This design comes from an exercise in tuning for small area on the open sky130 flow, not from production work.
The RTL was checked by simulation tests, not by an equivalence proof against the original design.
The series may have gaps, and a smaller design here may also do less where the tests do not look.
Power figures rest on the tool's default switching activity, not on a simulated workload.

<file path="design/flow/standard.sh">
#!/bin/bash
# synth_recipe.tcl (not shown) runs the flow's synth.tcl, then flattens the netlist and writes it again
# the make line also repeats each setting of config.mk as NAME=value (left out here)
make -C /OpenROAD-flow-scripts/flow DESIGN_CONFIG=/design/flow/config.mk WORK_HOME=/design/flow/orfs CLKGATE_MAP_FILE= SYNTH_SCRIPT=/design/flow/synth_recipe.tcl "${@:-finish}"
</file>
<file path="design/flow/flow/run.sh">
#!/bin/bash
# Layout flow: the standard ORFS flow (standard.sh) with these changes:
#  - synthesis: no adder/half-adder cell extraction (ADDER_MAP_FILE empty),
#    and an area-oriented ABC mapping script (five rounds of
#    dc2; &dch -f; &nf -a -R 3000 -F 12 -A 12). The rest of synthesis is the standard script
#    (synth_recipe.tcl), so the registers and their names are those of the
#    standard synthesis;
#  - plain buf_1 cells as port buffers (every input and output port still
#    gets its own buffer; repair_design resizes them where needed);
#  - clock tree synthesis with clkbuf_8 cells, small clusters and no dummy
#    loads.
# Each tool's full output goes to a log file in this folder (ORFS also keeps
# its per-step logs under orfs/logs).
set -euo pipefail
here=$(pwd)
rm -rf "$here/scripts_area"
cp -r "$FLOW_HOME/scripts" "$here/scripts_area"
round='strash\ndc2\n&get -n\n&st\n&dch -f\n&nf -R 3000 -a -F 12 -A 12\n&put\n'
printf "${round}${round}${round}${round}${round}topo\nstime -c\n" > "$here/scripts_area/abc_area.script"
cp "$here/scripts_area/abc_area.script" "$here/scripts_area/abc_speed.script"
SCRIPTS_DIR="$here/scripts_area" ADDER_MAP_FILE= bash standard.sh synth > flow_synth.log 2>&1
export BUFFER_PORTS_ARGS="-buffer_cell sky130_fd_sc_hd__buf_1"
export CTS_ARGS="-sink_clustering_enable -repair_clock_nets -dont_use_dummy_load -buf_list sky130_fd_sc_hd__clkbuf_8 -sink_clustering_size 16 -sink_clustering_max_diameter 60"
bash standard.sh > flow_layout.log 2>&1
</file>
<file path="design/flow/design.v">
`timescale 1ns/1ps
module font8x8_basic (
    input  wire [7:0] char_code,    
    input  wire [2:0] row,          
    output reg  [7:0] row_bits      
);
    always @* begin
        row_bits = 8'b0000_0000;
        case (char_code)
            "0": begin
                case (row)
                    3'd1: row_bits = 8'b0011_1100;
                    3'd2: row_bits = 8'b0100_0010;
                    3'd3: row_bits = 8'b0100_0010;
                    3'd4: row_bits = 8'b0100_0010;
                    3'd5: row_bits = 8'b0100_0010;
                    3'd6: row_bits = 8'b0011_1100;
                    default: ;
                endcase
            end
            "1": begin
                case (row)
                    3'd1: row_bits = 8'b0001_1000;
                    3'd2: row_bits = 8'b0010_1000;
                    3'd3: row_bits = 8'b0000_1000;
                    3'd4: row_bits = 8'b0000_1000;
                    3'd5: row_bits = 8'b0000_1000;
                    3'd6: row_bits = 8'b0011_1110;
                    default: ;
                endcase
            end
            "2": begin
                case (row)
                    3'd1: row_bits = 8'b0011_1100;
                    3'd2: row_bits = 8'b0100_0010;
                    3'd3: row_bits = 8'b0000_0100;
                    3'd4: row_bits = 8'b0000_1000;
                    3'd5: row_bits = 8'b0001_0000;
                    3'd6: row_bits = 8'b0111_1110;
                    default: ;
                endcase
            end
            "3": begin
                case (row)
                    3'd1: row_bits = 8'b0011_1100;
                    3'd2: row_bits = 8'b0100_0010;
                    3'd3: row_bits = 8'b0000_1100;
                    3'd4: row_bits = 8'b0000_1100;
                    3'd5: row_bits = 8'b0100_0010;
                    3'd6: row_bits = 8'b0011_1100;
                    default: ;
                endcase
            end
            "5": begin
                case (row)
                    3'd1: row_bits = 8'b0111_1110;
                    3'd2: row_bits = 8'b0100_0000;
                    3'd3: row_bits = 8'b0111_1100;
                    3'd4: row_bits = 8'b0000_0010;
                    3'd5: row_bits = 8'b0100_0010;
                    3'd6: row_bits = 8'b0011_1100;
                    default: ;
                endcase
            end
            "6": begin
                case (row)
                    3'd1: row_bits = 8'b0011_1100;
                    3'd2: row_bits = 8'b0100_0000;
                    3'd3: row_bits = 8'b0111_1100;
                    3'd4: row_bits = 8'b0100_0010;
                    3'd5: row_bits = 8'b0100_0010;
                    3'd6: row_bits = 8'b0011_1100;
                    default: ;
                endcase
            end
            "7": begin
                case (row)
                    3'd1: row_bits = 8'b0111_1110;
                    3'd2: row_bits = 8'b0000_0010;
                    3'd3: row_bits = 8'b0000_0100;
                    3'd4: row_bits = 8'b0000_1000;
                    3'd5: row_bits = 8'b0001_0000;
                    3'd6: row_bits = 8'b0001_0000;
                    default: ;
                endcase
            end
            "8": begin
                case (row)
                    3'd1: row_bits = 8'b0011_1100;
                    3'd2: row_bits = 8'b0100_0010;
                    3'd3: row_bits = 8'b0011_1100;
                    3'd4: row_bits = 8'b0100_0010;
                    3'd5: row_bits = 8'b0100_0010;
                    3'd6: row_bits = 8'b0011_1100;
                    default: ;
                endcase
            end
            "9": begin
                case (row)
                    3'd1: row_bits = 8'b0011_1100;
                    3'd2: row_bits = 8'b0100_0010;
                    3'd3: row_bits = 8'b0100_0010;
                    3'd4: row_bits = 8'b0011_1110;
                    3'd5: row_bits = 8'b0000_0010;
                    3'd6: row_bits = 8'b0011_1100;
                    default: ;
                endcase
            end
            "T": begin
                case (row)
                    3'd1: row_bits = 8'b0111_1110;
                    3'd2: row_bits = 8'b0001_1000;
                    3'd3: row_bits = 8'b0001_1000;
                    3'd4: row_bits = 8'b0001_1000;
                    3'd5: row_bits = 8'b0001_1000;
                    3'd6: row_bits = 8'b0001_1000;
                    default: ;
                endcase
            end
            "E": begin
                case (row)
                    3'd1: row_bits = 8'b0111_1110;
                    3'd2: row_bits = 8'b0100_0000;
                    3'd3: row_bits = 8'b0111_1100;
                    3'd4: row_bits = 8'b0100_0000;
                    3'd5: row_bits = 8'b0100_0000;
                    3'd6: row_bits = 8'b0111_1110;
                    default: ;
                endcase
            end
            "M": begin
                case (row)
                    3'd1: row_bits = 8'b0100_0010;
                    3'd2: row_bits = 8'b0110_0110;
                    3'd3: row_bits = 8'b0101_1010;
                    3'd4: row_bits = 8'b0100_0010;
                    3'd5: row_bits = 8'b0100_0010;
                    3'd6: row_bits = 8'b0100_0010;
                    default: ;
                endcase
            end
            "P": begin
                case (row)
                    3'd1: row_bits = 8'b0111_1100;
                    3'd2: row_bits = 8'b0100_0010;
                    3'd3: row_bits = 8'b0111_1100;
                    3'd4: row_bits = 8'b0100_0000;
                    3'd5: row_bits = 8'b0100_0000;
                    3'd6: row_bits = 8'b0100_0000;
                    default: ;
                endcase
            end
            "A": begin
                case (row)
                    3'd1: row_bits = 8'b0011_1100;
                    3'd2: row_bits = 8'b0100_0010;
                    3'd3: row_bits = 8'b0100_0010;
                    3'd4: row_bits = 8'b0111_1110;
                    3'd5: row_bits = 8'b0100_0010;
                    3'd6: row_bits = 8'b0100_0010;
                    default: ;
                endcase
            end
            "N": begin
                case (row)
                    3'd1: row_bits = 8'b0100_0010;
                    3'd2: row_bits = 8'b0110_0010;
                    3'd3: row_bits = 8'b0101_0010;
                    3'd4: row_bits = 8'b0100_1010;
                    3'd5: row_bits = 8'b0100_0110;
                    3'd6: row_bits = 8'b0100_0010;
                    default: ;
                endcase
            end
            "I": begin
                case (row)
                    3'd1: row_bits = 8'b0011_1100;
                    3'd2: row_bits = 8'b0001_1000;
                    3'd3: row_bits = 8'b0001_1000;
                    3'd4: row_bits = 8'b0001_1000;
                    3'd5: row_bits = 8'b0001_1000;
                    3'd6: row_bits = 8'b0011_1100;
                    default: ;
                endcase
            end
            "R": begin
                case (row)
                    3'd1: row_bits = 8'b0111_1100;
                    3'd2: row_bits = 8'b0100_0010;
                    3'd3: row_bits = 8'b0111_1100;
                    3'd4: row_bits = 8'b0100_1000;
                    3'd5: row_bits = 8'b0100_0100;
                    3'd6: row_bits = 8'b0100_0010;
                    default: ;
                endcase
            end
            "F": begin
                case (row)
                    3'd1: row_bits = 8'b0111_1110;
                    3'd2: row_bits = 8'b0100_0000;
                    3'd3: row_bits = 8'b0111_1100;
                    3'd4: row_bits = 8'b0100_0000;
                    3'd5: row_bits = 8'b0100_0000;
                    3'd6: row_bits = 8'b0100_0000;
                    default: ;
                endcase
            end
            "O": begin
                case (row)
                    3'd1: row_bits = 8'b0011_1100;
                    3'd2: row_bits = 8'b0100_0010;
                    3'd3: row_bits = 8'b0100_0010;
                    3'd4: row_bits = 8'b0100_0010;
                    3'd5: row_bits = 8'b0100_0010;
                    3'd6: row_bits = 8'b0011_1100;
                    default: ;
                endcase
            end
            "S": begin
                case (row)
                    3'd1: row_bits = 8'b0011_1110;
                    3'd2: row_bits = 8'b0100_0000;
                    3'd3: row_bits = 8'b0011_1100;
                    3'd4: row_bits = 8'b0000_0010;
                    3'd5: row_bits = 8'b0000_0010;
                    3'd6: row_bits = 8'b0111_1100;
                    default: ;
                endcase
            end
            "V": begin
                case (row)
                    3'd1: row_bits = 8'b0100_0010;
                    3'd2: row_bits = 8'b0100_0010;
                    3'd3: row_bits = 8'b0100_0010;
                    3'd4: row_bits = 8'b0010_0100;
                    3'd5: row_bits = 8'b0010_0100;
                    3'd6: row_bits = 8'b0001_1000;
                    default: ;
                endcase
            end
            "Y": begin
                case (row)
                    3'd1: row_bits = 8'b0100_0010;
                    3'd2: row_bits = 8'b0010_0100;
                    3'd3: row_bits = 8'b0001_1000;
                    3'd4: row_bits = 8'b0001_1000;
                    3'd5: row_bits = 8'b0001_1000;
                    3'd6: row_bits = 8'b0001_1000;
                    default: ;
                endcase
            end
           "4": begin
                case (row)
                    3'd1: row_bits = 8'b0000_1100;
                    3'd2: row_bits = 8'b0001_0100;
                    3'd3: row_bits = 8'b0010_0100;
                    3'd4: row_bits = 8'b0111_1110;
                    3'd5: row_bits = 8'b0000_0100;
                    3'd6: row_bits = 8'b0000_0100;
                    default: ;
                endcase
            end
            " ": begin
            end
            default: begin
            end
        endcase
    end
endmodule
`timescale 1ns/1ps
module vga_char_glyph #(
    parameter integer CH_W = 8,
    parameter integer CH_H = 8
)(
    input  wire       clk_pix,
    input  wire       rst_pix,
    input  wire [9:0] hcount,        
    input  wire [9:0] vcount,
    input  wire       active_video,  
    input  wire [9:0] x0,            
    input  wire [9:0] y0,            
    input  wire [7:0] char_code,     
    output reg        pixel_on       
);
    wire in_box =
        active_video &&
        (hcount >= x0) && (hcount < x0 + CH_W) &&
        (vcount >= y0) && (vcount < y0 + CH_H);
    wire [9:0] rel_x = hcount - x0;
    wire [9:0] rel_y = vcount - y0;
    wire [2:0] col = rel_x[2:0];    
    wire [2:0] row = rel_y[2:0];    
    wire [7:0] row_bits;
    font8x8_basic u_font (
        .char_code(char_code),
        .row      (row),
        .row_bits (row_bits)
    );
    wire font_bit = row_bits[7 - col];
    always @(posedge clk_pix) begin
        if (rst_pix) begin
            pixel_on <= 1'b0;
        end else begin
            pixel_on <= in_box && font_bit;
        end
    end
endmodule
`timescale 1ns/1ps
module vga_status_overlay #(
    parameter signed [15:0] TEMP_Q15_COLD = 16'sd4096,
    parameter signed [15:0] TEMP_Q15_HOT  = 16'sd16384
)(
    input  wire        pix_clk,
    input  wire        rst,
    input  wire [9:0]  hcount,
    input  wire [9:0]  vcount,
    input  wire        active_video,
    input  wire        frame_tick,
    input  wire [11:0] rgb_bg,
    input  wire  signed [15:0] sample_q15,
    input  wire  signed [15:0] duty_q15,
    input  wire         fan_temp_on,
    input  wire         fan_manual_on,
    input  wire         fan_pir_on,
    input  wire         fan_on,
    input  wire [7:0]   uart_tx_byte,
    input  wire         uart_tx_vld,
    input  wire         byte_accepted,
    input  wire  signed [15:0] theta_q15,
    input  wire         pir_active,
    input  wire         pir_rise,
    input  wire  signed [15:0] enc_pos,
    input  wire                enc_step_pulse,
    input  wire                enc_dir,
    input  wire        sw_temp_en,
    input  wire        sw_manual_en,
    input  wire        sw_pir_en,
    output reg  [11:0] rgb_out
);
    wire [9:0] h = hcount;
    wire [9:0] v = vcount;
    reg rst_q, rst_qq;
    always @(posedge pix_clk) begin
        rst_q  <= rst;
        rst_qq <= rst_q;
    end
    wire s1_clr = rst_q | rst_qq;         
    wire ld     = frame_tick & ~rst;      
    wire ld_v   = ld & ~s1_clr;           
    reg [6:0]  st_s0, st_s1;       
    reg [15:0] smp_s0;
    reg [7:0]  smp_s1;             
    reg [3:0]  smp_s1_fb;          
    reg [8:0]  dty_s0;             
    reg [7:0]  dty_s1;             
    reg        dty_s1_neg;
    reg [15:0] th_s0;
    reg [8:0]  th_s1;              
    reg        th_s1_neg;
    reg [7:0]  txb_s0, txb_s1;
    reg [4:0]  ev_s0, ev_s1;       
    reg        dir_s0, dir_s1;
    reg [15:0] enc_s0, enc_s1;
    reg [17:0] th_y;
    reg [8:0]  th_deg;
    reg        th_c, th_a;
    integer    tci;
    always @* begin
        th_c = 1'b0;
        for (tci = 0; tci < 18; tci = tci + 1) begin
            th_a = (tci >= 2 && tci < 17) ? th_s0[tci-2] : 1'b0;
            th_y[tci] = (tci < 15 ? th_s0[tci] : 1'b0) ^ th_a ^ th_c;
            th_c = ((tci < 15 ? th_s0[tci] : 1'b0) & th_a) |
                   (th_c & ((tci < 15 ? th_s0[tci] : 1'b0) ^ th_a));
        end
        th_c = 1'b0;
        for (tci = 3; tci < 12; tci = tci + 1)
            th_c = (th_y[tci] & th_y[tci-3]) | (th_c & (th_y[tci] ^ th_y[tci-3]));
        for (tci = 12; tci < 21; tci = tci + 1) begin
            th_a = (tci < 18) ? th_y[tci] : 1'b0;
            th_deg[tci-12] = th_a ^ th_y[tci-3] ^ th_c;
            th_c = (th_a & th_y[tci-3]) | (th_c & (th_a ^ th_y[tci-3]));
        end
    end
    reg [3:0] smp_fb;
    reg       fb_c, fb_a;
    integer   fbi;
    always @* begin
        fb_c = 1'b0;
        for (fbi = 2; fbi < 7; fbi = fbi + 1)
            fb_c = (smp_s0[fbi] & smp_s0[fbi-2]) | (fb_c & (smp_s0[fbi] ^ smp_s0[fbi-2]));
        for (fbi = 7; fbi < 11; fbi = fbi + 1) begin
            fb_a = (fbi < 8) ? smp_s0[fbi] : 1'b0;
            smp_fb[fbi-7] = fb_a ^ ((fbi - 2 < 8) ? smp_s0[fbi-2] : 1'b0) ^ fb_c;
            fb_c = (fb_a & ((fbi - 2 < 8) ? smp_s0[fbi-2] : 1'b0)) |
                   (fb_c & (fb_a ^ ((fbi - 2 < 8) ? smp_s0[fbi-2] : 1'b0)));
        end
    end
    always @(posedge pix_clk) begin
        st_s0  <= {fan_temp_on, fan_manual_on, fan_pir_on, fan_on,
                   sw_temp_en, sw_manual_en, sw_pir_en};
        st_s1  <= st_s0;
        smp_s0 <= sample_q15;
        smp_s1 <= smp_s0[15:8];
        smp_s1_fb <= smp_fb;
        dty_s0 <= duty_q15[15:7];
        dty_s1 <= dty_s0[7:0];
        dty_s1_neg <= dty_s0[8];
        th_s0  <= theta_q15;
        th_s1  <= th_deg;
        th_s1_neg <= th_s0[15];
        txb_s0 <= uart_tx_byte;
        txb_s1 <= txb_s0;
        ev_s0  <= {uart_tx_vld, byte_accepted, pir_rise, enc_step_pulse, pir_active};
        ev_s1  <= ev_s0;
        dir_s0 <= enc_dir;
        dir_s1 <= dir_s0;
        enc_s0 <= enc_pos;
        enc_s1 <= enc_s0;
    end
    wire [4:0] ev = ev_s1 & {5{~s1_clr}};    
    wire tx_vld_sync = ev[4];
    wire ba_sync     = ev[3];
    wire pir_rise_s1 = ev[2];
    wire enc_step_s1 = ev[1];
    wire pir_act_s1  = ev[0];
    reg [3:0] ev_prev;    
    always @(posedge pix_clk)
        ev_prev <= ev[4:1];
    wire tx_vld_rise = tx_vld_sync & ~ev_prev[3];
    wire ba_rise     = ba_sync     & ~ev_prev[2];
    wire pir_rise_px = pir_rise_s1 & ~ev_prev[1];
    wire enc_step_px = enc_step_s1 & ~ev_prev[0];
    reg [6:0] st_pix;
    reg [7:0] temp_code;       
    reg [3:0] temp_fb;         
    reg [7:0] duty_pix;        
    reg [8:0] deg;             
    always @(posedge pix_clk) begin
        if (rst) begin
            st_pix    <= 7'd0;
            temp_code <= 8'd0;
            temp_fb   <= 4'd0;
            duty_pix  <= 8'd0;
            deg       <= 9'd0;
        end else if (frame_tick) begin
            st_pix    <= s1_clr ? 7'd0 : st_s1;
            temp_code <= s1_clr ? 8'd0 : smp_s1;
            temp_fb   <= s1_clr ? 4'd0 : smp_s1_fb;
            duty_pix  <= (s1_clr | dty_s1_neg) ? 8'd0 : dty_s1;
            deg       <= (s1_clr | th_s1_neg) ? 9'd0 : th_s1;
        end
    end
    wire        t_lo = temp_code[7] | (temp_code[6:4] == 3'd0);
    wire        t_hi = temp_code[6];
    wire [5:0]  t_c6 = {temp_code[5:4] - 2'd1, temp_code[3:0]};    
    wire [8:0]  t_x  = {t_c6, 3'd0} + {2'd0, t_c6, 1'b0} + {5'd0, temp_fb};
    reg  [7:0]  t_div3;
    reg  [1:0]  t_rem;
    reg  [2:0]  t_xx;
    integer     ti;
    always @* begin
        t_rem = 2'd0;
        t_div3 = 8'd0;
        for (ti = 8; ti >= 0; ti = ti - 1) begin
            t_xx = {t_rem, t_x[ti]};
            case (t_xx)
                3'd0: begin t_rem = 2'd0; if (ti < 8) t_div3[ti] = 1'b0; end
                3'd1: begin t_rem = 2'd1; if (ti < 8) t_div3[ti] = 1'b0; end
                3'd2: begin t_rem = 2'd2; if (ti < 8) t_div3[ti] = 1'b0; end
                3'd3: begin t_rem = 2'd0; if (ti < 8) t_div3[ti] = 1'b1; end
                3'd4: begin t_rem = 2'd1; if (ti < 8) t_div3[ti] = 1'b1; end
                default: begin t_rem = 2'd2; if (ti < 8) t_div3[ti] = 1'b1; end
            endcase
        end
    end
    wire [7:0]  temp_h = t_lo ? 8'd0 : t_hi ? 8'd159 : t_div3;
    wire fan_temp_pix   = st_pix[6];
    wire fan_manual_pix = st_pix[5];
    wire fan_pir_pix    = st_pix[4];
    wire fan_on_pix     = st_pix[3];
    wire sw_temp_pix    = st_pix[2];
    wire sw_manual_pix  = st_pix[1];
    wire sw_pir_pix     = st_pix[0];
    reg [7:0] rot_h;           
    reg       enc_chg_d1, enc_chg;
    reg       enc_dir_pix;
    reg [7:0] enc_h10;
    reg       enc_c, enc_a;
    integer   ei;
    always @* begin
        enc_c = enc_s1[15] & (enc_s1[7:0] == 8'd0);
        for (ei = 0; ei < 8; ei = ei + 1) begin
            enc_a = enc_s1[8+ei] ^ enc_s1[15];
            enc_h10[ei] = enc_a ^ enc_c ^ ((8'd10 >> ei) & 1'b1);
            enc_c = ((8'd10 >> ei) & 1'b1) ? (enc_a | enc_c) : (enc_a & enc_c);
        end
    end
    always @(posedge pix_clk) begin
        rot_h       <= (rst | s1_clr) ? 8'd10 : enc_h10;
        enc_dir_pix <= (rst | s1_clr) ? 1'b0 : dir_s1;
        enc_chg_d1  <= (rst | rst_q) ? 1'b0 :
                       rst_qq ? (enc_s0 != 16'd0) : (enc_s0 != enc_s1);
        enc_chg     <= rst ? 1'b0 : enc_chg_d1;
    end
    reg [5:0] pir_cnt;  reg pir_nz;
    reg [5:0] rot_cnt;  reg rot_nz;
    reg [7:0] ul;        
    reg [15:0] ucount;
    reg [7:0]  uart_acc;
    localparam [7:0] UL_SEED = 8'h01;
    function [7:0] ul_step;    
        input [7:0] s;
        ul_step = {s[6:0], s[7] ^ s[5] ^ s[4] ^ s[3]};
    endfunction
    localparam [7:0] UL_LAST = 8'h80;    
    always @(posedge pix_clk) begin
        if (rst) begin
            pir_cnt <= 6'd0; pir_nz <= 1'b0;
            rot_cnt <= 6'd0; rot_nz <= 1'b0;
            ul      <= 8'd0;
            ucount  <= 16'd0;
            uart_acc <= 8'd0;
        end else begin
            if (pir_rise_px) begin
                pir_cnt <= 6'd63; pir_nz <= 1'b1;
            end else if (frame_tick && pir_nz)
                pir_cnt <= pir_cnt - 6'd1;
            if (enc_chg || enc_step_px) begin
                rot_cnt <= 6'd63; rot_nz <= 1'b1;
            end else if (frame_tick && rot_nz)
                rot_cnt <= rot_cnt - 6'd1;
            if (tx_vld_rise)
                ul <= UL_SEED;
            else if (frame_tick && ul != 8'd0)
                ul <= (ul == UL_LAST) ? 8'd0 : ul_step(ul);
            if (ba_rise) begin
                ucount   <= ucount + 16'd1;
                uart_acc <= txb_s1;
            end
        end
    end
    function [7:0] font8;
        input [4:0] c;
        input [2:0] r;
        begin
            case ({c, r})
                {5'd1, 3'd1}: font8 = 8'b00111100;  
                {5'd1, 3'd2}: font8 = 8'b01000010;  
                {5'd1, 3'd3}: font8 = 8'b01000010;  
                {5'd1, 3'd4}: font8 = 8'b01000010;  
                {5'd1, 3'd5}: font8 = 8'b01000010;  
                {5'd1, 3'd6}: font8 = 8'b00111100;  
                {5'd2, 3'd1}: font8 = 8'b01111110;  
                {5'd2, 3'd2}: font8 = 8'b01000000;  
                {5'd2, 3'd3}: font8 = 8'b01111100;  
                {5'd2, 3'd4}: font8 = 8'b00000010;  
                {5'd2, 3'd5}: font8 = 8'b01000010;  
                {5'd2, 3'd6}: font8 = 8'b00111100;  
                {5'd3, 3'd1}: font8 = 8'b00111100;  
                {5'd3, 3'd2}: font8 = 8'b01000000;  
                {5'd3, 3'd3}: font8 = 8'b01111100;  
                {5'd3, 3'd4}: font8 = 8'b01000010;  
                {5'd3, 3'd5}: font8 = 8'b01000010;  
                {5'd3, 3'd6}: font8 = 8'b00111100;  
                {5'd4, 3'd1}: font8 = 8'b01111110;  
                {5'd4, 3'd2}: font8 = 8'b00000010;  
                {5'd4, 3'd3}: font8 = 8'b00000100;  
                {5'd4, 3'd4}: font8 = 8'b00001000;  
                {5'd4, 3'd5}: font8 = 8'b00010000;  
                {5'd4, 3'd6}: font8 = 8'b00010000;  
                {5'd5, 3'd1}: font8 = 8'b00111100;  
                {5'd5, 3'd2}: font8 = 8'b01000010;  
                {5'd5, 3'd3}: font8 = 8'b01000010;  
                {5'd5, 3'd4}: font8 = 8'b00111110;  
                {5'd5, 3'd5}: font8 = 8'b00000010;  
                {5'd5, 3'd6}: font8 = 8'b00111100;  
                {5'd6, 3'd1}: font8 = 8'b00111100;  
                {5'd6, 3'd2}: font8 = 8'b01000010;  
                {5'd6, 3'd3}: font8 = 8'b01000010;  
                {5'd6, 3'd4}: font8 = 8'b01111110;  
                {5'd6, 3'd5}: font8 = 8'b01000010;  
                {5'd6, 3'd6}: font8 = 8'b01000010;  
                {5'd7, 3'd1}: font8 = 8'b01111110;  
                {5'd7, 3'd2}: font8 = 8'b01000000;  
                {5'd7, 3'd3}: font8 = 8'b01111100;  
                {5'd7, 3'd4}: font8 = 8'b01000000;  
                {5'd7, 3'd5}: font8 = 8'b01000000;  
                {5'd7, 3'd6}: font8 = 8'b01111110;  
                {5'd8, 3'd1}: font8 = 8'b01111110;  
                {5'd8, 3'd2}: font8 = 8'b01000000;  
                {5'd8, 3'd3}: font8 = 8'b01111100;  
                {5'd8, 3'd4}: font8 = 8'b01000000;  
                {5'd8, 3'd5}: font8 = 8'b01000000;  
                {5'd8, 3'd6}: font8 = 8'b01000000;  
                {5'd9, 3'd1}: font8 = 8'b00111100;  
                {5'd9, 3'd2}: font8 = 8'b00011000;  
                {5'd9, 3'd3}: font8 = 8'b00011000;  
                {5'd9, 3'd4}: font8 = 8'b00011000;  
                {5'd9, 3'd5}: font8 = 8'b00011000;  
                {5'd9, 3'd6}: font8 = 8'b00111100;  
                {5'd10, 3'd1}: font8 = 8'b01000010;  
                {5'd10, 3'd2}: font8 = 8'b01100110;  
                {5'd10, 3'd3}: font8 = 8'b01011010;  
                {5'd10, 3'd4}: font8 = 8'b01000010;  
                {5'd10, 3'd5}: font8 = 8'b01000010;  
                {5'd10, 3'd6}: font8 = 8'b01000010;  
                {5'd11, 3'd1}: font8 = 8'b01000010;  
                {5'd11, 3'd2}: font8 = 8'b01100010;  
                {5'd11, 3'd3}: font8 = 8'b01010010;  
                {5'd11, 3'd4}: font8 = 8'b01001010;  
                {5'd11, 3'd5}: font8 = 8'b01000110;  
                {5'd11, 3'd6}: font8 = 8'b01000010;  
                {5'd12, 3'd1}: font8 = 8'b00111100;  
                {5'd12, 3'd2}: font8 = 8'b01000010;  
                {5'd12, 3'd3}: font8 = 8'b01000010;  
                {5'd12, 3'd4}: font8 = 8'b01000010;  
                {5'd12, 3'd5}: font8 = 8'b01000010;  
                {5'd12, 3'd6}: font8 = 8'b00111100;  
                {5'd13, 3'd1}: font8 = 8'b01111100;  
                {5'd13, 3'd2}: font8 = 8'b01000010;  
                {5'd13, 3'd3}: font8 = 8'b01111100;  
                {5'd13, 3'd4}: font8 = 8'b01000000;  
                {5'd13, 3'd5}: font8 = 8'b01000000;  
                {5'd13, 3'd6}: font8 = 8'b01000000;  
                {5'd14, 3'd1}: font8 = 8'b01111100;  
                {5'd14, 3'd2}: font8 = 8'b01000010;  
                {5'd14, 3'd3}: font8 = 8'b01111100;  
                {5'd14, 3'd4}: font8 = 8'b01001000;  
                {5'd14, 3'd5}: font8 = 8'b01000100;  
                {5'd14, 3'd6}: font8 = 8'b01000010;  
                {5'd15, 3'd1}: font8 = 8'b00111110;  
                {5'd15, 3'd2}: font8 = 8'b01000000;  
                {5'd15, 3'd3}: font8 = 8'b00111100;  
                {5'd15, 3'd4}: font8 = 8'b00000010;  
                {5'd15, 3'd5}: font8 = 8'b00000010;  
                {5'd15, 3'd6}: font8 = 8'b01111100;  
                {5'd16, 3'd1}: font8 = 8'b01111110;  
                {5'd16, 3'd2}: font8 = 8'b00011000;  
                {5'd16, 3'd3}: font8 = 8'b00011000;  
                {5'd16, 3'd4}: font8 = 8'b00011000;  
                {5'd16, 3'd5}: font8 = 8'b00011000;  
                {5'd16, 3'd6}: font8 = 8'b00011000;  
                {5'd17, 3'd1}: font8 = 8'b01000010;  
                {5'd17, 3'd2}: font8 = 8'b01000010;  
                {5'd17, 3'd3}: font8 = 8'b01000010;  
                {5'd17, 3'd4}: font8 = 8'b00100100;  
                {5'd17, 3'd5}: font8 = 8'b00100100;  
                {5'd17, 3'd6}: font8 = 8'b00011000;  
                {5'd18, 3'd1}: font8 = 8'b01000010;  
                {5'd18, 3'd2}: font8 = 8'b00100100;  
                {5'd18, 3'd3}: font8 = 8'b00011000;  
                {5'd18, 3'd4}: font8 = 8'b00011000;  
                {5'd18, 3'd5}: font8 = 8'b00011000;  
                {5'd18, 3'd6}: font8 = 8'b00011000;  
                default: font8 = 8'd0;
            endcase
        end
    endfunction
    function [4:0] leg_char;
        input [7:0] q;
        case (q)
            8'd87: leg_char = 5'd16;
            8'd88: leg_char = 5'd16;
            8'd89: leg_char = 5'd12;
            8'd90: leg_char = 5'd12;
            8'd91: leg_char = 5'd8;
            8'd92: leg_char = 5'd8;
            8'd107: leg_char = 5'd16;
            8'd108: leg_char = 5'd16;
            8'd109: leg_char = 5'd10;
            8'd110: leg_char = 5'd10;
            8'd111: leg_char = 5'd13;
            8'd112: leg_char = 5'd13;
            8'd127: leg_char = 5'd15;
            8'd128: leg_char = 5'd15;
            8'd129: leg_char = 5'd14;
            8'd130: leg_char = 5'd14;
            8'd131: leg_char = 5'd17;
            8'd132: leg_char = 5'd17;
            8'd147: leg_char = 5'd15;
            8'd148: leg_char = 5'd15;
            8'd149: leg_char = 5'd18;
            8'd150: leg_char = 5'd18;
            8'd151: leg_char = 5'd15;
            8'd152: leg_char = 5'd15;
            default: leg_char = 5'd0;
        endcase
    endfunction
    function [4:0] fan_char;
        input [6:0] q;
        case (q)
            7'd41: fan_char = 5'd10;
            7'd42: fan_char = 5'd6;
            7'd43: fan_char = 5'd11;
            7'd51: fan_char = 5'd16;
            7'd52: fan_char = 5'd7;
            7'd53: fan_char = 5'd10;
            7'd54: fan_char = 5'd13;
            7'd61: fan_char = 5'd13;
            7'd62: fan_char = 5'd9;
            7'd63: fan_char = 5'd14;
            7'd71: fan_char = 5'd8;
            7'd72: fan_char = 5'd6;
            7'd73: fan_char = 5'd11;
            default: fan_char = 5'd0;
        endcase
    endfunction
    function [4:0] t60_char;
        input [6:0] q;
        case (q)
            7'd57: t60_char = 5'd3;
            7'd58: t60_char = 5'd1;
            7'd59: t60_char = 5'd8;
            default: t60_char = 5'd0;
        endcase
    endfunction
    function [4:0] t75_char;
        input [6:0] q;
        case (q)
            7'd57: t75_char = 5'd4;
            7'd58: t75_char = 5'd2;
            7'd59: t75_char = 5'd8;
            default: t75_char = 5'd0;
        endcase
    endfunction
    function [4:0] t90_char;
        input [6:0] q;
        case (q)
            7'd57: t90_char = 5'd5;
            7'd58: t90_char = 5'd1;
            7'd59: t90_char = 5'd8;
            default: t90_char = 5'd0;
        endcase
    endfunction
    function ge10;    
        input [9:0] a;
        input [9:0] b;
        integer i;
        reg r;
        begin
            r = 1'b1;
            for (i = 0; i < 10; i = i + 1)
                r = b[i] ? (a[i] & r) : (a[i] | r);
            ge10 = r;
        end
    endfunction
    function inr;     
        input [9:0] a;
        input [9:0] lo;
        input [9:0] hi;
        inr = ge10(a, lo) & ge10(hi, a);
    endfunction
    wire in_leg_txt = inr(v, 10'd20, 10'd27);
    wire in_fan_txt = inr(v, 10'd40, 10'd47);
    wire in_t60     = inr(v, 10'd432, 10'd439);
    wire in_t75     = inr(v, 10'd358, 10'd365);
    wire in_t90     = inr(v, 10'd285, 10'd292);
    wire [4:0] tch = (in_leg_txt ? leg_char(h[9:2]) : 5'd0) |
                     (in_fan_txt ? fan_char(h[9:3]) : 5'd0) |
                     (in_t60     ? t60_char(h[9:3]) : 5'd0) |
                     (in_t75     ? t75_char(h[9:3]) : 5'd0) |
                     (in_t90     ? t90_char(h[9:3]) : 5'd0);
    wire [2:0] trow = v[2:0] - (in_leg_txt ? 3'd4 : in_t75 ? 3'd6 : in_t90 ? 3'd5 : 3'd0);
    wire [2:0] tcol = {h[2] ^ in_leg_txt, h[1:0]};
    wire [7:0] tbits = font8(tch, trow);
    wire       tpix  = active_video & tbits[~tcol];
    reg text_q, tick_q;
    always @(posedge pix_clk) begin
        if (rst) begin
            text_q <= 1'b0;
            tick_q <= 1'b0;
        end else begin
            text_q <= tpix & (in_leg_txt | in_fan_txt);
            tick_q <= tpix & (in_t60 | in_t75 | in_t90);
        end
    end
    wire vb_td = inr(v, 10'd429, 10'd435);
    wire box_t = vb_td && inr(h, 10'd488, 10'd504);
    wire box_d = vb_td && inr(h, 10'd568, 10'd584);
    wire box_h = inr(v, 10'd132, 10'd138) && inr(h, 10'd328, 10'd344);
    wire box_u = inr(v, 10'd114, 10'd120) && inr(h, 10'd388, 10'd410);
    wire [6:0] pct = ge10({3'd0, duty_pix[7:1]}, 10'd101) ? 7'd100 : duty_pix[7:1];
    wire [8:0] dval = box_t ? {1'b0, temp_code} :
                      box_d ? {2'b00, pct} : deg;
    function [3:0] add3;
        input [3:0] x;
        case (x)
            4'd5: add3 = 4'd8;
            4'd6: add3 = 4'd9;
            4'd7: add3 = 4'd10;
            4'd8: add3 = 4'd11;
            4'd9: add3 = 4'd12;
            default: add3 = x;
        endcase
    endfunction
    reg [11:0] bcd;
    integer bi;
    always @* begin
        bcd = 12'd0;
        for (bi = 8; bi >= 0; bi = bi - 1) begin
            bcd = {add3(bcd[11:8]), add3(bcd[7:4]), add3(bcd[3:0])};
            bcd = {bcd[10:0], dval[bi]};
        end
    end
    wire [4:0] xw = h[4:0] - (box_u ? 5'd4 : box_d ? 5'd24 : 5'd8);
    reg [1:0] didx;
    reg [2:0] dcol;
    always @* begin
        case (xw)
            5'd0, 5'd1, 5'd2, 5'd3, 5'd4, 5'd5:       didx = 2'd0;
            5'd6, 5'd7, 5'd8, 5'd9, 5'd10, 5'd11:     didx = 2'd1;
            5'd12, 5'd13, 5'd14, 5'd15, 5'd16, 5'd17: didx = 2'd2;
            default:                                  didx = 2'd3;
        endcase
        case (xw)
            5'd0, 5'd6, 5'd12, 5'd18: dcol = 3'd0;
            5'd1, 5'd7, 5'd13, 5'd19: dcol = 3'd1;
            5'd2, 5'd8, 5'd14, 5'd20: dcol = 3'd2;
            5'd3, 5'd9, 5'd15, 5'd21: dcol = 3'd3;
            5'd4, 5'd10, 5'd16, 5'd22: dcol = 3'd4;
            default:                  dcol = 3'd5;
        endcase
    end
    wire [2:0] drow = v[2:0] - (box_u ? 3'd2 : box_h ? 3'd4 : 3'd5);
    reg [3:0] dsel;
    always @* begin
        if (box_u) begin
            case (didx)
                2'd0: dsel = ucount[15:12];
                2'd1: dsel = ucount[11:8];
                2'd2: dsel = ucount[7:4];
                default: dsel = ucount[3:0];
            endcase
        end else begin
            case (didx)
                2'd0: dsel = bcd[11:8];
                2'd1: dsel = bcd[7:4];
                default: dsel = bcd[3:0];
            endcase
        end
    end
    function [34:0] digit_5x7_bitmap;
        input [3:0] d;
        begin
            case (d)
                4'd0: digit_5x7_bitmap = 35'b01110_10001_10011_10101_11001_10001_01110;
                4'd1: digit_5x7_bitmap = 35'b00100_01100_00100_00100_00100_00100_01110;
                4'd2: digit_5x7_bitmap = 35'b01110_10001_00001_00010_00100_01000_11111;
                4'd3: digit_5x7_bitmap = 35'b01110_10001_00001_00110_00001_10001_01110;
                4'd4: digit_5x7_bitmap = 35'b00010_00110_01010_10010_11111_00010_00010;
                4'd5: digit_5x7_bitmap = 35'b11111_10000_11110_00001_00001_10001_01110;
                4'd6: digit_5x7_bitmap = 35'b00110_01000_10000_11110_10001_10001_01110;
                4'd7: digit_5x7_bitmap = 35'b11111_00001_00010_00100_01000_01000_01000;
                4'd8: digit_5x7_bitmap = 35'b01110_10001_10001_01110_10001_10001_01110;
                4'd9: digit_5x7_bitmap = 35'b01110_10001_10001_01111_00001_00010_01100;
                default: digit_5x7_bitmap = 35'd0;
            endcase
        end
    endfunction
    wire [34:0] dbits = digit_5x7_bitmap(dsel);
    reg  [4:0]  drow_bits;
    always @* begin
        case (drow)
            3'd0: drow_bits = dbits[34:30];
            3'd1: drow_bits = dbits[29:25];
            3'd2: drow_bits = dbits[24:20];
            3'd3: drow_bits = dbits[19:15];
            3'd4: drow_bits = dbits[14:10];
            3'd5: drow_bits = dbits[9:5];
            default: drow_bits = dbits[4:0];
        endcase
    end
    reg dpix;
    always @* begin
        case (dcol)
            3'd0: dpix = drow_bits[4];
            3'd1: dpix = drow_bits[3];
            3'd2: dpix = drow_bits[2];
            3'd3: dpix = drow_bits[1];
            3'd4: dpix = drow_bits[0];
            default: dpix = 1'b0;
        endcase
    end
    wire digit_on = (box_t | box_d | box_h | box_u) && dpix;
    wire in_col0 = inr(h, 10'd320, 10'd399);
    wire in_col1 = inr(h, 10'd400, 10'd479);
    wire in_col2 = inr(h, 10'd480, 10'd559);
    wire in_col3 = inr(h, 10'd560, 10'd639);
    wire in_legend = inr(v, 10'd16, 10'd27);
    wire in_fanrow = inr(v, 10'd32, 10'd63);
    wire in_statrow = inr(v, 10'd64, 10'd95);
    wire temp_cold = ~ge10({2'd0, temp_h}, 10'd53);
    wire temp_hot  = ge10({2'd0, temp_h}, 10'd106);
    wire [2:0] hp_hi = h[9:5] == 5'd15 ? 3'd0 : h[9:5] == 5'd16 ? 3'd1 :
                       h[9:5] == 5'd17 ? 3'd2 : h[9:5] == 5'd18 ? 3'd3 : 3'd4;
    wire in_pir = inr(v, 10'd96, 10'd127) && inr(h, 10'd480, 10'd639) &&
                  (pir_nz ? ge10({4'd0, pir_cnt}, {4'd0, hp_hi, h[4:2]}) : (h == 10'd480));
    wire in_ubits = inr(v, 10'd102, 10'd121) && inr(h, 10'd324, 10'd475);
    reg ubit;
    always @* begin
        if (ge10(10'd342, h)) ubit = uart_acc[7];
        else if (ge10(10'd361, h)) ubit = uart_acc[6];
        else if (ge10(10'd380, h)) ubit = uart_acc[5];
        else if (ge10(10'd399, h)) ubit = uart_acc[4];
        else if (ge10(10'd418, h)) ubit = uart_acc[3];
        else if (ge10(10'd437, h)) ubit = uart_acc[2];
        else if (ge10(10'd456, h)) ubit = uart_acc[1];
        else                   ubit = uart_acc[0];
    end
    wire segr1 = inr(v, 10'd196, 10'd205);
    wire segr2 = inr(v, 10'd206, 10'd215);
    wire segc0 = inr(h, 10'd584, 10'd591);
    wire segc1 = inr(h, 10'd595, 10'd602);
    wire segc2 = inr(h, 10'd606, 10'd613);
    wire segc3 = inr(h, 10'd617, 10'd624);
    wire in_seg = (segr1 | segr2) & (segc0 | segc1 | segc2 | segc3);
    wire [6:0] dp = duty_pix[7:1];
    wire [9:0] dpx = {3'd0, dp};
    wire seg_lit = segr1 ? (segc0 ? ge10(dpx, 10'd13) : segc1 ? ge10(dpx, 10'd25) :
                            segc2 ? ge10(dpx, 10'd38) : ge10(dpx, 10'd50))
                         : (segc0 ? ge10(dpx, 10'd63) : segc1 ? ge10(dpx, 10'd75) :
                            segc2 ? ge10(dpx, 10'd88) : ge10(dpx, 10'd100));
    reg [8:0] vu;
    reg       vu_b;
    integer   vui;
    always @* begin
        vu_b = 1'b0;
        for (vui = 0; vui < 9; vui = vui + 1) begin
            vu[vui] = v[vui] ^ vu_b ^ ((9'd440 >> vui) & 1'b1);
            vu_b = ((9'd440 >> vui) & 1'b1) ? (v[vui] & vu_b) : (v[vui] | vu_b);
        end
    end
    wire v_le440 = ge10(10'd440, v);
    wire in_tbar = inr(h, 10'd488, 10'd507) && v_le440 && ge10({2'd0, temp_h}, {1'b0, vu});
    wire in_dbar = inr(h, 10'd568, 10'd587) && v_le440 && ge10({2'd0, duty_pix}, {1'b0, vu});
    wire in_rbar = inr(h, 10'd624, 10'd639) && ge10(10'd430, v) && ge10({2'd0, rot_h}, {1'b0, vu});
    wire in_tick = inr(h, 10'd482, 10'd487) &&
                   ((v == 10'd435) || (v == 10'd436) || (v == 10'd361) ||
                    (v == 10'd362) || (v == 10'd288) || (v == 10'd289));
    wire cx_mid = inr(h, 10'd597, 10'd602);
    wire cy_mid = inr(v, 10'd141, 10'd146);
    wire comp_N = cx_mid && inr(v, 10'd133, 10'd138);
    wire comp_S = cx_mid && inr(v, 10'd149, 10'd154);
    wire comp_W = cy_mid && inr(h, 10'd589, 10'd594);
    wire comp_E = cy_mid && inr(h, 10'd605, 10'd610);
    wire comp_C = cx_mid && cy_mid;
    wire [9:0] degx = {1'b0, deg};
    wire d45 = ge10(degx, 10'd45), d135 = ge10(degx, 10'd135);
    wire d225 = ge10(degx, 10'd225), d315 = ge10(degx, 10'd315);
    wire dir_N = ~d45 | d315;
    wire dir_E = d45 & ~d135;
    wire dir_S = d135 & ~d225;
    wire dir_W = d225 & ~d315;
    wire [3:0] rl = rot_nz ? rot_cnt[5:2] : 4'd0;
    wire stat_sys_ok = fan_on_pix | pir_act_s1 | ba_sync;
    wire comp_dir = (comp_N && dir_N) || (comp_E && dir_E) ||
                    (comp_S && dir_S) || (comp_W && dir_W);
    wire comp_any = comp_N | comp_E | comp_S | comp_W | comp_C;
    wire [11:0] rot_c = enc_dir_pix ? {1'b0, rl[3:1], rl, 4'h0} : {rl, 4'h0, 1'b0, rl[3:1]};
    wire        grp_b = in_rbar | comp_any;
    wire [11:0] col_b = ({12{in_rbar}} & rot_c) |
                        ({12{comp_any}} & (comp_dir ? 12'hFFF : 12'h888));
    wire st0 = in_statrow && in_col0, st1 = in_statrow && in_col1;
    wire st2 = in_statrow && in_col2, st3 = in_statrow && in_col3;
    wire fn0 = in_fanrow && in_col0,  fn1 = in_fanrow && in_col1;
    wire fn2 = in_fanrow && in_col2,  fn3 = in_fanrow && in_col3;
    wire lg0 = in_legend && in_col0,  lg1 = in_legend && in_col1;
    wire lg2 = in_legend && in_col2,  lg3 = in_legend && in_col3;
    wire [11:0] c_tbar = temp_cold ? 12'h04F : temp_hot ? 12'hF00 : 12'h0F0;
    wire [11:0] c_seg  = seg_lit ? 12'h0F0 : 12'h060;
    wire [11:0] c_ubit = ubit ? 12'h0FF : 12'h222;
    wire [11:0] c_pir  = pir_act_s1 ? 12'h0F0 : 12'hFF0;
    wire [11:0] c_st0  = (ul != 8'd0) ? 12'h0FF : 12'h222;
    wire [11:0] c_st1  = temp_hot ? 12'hF00 : temp_cold ? 12'h00F : 12'h0F0;
    wire [11:0] c_st2  = rot_nz ? 12'h0F0 : 12'h222;
    wire [11:0] c_st3  = stat_sys_ok ? 12'hF0F : 12'h222;
    wire [11:0] c_fn0  = !sw_manual_pix ? 12'h222 : fan_manual_pix ? 12'h04F : 12'h027;
    wire [11:0] c_fn1  = !sw_temp_pix ? 12'h222 : fan_temp_pix ? 12'hF80 : 12'h630;
    wire [11:0] c_fn2  = !sw_pir_pix ? 12'h222 : fan_pir_pix ? 12'h0F0 : 12'h050;
    wire [11:0] c_fn3  = fan_on_pix ? 12'hFFF : 12'hF0F;
    wire low_any = in_tbar | in_seg | in_ubits | in_pir |
                   st0 | st1 | st2 | st3 | fn0 | fn1 | fn2 | fn3 |
                   lg0 | lg1 | lg2 | lg3;
    wire [11:0] low_c = ({12{in_tbar}}  & c_tbar) | ({12{in_seg}} & c_seg) |
                        ({12{in_ubits}} & c_ubit) | ({12{in_pir}} & c_pir) |
                        ({12{st0}} & c_st0) | ({12{st1}} & c_st1) |
                        ({12{st2}} & c_st2) | ({12{st3}} & c_st3) |
                        ({12{fn0}} & c_fn0) | ({12{fn1}} & c_fn1) |
                        ({12{fn2}} & c_fn2) | ({12{fn3}} & c_fn3) |
                        ({12{lg0}} & 12'h00F) | ({12{lg1}} & 12'h0F0) |
                        ({12{lg2}} & 12'h0FF) | ({12{lg3}} & 12'hF0F);
    wire        grp_d = digit_on | in_dbar | low_any;
    wire [11:0] col_d = digit_on ? (box_u ? 12'h0FF : 12'hFFF) :
                        in_dbar  ? {4'h0, duty_pix[7:4], 4'h0} : low_c;
    always @* begin
        if (!active_video)
            rgb_out = 12'h000;
        else if (text_q)
            rgb_out = 12'hFFF;
        else if (grp_b)
            rgb_out = col_b;
        else if (tick_q | in_tick)
            rgb_out = 12'hFFF;
        else if (grp_d)
            rgb_out = col_d;
        else
            rgb_out = rgb_bg;
    end
endmodule
</file>
<file path="design/flow/config.mk">
export PLATFORM = sky130hd
export DESIGN_NAME = vga_status_overlay
export DESIGN_NICKNAME = vga_status_overlay
export VERILOG_FILES = /design/flow/design.v
export SDC_FILE = /design/flow/constraint.sdc
export NUM_CORES = 4
export LEC_CHECK = 0
export ABC_AREA = 1
export CAP_MARGIN = 20
export CORE_MARGIN = 2
export CORE_UTILIZATION = 55
export SLEW_MARGIN = 20
</file>
<file path="design/flow/constraint.sdc">
create_clock -name core_clock -period 20.0 [get_ports {pix_clk}]
set_input_delay 4.0000 -clock core_clock [delete_from_list [all_inputs] [get_ports {pix_clk}]]
set_output_delay 4.0000 -clock core_clock [all_outputs]
set_load 0.01 [all_outputs]
</file>
==> reports/summary.json, run 1 <==
{
  "flow.area_growth_from_synthesis_pct": 10.5,
  "fin_skew_ns": 0.0908,
  "p_seq_share_pct": 51.6,
  "antenna_violating_nets_post_route": 0,
  "num_antenna_cells": 0,
  "synth.top_cells.by_count": "sky130_fd_sc_hd__nand2_1 (252), sky130_fd_sc_hd__dfxtp_1 (247), sky130_fd_sc_hd__nor2_1 (200)",
  "worst-path-max-fanout": 18,
  "seq_area_um2": 4940,
  "power.clock.total_uw": 255,
  "max_cap_viol_count": 0,
  "synth_top_family_by_area": "compound AO/OA/AOI/OAI gates",
  "normalized_max_slew_margin_pct": 29.9,
  "placedCellCount": 2153,
  "half_perimeter_wire_length_of_the_detailed_placement_result_um": 27600,
  "final_max_slew_viol_count": 0,
  "multi_input_combinational_area_share_pct": 54.1,
  "yosysTopAreaCell": "sky130_fd_sc_hd__dfxtp_1",
  "endpoint_of_the_lowest_slack_register_to_register_path": "th_s1[8]",
  "share_of_the_synthesized_area_in_compound_gates_ao_oa_aoi_oai_pct": 26.6,
  "timing.final.hold_violations": 0,
  "startpoint": "hcount[3]",
  "globalRoute.busiestLayer": "met2",
  "setup_total_negative_slack_ns": 0,
  "synthArstFlopShare_pct": 0,
  "critical_path.top_delay_family": "compound AO/OA/AOI/OAI gates",
  "clock_latency_of_the_later_clocked_register_in_the_worst_skew_pair_ns": 0.58,
  "r2r_slack_ns": 13.65,
  "max_freq_mhz": 56.1,
  "grt_util_met1_pct": 38.3,
  "yosysWarnings": 1,
  "setup.worst_path.end": "rgb_out[2]",
  "cts_num_sinks": 247,
  "die_y_um": 157,
  "synthXorXnorAreaFrac_pct": 5.03,
  "top_level_ports": 133,
  "final.period_utilization_pct": 89.2,
  "avgViaCountPerCell": 6.05,
  "mostFrequentLayoutCells": "sky130_fd_sc_hd__nand2_1 (252), sky130_fd_sc_hd__dfxtp_1 (247), sky130_fd_sc_hd__nor2_1 (200)",
  "tritoncts.num_buffers": 23,
  "start_kind": "primary input",
  "reg2reg_depth": 30,
  "number_of_distinct_library_cell_variants_in_the_gate_level_netlist_after_synthesis": 59,
  "crit_top_cell": "sky130_fd_sc_hd__o21ai_0",
  "power.share.combinational_pct": 24.3,
  "drt_first_pass_iters": 5,
  "globalRouteTotalUtil_pct": 29.1,
  "cts_tree": "built",
  "switching_share_pct": 31.9,
  "n_sequential_cell": 247,
  "crit-reg2reg-launch": "th_s0[3]",
  "antenna_found_initial": 0,
  "grt_setup_unrepaired": "false",
  "critical_path_required_ns": 16.00,
  "cts_post_setup_buffers_inserted": 0,
  "postCtsResizedCells": 0,
  "initial_utilization_pct": 55.4,
  "finalNetCount": 1980,
  "die_w_um": 157,
  "detailroute.wirelength.met3_um": 2660,
  "path_class": "in2out",
  "gp_congestion": 1.02,
  "post_synthesis_instance_area_um2": 12900,
  "status": "no timing/DRC/antenna violations",
  "met1Wirelength_um": 16000
}
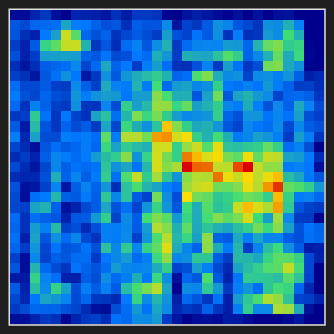
Fig. 1. Routed metal per tile (run 1).
Drawn at 2 px/um. 31 x 31 tiles, from dark blue (low) to red (high), scaled to the fullest tile. Values are wire area over tile area, all layers added.
nearly empty tiles	3.4%
mean over tiles	0.25
tiles over half the peak	15%
via count: 13,200
final wirelength: 36,700 um

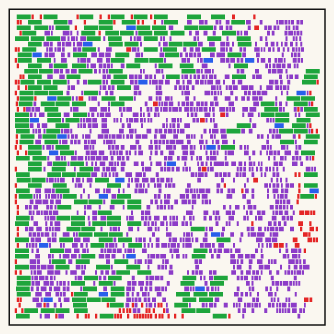
Fig. 2. Cell classes on the final placement (run 1).
Drawn at 2 px/um.
class	colour	cells
clock drivers	blue	23
combinational and other logic	purple	1,443
other buffers and delay cells	red	144
flops	green	247
utilization after layout: 61.2%
Layout Cell Area excl Fill: 14,200 um^2
fraction of area in registers: 34.7%
placeable core region: 23,300 um^2

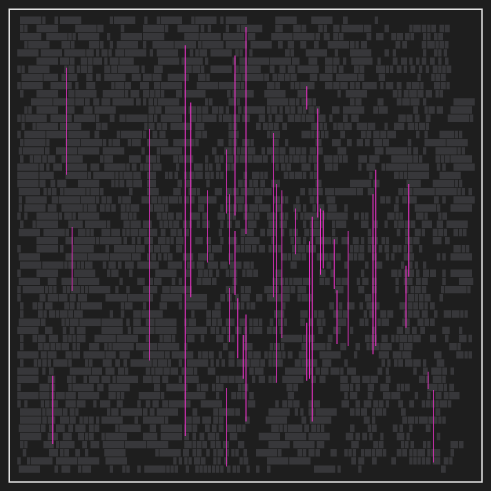
Fig. 3. Met4 routing (run 1).
Drawn at 3 px/um. Cells faint in the background.
main direction	vertical
nets with wire on the layer	29
longest straight run	130 um
share of all routed wire	3.7%

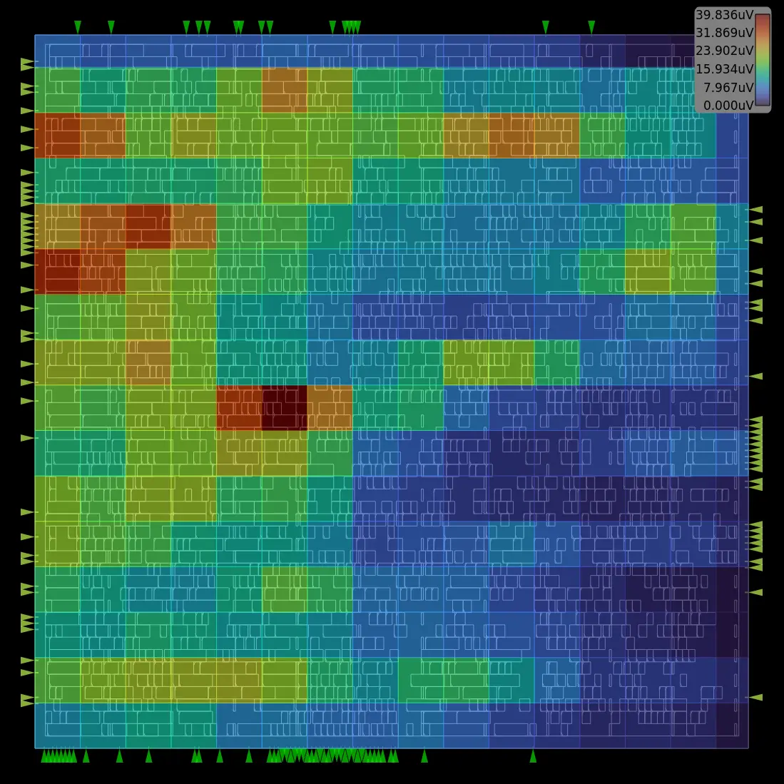
Fig. 4. IR drop over the die (run 1).
internal cell power: 720 uW
power density cells: 74.3 nW/um^2
final total power: 1060 uW

## Run 2: what changed since run 1
--- a/design/flow/design.v
+++ b/design/flow/design.v
@@ -612,46 +612,40 @@
                 {5'd11, 3'd5}: font8 = 8'b01000110;  
                 {5'd11, 3'd6}: font8 = 8'b01000010;  
-                {5'd12, 3'd1}: font8 = 8'b00111100;  
+                {5'd12, 3'd1}: font8 = 8'b01111100;  
                 {5'd12, 3'd2}: font8 = 8'b01000010;  
-                {5'd12, 3'd3}: font8 = 8'b01000010;  
-                {5'd12, 3'd4}: font8 = 8'b01000010;  
-                {5'd12, 3'd5}: font8 = 8'b01000010;  
-                {5'd12, 3'd6}: font8 = 8'b00111100;  
+                {5'd12, 3'd3}: font8 = 8'b01111100;  
+                {5'd12, 3'd4}: font8 = 8'b01000000;  
+                {5'd12, 3'd5}: font8 = 8'b01000000;  
+                {5'd12, 3'd6}: font8 = 8'b01000000;  
                 {5'd13, 3'd1}: font8 = 8'b01111100;  
                 {5'd13, 3'd2}: font8 = 8'b01000010;  
                 {5'd13, 3'd3}: font8 = 8'b01111100;  
-                {5'd13, 3'd4}: font8 = 8'b01000000;  
-                {5'd13, 3'd5}: font8 = 8'b01000000;  
-                {5'd13, 3'd6}: font8 = 8'b01000000;  
-                {5'd14, 3'd1}: font8 = 8'b01111100;  
-                {5'd14, 3'd2}: font8 = 8'b01000010;  
-                {5'd14, 3'd3}: font8 = 8'b01111100;  
-                {5'd14, 3'd4}: font8 = 8'b01001000;  
-                {5'd14, 3'd5}: font8 = 8'b01000100;  
-                {5'd14, 3'd6}: font8 = 8'b01000010;  
-                {5'd15, 3'd1}: font8 = 8'b00111110;  
-                {5'd15, 3'd2}: font8 = 8'b01000000;  
-                {5'd15, 3'd3}: font8 = 8'b00111100;  
-                {5'd15, 3'd4}: font8 = 8'b00000010;  
-                {5'd15, 3'd5}: font8 = 8'b00000010;  
-                {5'd15, 3'd6}: font8 = 8'b01111100;  
-                {5'd16, 3'd1}: font8 = 8'b01111110;  
-                {5'd16, 3'd2}: font8 = 8'b00011000;  
-                {5'd16, 3'd3}: font8 = 8'b00011000;  
-                {5'd16, 3'd4}: font8 = 8'b00011000;  
-                {5'd16, 3'd5}: font8 = 8'b00011000;  
+                {5'd13, 3'd4}: font8 = 8'b01001000;  
+                {5'd13, 3'd5}: font8 = 8'b01000100;  
+                {5'd13, 3'd6}: font8 = 8'b01000010;  
+                {5'd14, 3'd1}: font8 = 8'b00111110;  
+                {5'd14, 3'd2}: font8 = 8'b01000000;  
+                {5'd14, 3'd3}: font8 = 8'b00111100;  
+                {5'd14, 3'd4}: font8 = 8'b00000010;  
+                {5'd14, 3'd5}: font8 = 8'b00000010;  
+                {5'd14, 3'd6}: font8 = 8'b01111100;  
+                {5'd15, 3'd1}: font8 = 8'b01111110;  
+                {5'd15, 3'd2}: font8 = 8'b00011000;  
+                {5'd15, 3'd3}: font8 = 8'b00011000;  
+                {5'd15, 3'd4}: font8 = 8'b00011000;  
+                {5'd15, 3'd5}: font8 = 8'b00011000;  
+                {5'd15, 3'd6}: font8 = 8'b00011000;  
+                {5'd16, 3'd1}: font8 = 8'b01000010;  
+                {5'd16, 3'd2}: font8 = 8'b01000010;  
+                {5'd16, 3'd3}: font8 = 8'b01000010;  
+                {5'd16, 3'd4}: font8 = 8'b00100100;  
+                {5'd16, 3'd5}: font8 = 8'b00100100;  
                 {5'd16, 3'd6}: font8 = 8'b00011000;  
                 {5'd17, 3'd1}: font8 = 8'b01000010;  
-                {5'd17, 3'd2}: font8 = 8'b01000010;  
-                {5'd17, 3'd3}: font8 = 8'b01000010;  
-                {5'd17, 3'd4}: font8 = 8'b00100100;  
-                {5'd17, 3'd5}: font8 = 8'b00100100;  
+                {5'd17, 3'd2}: font8 = 8'b00100100;  
+                {5'd17, 3'd3}: font8 = 8'b00011000;  
+                {5'd17, 3'd4}: font8 = 8'b00011000;  
+                {5'd17, 3'd5}: font8 = 8'b00011000;  
                 {5'd17, 3'd6}: font8 = 8'b00011000;  
-                {5'd18, 3'd1}: font8 = 8'b01000010;  
-                {5'd18, 3'd2}: font8 = 8'b00100100;  
-                {5'd18, 3'd3}: font8 = 8'b00011000;  
-                {5'd18, 3'd4}: font8 = 8'b00011000;  
-                {5'd18, 3'd5}: font8 = 8'b00011000;  
-                {5'd18, 3'd6}: font8 = 8'b00011000;  
                 default: font8 = 8'd0;
             endcase
@@ -661,28 +655,28 @@
         input [7:0] q;
         case (q)
-            8'd87: leg_char = 5'd16;
-            8'd88: leg_char = 5'd16;
-            8'd89: leg_char = 5'd12;
-            8'd90: leg_char = 5'd12;
+            8'd87: leg_char = 5'd15;
+            8'd88: leg_char = 5'd15;
+            8'd89: leg_char = 5'd1;
+            8'd90: leg_char = 5'd1;
             8'd91: leg_char = 5'd8;
             8'd92: leg_char = 5'd8;
-            8'd107: leg_char = 5'd16;
-            8'd108: leg_char = 5'd16;
+            8'd107: leg_char = 5'd15;
+            8'd108: leg_char = 5'd15;
             8'd109: leg_char = 5'd10;
             8'd110: leg_char = 5'd10;
-            8'd111: leg_char = 5'd13;
-            8'd112: leg_char = 5'd13;
-            8'd127: leg_char = 5'd15;
-            8'd128: leg_char = 5'd15;
-            8'd129: leg_char = 5'd14;
-            8'd130: leg_char = 5'd14;
-            8'd131: leg_char = 5'd17;
-            8'd132: leg_char = 5'd17;
-            8'd147: leg_char = 5'd15;
-            8'd148: leg_char = 5'd15;
-            8'd149: leg_char = 5'd18;
-            8'd150: leg_char = 5'd18;
-            8'd151: leg_char = 5'd15;
-            8'd152: leg_char = 5'd15;
+            8'd111: leg_char = 5'd12;
+            8'd112: leg_char = 5'd12;
+            8'd127: leg_char = 5'd14;
+            8'd128: leg_char = 5'd14;
+            8'd129: leg_char = 5'd13;
+            8'd130: leg_char = 5'd13;
+            8'd131: leg_char = 5'd16;
+            8'd132: leg_char = 5'd16;
+            8'd147: leg_char = 5'd14;
+            8'd148: leg_char = 5'd14;
+            8'd149: leg_char = 5'd17;
+            8'd150: leg_char = 5'd17;
+            8'd151: leg_char = 5'd14;
+            8'd152: leg_char = 5'd14;
             default: leg_char = 5'd0;
         endcase
@@ -694,11 +688,11 @@
             7'd42: fan_char = 5'd6;
             7'd43: fan_char = 5'd11;
-            7'd51: fan_char = 5'd16;
+            7'd51: fan_char = 5'd15;
             7'd52: fan_char = 5'd7;
             7'd53: fan_char = 5'd10;
-            7'd54: fan_char = 5'd13;
-            7'd61: fan_char = 5'd13;
+            7'd54: fan_char = 5'd12;
+            7'd61: fan_char = 5'd12;
             7'd62: fan_char = 5'd9;
-            7'd63: fan_char = 5'd14;
+            7'd63: fan_char = 5'd13;
             7'd71: fan_char = 5'd8;
             7'd72: fan_char = 5'd6;
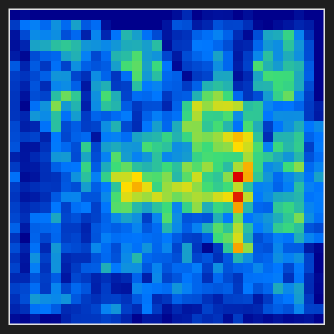
Fig. 5. Routed metal per tile (run 2).
Drawn at 2 px/um. 31 x 31 tiles, from dark blue (low) to red (high), scaled to the fullest tile. Values are wire area over tile area, all layers added.
nearly empty tiles	6.0%
densest ninth of the die	middle
emptiest ninth of the die	bottom left
global router's overall resource usage: 27.7%
final wirelength: 34,600 um
via count: 12,900
post-detailed-route wirelength per cell: 16.1 um

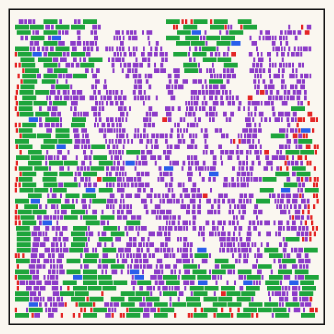
Fig. 6. Cell classes on the final placement (run 2).
Drawn at 2 px/um.
class	colour	cells
other buffers and delay cells	red	141
clock drivers	blue	22
combinational and other logic	purple	1,425
flops	green	247
utilization after layout: 62.0%
row count: 55
Layout Cell Area excl Fill: 14,100 um^2
fraction of area in registers: 35.0%
placeable core region: 22,800 um^2

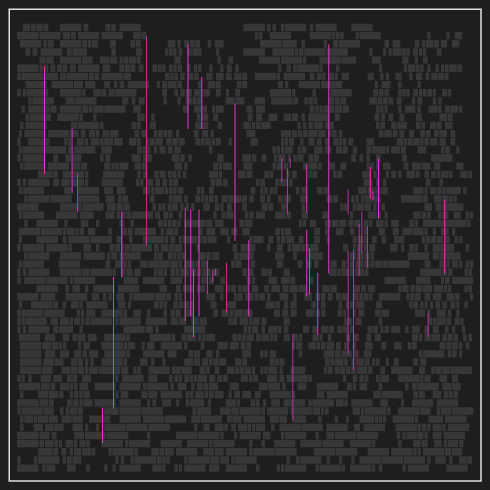
Fig. 7. Met4 routing (run 2).
Drawn at 3 px/um. Cells faint in the background.
share of all routed wire	2.6%
wire length on this layer	888 um

==> run 2 against run 1 <==
  * Via count decreased by 1.8%
  * Clock skew decreased by 0.022 ns
  * Power decreased by 3.8%
  * Register-to-register slack got worse by 0.12 ns
  * Critical path type unchanged
==> reports/summary.json, run 2 <==
{
  "status": "no timing/DRC/antenna violations",
  "clkTransAtPathRegs_ns": 0.09,
  "first_iter_violations": 1260,
  "buffer_levels_on_the_longest_clock_path": 3,
  "synthArstFlopShare_pct": 0,
  "r2r_slack_ns": 13.53,
  "num_antenna_cells": 0,
  "critical_path.top_delay_family": "simple AND/OR/NAND/NOR gates",
  "die_y_um": 157,
  "avgViaCountPerCell": 6.02,
  "globalRoute.busiestLayer": "met2",
  "crit_top_cell": "sky130_fd_sc_hd__nor2_1",
  "reg2reg_depth": 25,
  "number_of_distinct_library_cell_variants_in_the_gate_level_netlist_after_synthesis": 62,
  "seq_area_um2": 4940,
  "setup.worst_path.end": "rgb_out[2]",
  "multi_input_combinational_area_share_pct": 53.9,
  "drt_first_pass_iters": 6,
  "endpoint_of_the_lowest_slack_register_to_register_path": "th_s1[8]",
  "holdPathEnd": "smp_s1[4]",
  "finalNetCount": 1958,
  "yosysWarnings": 1,
  "cts_num_sinks": 247,
  "switching_share_pct": 30.5,
  "p_seq_share_pct": 53.6,
  "flow.area_growth_from_synthesis_pct": 10.1,
  "crit-reg2reg-launch": "th_s0[3]",
  "cts_post_setup_buffers_inserted": 0,
  "grt_setup_unrepaired": "false",
  "worst-path-max-fanout": 11,
  "met1Wirelength_um": 15300,
  "clock_latency_of_the_later_clocked_register_in_the_worst_skew_pair_ns": 0.54,
  "synth_top_family_by_area": "simple AND/OR/NAND/NOR gates",
  "placedCellCount": 2126,
  "detailroute.wirelength.met3_um": 2910,
  "fin_skew_ns": 0.0688,
  "placement_stage_cell_area_um2": 13800,
  "startpoint": "hcount[7]",
  "tritoncts.num_buffers": 22,
  "power.clock.total_uw": 245,
  "cts_tree": "built",
  "half_perimeter_wire_length_of_the_detailed_placement_result_um": 26300,
  "share_of_the_synthesized_area_in_compound_gates_ao_oa_aoi_oai_pct": 25.1,
  "synthXorXnorAreaFrac_pct": 5.39,
  "grt_util_met1_pct": 37.6,
  "top_level_ports": 133,
  "yosysTopAreaCell": "sky130_fd_sc_hd__dfxtp_1",
  "internal_power_uw": 707,
  "mostFrequentLayoutCells": "sky130_fd_sc_hd__dfxtp_1 (247), sky130_fd_sc_hd__nor2_1 (222), sky130_fd_sc_hd__nand2_1 (213)",
  "antenna_found_initial": 0,
  "vdd.ir_drop.worst_mv": 0.0648,
  "path_class": "in2out",
  "synth.top_cells.by_count": "sky130_fd_sc_hd__dfxtp_1 (247), sky130_fd_sc_hd__nor2_1 (222), sky130_fd_sc_hd__nand2_1 (213)",
  "power.share.combinational_pct": 22.3,
  "max_cap_viol_count": 0,
  "initial_utilization_pct": 56.4,
  "normalized_max_slew_margin_pct": 34.4,
  "post_synthesis_instance_area_um2": 12800,
  "antenna_violating_nets_post_route": 0,
  "timing.final.hold_violations": 0,
  "n_sequential_cell": 247,
  "setup_total_negative_slack_ns": 0,
  "critical_path_required_ns": 16.00,
  "power_uw": 1020,
  "ctsRootBufferMaster": "sky130_fd_sc_hd__clkbuf_8",
  "die_w_um": 157,
  "gp_congestion": 1.02,
  "fillCellCount": 2122,
  "max_freq_mhz": 55.4,
  "setup_violations": 0
}
## Run 3: what changed since run 2
--- a/design/flow/flow/run.sh
+++ b/design/flow/flow/run.sh
@@ -21,4 +21,4 @@
 SCRIPTS_DIR="$here/scripts_area" ADDER_MAP_FILE= bash standard.sh synth > flow_synth.log 2>&1
 export BUFFER_PORTS_ARGS="-buffer_cell sky130_fd_sc_hd__buf_1"
-export CTS_ARGS="-sink_clustering_enable -repair_clock_nets -dont_use_dummy_load -buf_list sky130_fd_sc_hd__clkbuf_8 -sink_clustering_size 16 -sink_clustering_max_diameter 60"
+export CTS_ARGS="-sink_clustering_enable -repair_clock_nets -dont_use_dummy_load -buf_list sky130_fd_sc_hd__clkbuf_8 -sink_clustering_size 20 -sink_clustering_max_diameter 60"
 bash standard.sh > flow_layout.log 2>&1
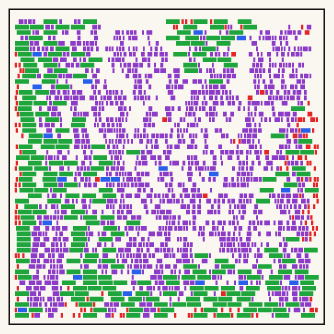
Fig. 8. Cell classes on the final placement (run 3).
Drawn at 2 px/um.
class	colour	cells
other buffers and delay cells	red	141
combinational and other logic	purple	1,425
flops	green	247
clock drivers	blue	21
fraction of area in registers: 35.0%
Layout Cell Area excl Fill: 14,100 um^2
utilization after layout: 62.0%

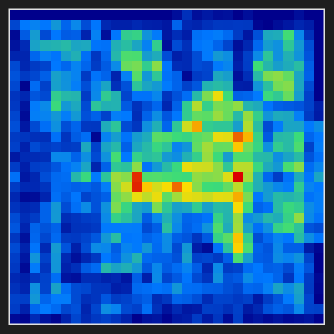
Fig. 9. Routed metal per tile (run 3).
Drawn at 2 px/um. 31 x 31 tiles, from dark blue (low) to red (high), scaled to the fullest tile. Values are wire area over tile area, all layers added.
densest ninth of the die	middle
tiles over half the peak	11%
nearly empty tiles	5.2%
emptiest ninth of the die	bottom left
final wirelength: 34,700 um
via count: 13,000
post-detailed-route wirelength per cell: 16.2 um

==> run 3 against run 2 <==
  * Still clean
  * Largest power group unchanged
  * Critical endpoint unchanged
  * Setup slack worse by 0.037 ns
  * Sequential power hardly changed
  * Clock skew is 0.0029 ns higher
  * Combinational power hardly changed
==> reports/summary.json, run 3 <==
{
  "status": "no timing/DRC/antenna violations",
  "cts_num_sinks": 247,
  "seq_area_um2": 4940,
  "number_of_distinct_library_cell_variants_in_the_gate_level_netlist_after_synthesis": 62,
  "avgViaCountPerCell": 6.03,
  "num_antenna_cells": 0,
  "fillCellCount": 2134,
  "clkTransAtPathRegs_ns": 0.11,
  "yosysWarnings": 1,
  "synth_top_family_by_area": "simple AND/OR/NAND/NOR gates",
  "critical_path.top_delay_family": "simple AND/OR/NAND/NOR gates",
  "cts_tree": "built",
  "initial_utilization_pct": 56.4,
  "normalized_max_slew_margin_pct": 35.4,
  "max_cap_viol_count": 0,
  "worst-path-max-fanout": 11,
  "antenna_found_initial": 0,
  "first_iter_violations": 1150,
  "gp_congestion": 1.02,
  "synth.top_cells.by_count": "sky130_fd_sc_hd__dfxtp_1 (247), sky130_fd_sc_hd__nor2_1 (222), sky130_fd_sc_hd__nand2_1 (213)",
  "ctsRootBufferMaster": "sky130_fd_sc_hd__clkbuf_8",
  "final.period_utilization_pct": 90.4,
  "globalRouteTotalUtil_pct": 27.8,
  "switching_share_pct": 30.6,
  "setup_violations": 0,
  "critical_path_required_ns": 16.00,
  "finalNetCount": 1957,
  "fp.coreArea_um2": 22800,
  "die_w_um": 157,
  "power.clock.total_uw": 241,
  "fp-row-count": 55,
  "holdPathEnd": "st_s1[2]",
  "crit_top_cell": "sky130_fd_sc_hd__nor2_1",
  "globalRoute.busiestLayer": "met2",
  "path_class": "in2out",
  "share_of_the_synthesized_area_in_compound_gates_ao_oa_aoi_oai_pct": 25.1,
  "half_perimeter_wire_length_of_the_detailed_placement_result_um": 26300,
  "endpoint_of_the_lowest_slack_register_to_register_path": "th_s1[8]",
  "post_synthesis_instance_area_um2": 12800,
  "final_max_slew_viol_count": 0,
  "max_freq_mhz": 55.3,
  "die_y_um": 157,
  "grt_setup_unrepaired": "false",
  "mostFrequentLayoutCells": "sky130_fd_sc_hd__dfxtp_1 (247), sky130_fd_sc_hd__nor2_1 (222), sky130_fd_sc_hd__nand2_1 (213)",
  "timing.final.hold_violations": 0,
  "reg2reg_depth": 25,
  "n_sequential_cell": 247,
  "crit-reg2reg-launch": "th_s0[1]"
}
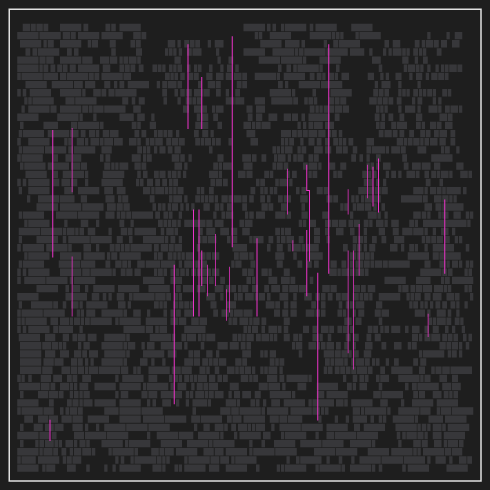
Fig. 10. Met4 routing (run 3).
Drawn at 3 px/um. Cells faint in the background.
longest straight run	76.2 um
wire length on this layer	782 um
share of all routed wire	2.3%
nets with wire on the layer	26
main direction	vertical

Fig. 11: run 3, logic cells by family
Drawn at 4 px/um.
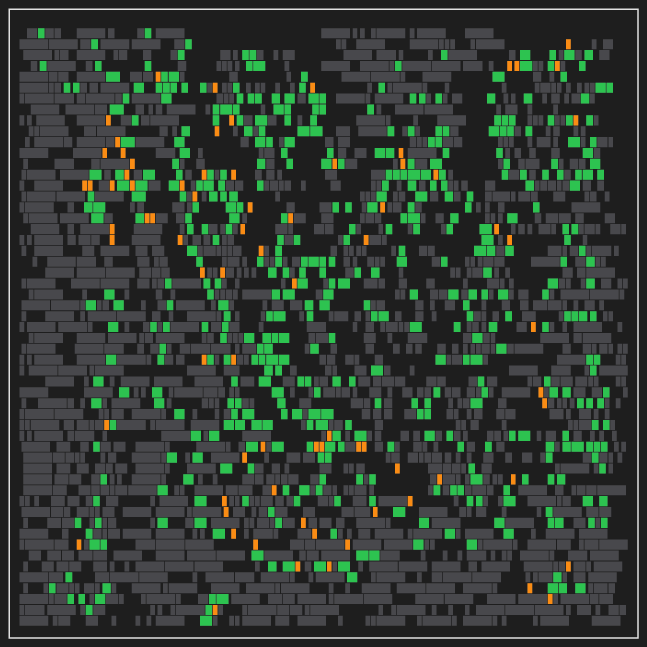

## Run 4: what changed since run 3
--- a/design/flow/flow/run.sh
+++ b/design/flow/flow/run.sh
@@ -2,5 +2,6 @@
 # Layout flow: the standard ORFS flow (standard.sh) with these changes:
 #  - synthesis: no adder/half-adder cell extraction (ADDER_MAP_FILE empty),
-#    and an area-oriented ABC mapping script (five rounds of
+#    and an area-oriented ABC mapping script (AIG optimisation with
+#    &deepsyn -J 100 -S 1, a fixed seed and stop rule, then five rounds of
 #    dc2; &dch -f; &nf -a -R 3000 -F 12 -A 12). The rest of synthesis is the standard script
 #    (synth_recipe.tcl), so the registers and their names are those of the
@@ -17,5 +18,5 @@
 cp -r "$FLOW_HOME/scripts" "$here/scripts_area"
 round='strash\ndc2\n&get -n\n&st\n&dch -f\n&nf -R 3000 -a -F 12 -A 12\n&put\n'
-printf "${round}${round}${round}${round}${round}topo\nstime -c\n" > "$here/scripts_area/abc_area.script"
+printf "strash\n&get -n\n&deepsyn -J 100 -S 1\n&put\n${round}${round}${round}${round}${round}topo\nstime -c\n" > "$here/scripts_area/abc_area.script"
 cp "$here/scripts_area/abc_area.script" "$here/scripts_area/abc_speed.script"
 SCRIPTS_DIR="$here/scripts_area" ADDER_MAP_FILE= bash standard.sh synth > flow_synth.log 2>&1
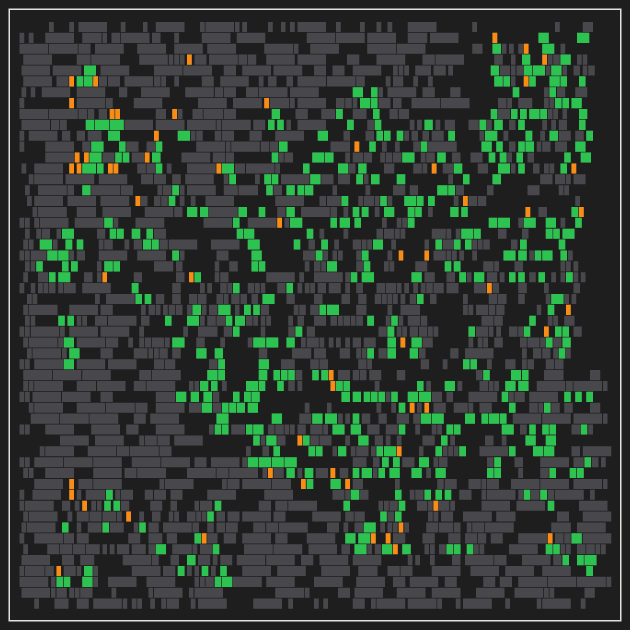
Fig. 12. Logic cells by family (run 4).
Drawn at 4 px/um.
family	colour	cells	most used	where
inverters	orange	59	clkinv_1	spread over the die
inverting AOI/OAI gates	green	421	a21oi_1	spread over the die
most frequent standard cell in the layout excluding fill and tap cells: sky130_fd_sc_hd__dfxtp_1
multi-input combinational area share: 52.0%
final cell count without fillers: 1,946

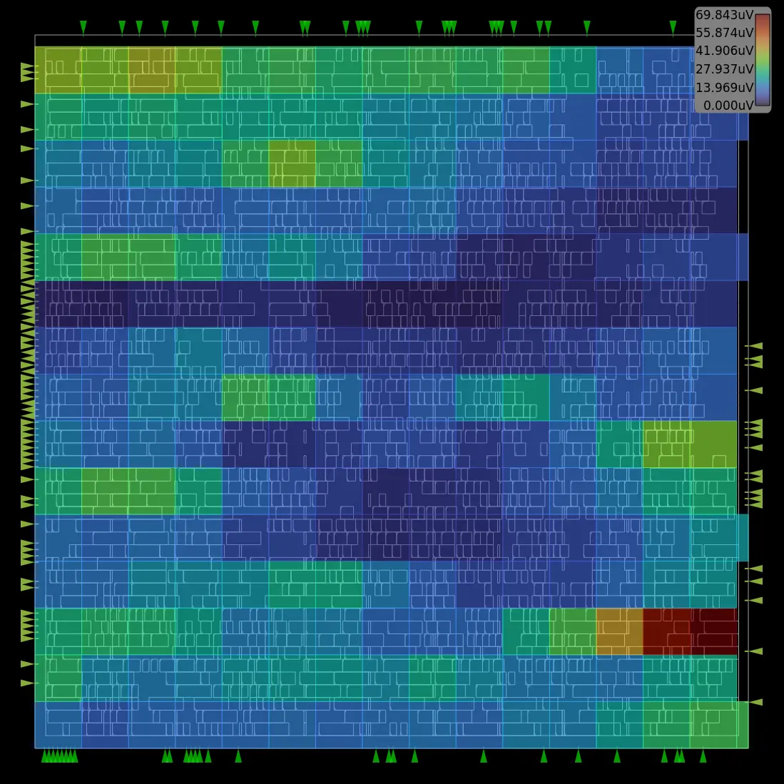
Fig. 13. IR drop over the die (run 4).
power density cells: 71.7 nW/um^2
internal cell power: 683 uW

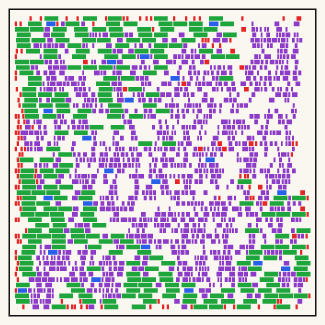
Fig. 14. Cell classes on the final placement (run 4).
Drawn at 2 px/um.
class	colour	cells
combinational and other logic	purple	1,254
clock drivers	blue	21
flops	green	247
other buffers and delay cells	red	144
placeable core region: 21,800 um^2
row count: 54
fraction of area in registers: 37.0%
Layout Cell Area excl Fill: 13,400 um^2
utilization after layout: 61.5%

==> run 4 against run 3 <==
  * Non-clock buffer count rose by 3
  * Die area down 5.4%
  * Critical path type unchanged
  * Flip-flop and latch count is the same
  * Largest cell class unchanged
  * Utilization decreased by 0.48 points
  * Clock power hardly changed
  * Count of clock-buffer cells in the layout unchanged
  * Design area decreased by 5.2%
==> reports/summary.json, run 4 <==
{
  "status": "no timing/DRC/antenna violations",
  "layout.cells.largest_class": "multi-input gates",
  "cts_tree": "built",
  "placedCellCount": 1925,
  "drt-total-wl_um": 33100,
  "met1Wirelength_um": 14800,
  "detailroute.wirelength.met3_um": 2680,
  "buffer_levels_on_the_longest_clock_path": 3,
  "critical_path.top_delay_family": "compound AO/OA/AOI/OAI gates",
  "r2r_slack_ns": 14.12,
  "critical_path_required_ns": 16.00,
  "cts_num_sinks": 247,
  "gp_congestion": 0.992,
  "num_antenna_cells": 0,
  "synth_top_family_by_area": "compound AO/OA/AOI/OAI gates",
  "switching_share_pct": 28.8,
  "max_cap_viol_count": 0,
  "clkTransAtPathRegs_ns": 0.11,
  "flow.area_growth_from_synthesis_pct": 10.3,
  "power_uw": 959,
  "die_w_um": 152,
  "avgViaCountPerCell": 6.10,
  "setup.worst_path.end": "rgb_out[2]",
  "power.share.combinational_pct": 18.5,
  "crit-reg2reg-launch": "th_s0[3]",
  "endpoint_of_the_lowest_slack_register_to_register_path": "th_s1[7]",
  "postCtsResizedCells": 0,
  "antenna_found_initial": 0,
  "final.period_utilization_pct": 93.7,
  "synth_enable_flop_cells": 0,
  "number_of_distinct_library_cell_variants_in_the_gate_level_netlist_after_synthesis": 62,
  "wl_per_cell_um": 17.0,
  "globalRoute.busiestLayer": "met2",
  "yosysWarnings": 1,
  "synthXorXnorAreaFrac_pct": 5.63,
  "synthArstFlopShare_pct": 0,
  "synth_seq_area_share_pct": 40.8,
  "yosysTopAreaCell": "sky130_fd_sc_hd__dfxtp_1",
  "n_sequential_cell": 247,
  "routed-via-count": 11900,
  "grt_setup_unrepaired": "false",
  "share_of_the_synthesized_area_in_compound_gates_ao_oa_aoi_oai_pct": 27.4,
  "reg2reg_depth": 30,
  "final_max_slew_viol_count": 0,
  "globalRouteTotalUtil_pct": 27.4,
  "placement_stage_cell_area_um2": 13100,
  "startpoint": "hcount[1]",
  "mostFrequentLayoutCells": "sky130_fd_sc_hd__dfxtp_1 (247), sky130_fd_sc_hd__nand2_1 (165), sky130_fd_sc_hd__nor2_1 (158)",
  "power.clock.total_uw": 243,
  "holdPathEnd": "smp_s1[3]",
  "synth.top_cells.by_count": "sky130_fd_sc_hd__dfxtp_1 (247), sky130_fd_sc_hd__nand2_1 (165), sky130_fd_sc_hd__nor2_1 (159)",
  "max_freq_mhz": 53.4,
  "post_synthesis_instance_area_um2": 12100,
  "tritoncts.num_buffers": 21,
  "setup_violations": 0,
  "half_perimeter_wire_length_of_the_detailed_placement_result_um": 24800,
  "seq_area_um2": 4940,
  "vdd.ir_drop.worst_mv": 0.0678,
  "worst-path-max-fanout": 14,
  "top_level_ports": 133,
  "synth_flop_cell": "sky130_fd_sc_hd__dfxtp_1",
  "cts_post_setup_buffers_inserted": 0,
  "start_kind": "primary input",
  "path_class": "in2out",
  "drt_first_pass_iters": 6,
  "first_iter_violations": 1089,
  "fillCellCount": 2042,
  "die_y_um": 152,
  "clock_latency_of_the_later_clocked_register_in_the_worst_skew_pair_ns": 0.56,
  "setup_total_negative_slack_ns": 0,
  "fin_skew_ns": 0.0679,
  "ctsRootBufferMaster": "sky130_fd_sc_hd__clkbuf_8",
  "setup_crit_end_kind": "primary output",
  "initial_utilization_pct": 55.7,
  "p_seq_share_pct": 56.2
}
## Run 5: what changed since run 4
--- a/design/flow/flow/run.sh
+++ b/design/flow/flow/run.sh
@@ -2,7 +2,8 @@
 # Layout flow: the standard ORFS flow (standard.sh) with these changes:
 #  - synthesis: no adder/half-adder cell extraction (ADDER_MAP_FILE empty),
-#    and an area-oriented ABC mapping script (AIG optimisation with
-#    &deepsyn -J 100 -S 1, a fixed seed and stop rule, then five rounds of
-#    dc2; &dch -f; &nf -a -R 3000 -F 12 -A 12). The rest of synthesis is the standard script
+#    and an area-oriented ABC mapping script: five rounds of
+#    dc2; &dch -f; &nf -a -R 3000 -F 12 -A 12 (area mapping), with AIG
+#    optimisation by &deepsyn -J 100 -S 1 (fixed seed and stop rule) before
+#    the first and the third. The rest of synthesis is the standard script
 #    (synth_recipe.tcl), so the registers and their names are those of the
 #    standard synthesis;
@@ -18,5 +19,6 @@
 cp -r "$FLOW_HOME/scripts" "$here/scripts_area"
 round='strash\ndc2\n&get -n\n&st\n&dch -f\n&nf -R 3000 -a -F 12 -A 12\n&put\n'
-printf "strash\n&get -n\n&deepsyn -J 100 -S 1\n&put\n${round}${round}${round}${round}${round}topo\nstime -c\n" > "$here/scripts_area/abc_area.script"
+deep='strash\n&get -n\n&deepsyn -J 100 -S 1\n&put\n'
+printf "${deep}${round}${round}${deep}${round}${round}${round}topo\nstime -c\n" > "$here/scripts_area/abc_area.script"
 cp "$here/scripts_area/abc_area.script" "$here/scripts_area/abc_speed.script"
 SCRIPTS_DIR="$here/scripts_area" ADDER_MAP_FILE= bash standard.sh synth > flow_synth.log 2>&1
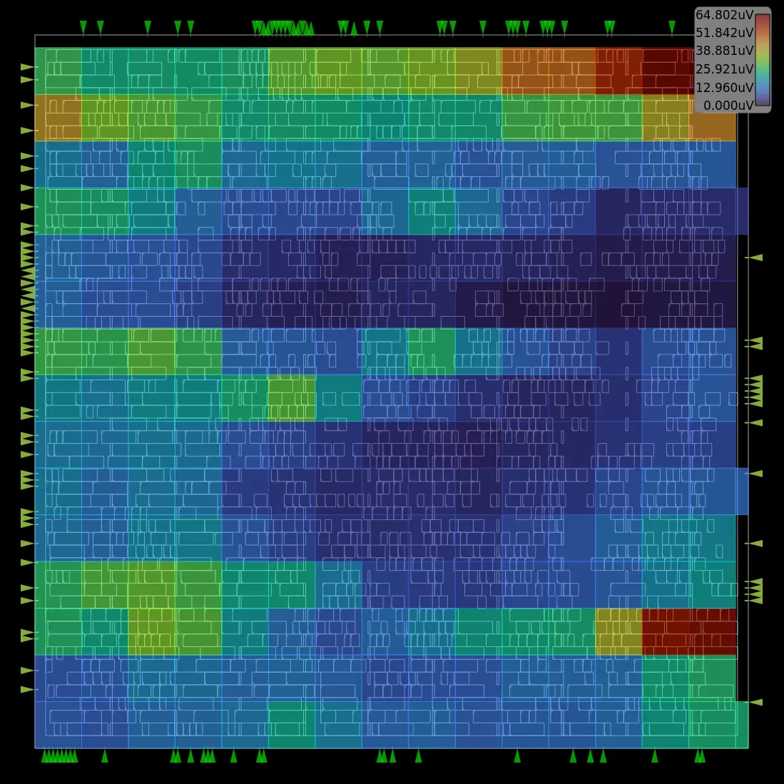
Fig. 15. IR drop over the die (run 5).
power spent charging and discharging nets: 267 uW
final total power: 943 uW

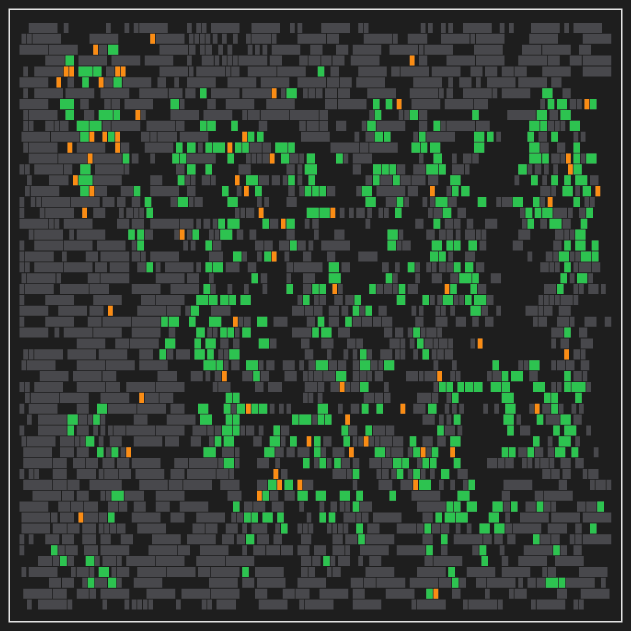
Fig. 16. Logic cells by family (run 5).
Drawn at 4 px/um.
family	colour	cells	most used	where
inverting AOI/OAI gates	green	386	a21oi_1	spread over the die
inverters	orange	64	clkinv_1	spread over the die
multi-input combinational area share: 52.3%
final cell count without fillers: 1,925

==> run 5 against run 4 <==
  * Setup slack better by 0.010 ns
  * Critical path depth shrank 5
  * Sequential power barely moved
  * Synthesized cell count down 1.1%
  * Fmax hardly changed
  * Cell count shrank 1.1%
  * Worst hold slack better by 0.040 ns
  * Utilization about the same
  * Power shrank 1.6%
  * Combinational power is essentially flat
  * Die area up 0.31%
  * Clock power decreased by 6%
  * Largest cell class unchanged
==> reports/summary.json, run 5 <==
{
  "status": "no timing/DRC/antenna violations",
  "post_synthesis_instance_area_um2": 12200,
  "fin_skew_ns": 0.0566,
  "placedCellCount": 1905,
  "first_iter_violations": 1180,
  "max_freq_mhz": 53.4,
  "internal_power_uw": 677,
  "globalRoute.busiestLayer": "met2",
  "avgViaCountPerCell": 6.06,
  "finalNetCount": 1767,
  "share_of_the_synthesized_area_in_compound_gates_ao_oa_aoi_oai_pct": 26.1,
  "number_of_distinct_library_cell_variants_in_the_gate_level_netlist_after_synthesis": 64,
  "vdd.ir_drop.worst_mv": 0.0723,
  "flow.area_growth_from_synthesis_pct": 9.90,
  "critical_path_required_ns": 16.00,
  "synth.top_cells.by_count": "sky130_fd_sc_hd__dfxtp_1 (247), sky130_fd_sc_hd__nand2_1 (154), sky130_fd_sc_hd__nor2_1 (154)",
  "synth_top_family_by_area": "compound AO/OA/AOI/OAI gates",
  "clock_latency_of_the_later_clocked_register_in_the_worst_skew_pair_ns": 0.53,
  "max_cap_viol_count": 0,
  "seq-cell-share_pct": 37.0,
  "clkTransAtPathRegs_ns": 0.09,
  "synth_enable_flop_cells": 0,
  "endpoint_of_the_lowest_slack_register_to_register_path": "th_s1[7]",
  "critical_path.top_delay_family": "compound AO/OA/AOI/OAI gates",
  "setup.worst_path.end": "rgb_out[11]",
  "fp.coreArea_um2": 21800,
  "top_level_ports": 133,
  "synthArstFlopShare_pct": 0,
  "postCtsResizedCells": 0,
  "setup_total_negative_slack_ns": 0,
  "drt_first_pass_iters": 8,
  "final_max_slew_viol_count": 0,
  "grt_setup_unrepaired": "false",
  "half_perimeter_wire_length_of_the_detailed_placement_result_um": 25100,
  "die_w_um": 153,
  "p_seq_share_pct": 57.1,
  "layout.cells.most_common": "sky130_fd_sc_hd__dfxtp_1",
  "final.period_utilization_pct": 93.6,
  "fin_util_pct": 61.5,
  "mostFrequentLayoutCells": "sky130_fd_sc_hd__dfxtp_1 (247), sky130_fd_sc_hd__nand2_1 (154), sky130_fd_sc_hd__nor2_1 (153)",
  "holdPathEnd": "smp_s1[0]",
  "placement_stage_cell_area_um2": 13100,
  "power.share.combinational_pct": 18.6,
  "fp-row-count": 54,
  "power.clock.total_uw": 229,
  "yosysTopAreaCell": "sky130_fd_sc_hd__dfxtp_1",
  "fillCellCount": 2012,
  "layout.cells.largest_class": "multi-input gates",
  "reg2reg_depth": 24,
  "path_class": "in2out",
  "startpoint": "hcount[1]",
  "detailroute.wirelength.met3_um": 2400,
  "cts_post_setup_buffers_inserted": 0,
  "setup_violations": 0,
  "power_density_nw_per_um2": 70.6,
  "timing.final.hold_violations": 0,
  "grt_util_met1_pct": 37.4,
  "synth_seq_area_share_pct": 40.6,
  "r2r_slack_ns": 13.54,
  "initial_utilization_pct": 55.9
}
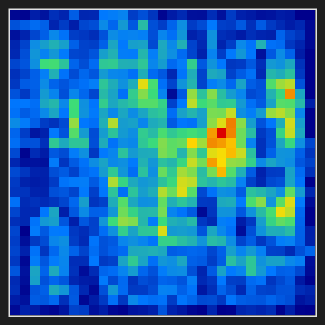
Fig. 17. Routed metal per tile (run 5).
Drawn at 2 px/um. 31 x 31 tiles, from dark blue (low) to red (high), scaled to the fullest tile. Values are wire area over tile area, all layers added.
fullest tile	0.88
emptiest ninth of the die	bottom left
mean over tiles	0.23
nearly empty tiles	3.7%
via count: 11,700
post-detailed-route wirelength per cell: 16.9 um
global router's overall resource usage: 27.1%
final wirelength: 32,600 um

==> static timing again, ports no longer ideal <==
How much do the figures lean on ideal ports? The routed layouts below were timed once more, with nothing changed but the port constraints.
Step 1 sets driving cells, clkbuf_16 on the clock port and buf_2 on the other inputs (assumed; they add their load-dependent delay and slew).
Step 2 times the ports against the registers' clock, not the clock port: input delays grow and output delays shrink by t, the midpoint of the rising clock arrivals with the driver on.
Slacks: ideal ports / drivers / drivers and shift; pairs: ideal ports / drivers.
run | t, ns | setup slack, ns | hold slack, ns | worst data-port slew with drivers (ns)
run 1 | 0.578 | 2.160 / 2.134 / 2.134 | 0.310 / 0.310 / 0.310 | 0.07
run 2 | 0.559 | 1.948 / 1.881 / 1.881 | 0.292 / 0.292 / 0.292 | 0.07
run 3 | 0.568 | 1.912 / 1.843 / 1.843 | 0.316 / 0.316 / 0.316 | 0.07
run 4 | 0.579 | 1.269 / 1.235 / 1.235 | 0.281 / 0.281 / 0.281 | 0.07
run 5 | 0.548 | 1.279 / 1.247 / 1.247 | 0.321 / 0.321 / 0.321 | 0.08
After both steps setup and hold are still met in every run listed. The setup slack of run 3, which loses most, moves by -0.069 ns with the drivers and by -0.069 ns with both steps.
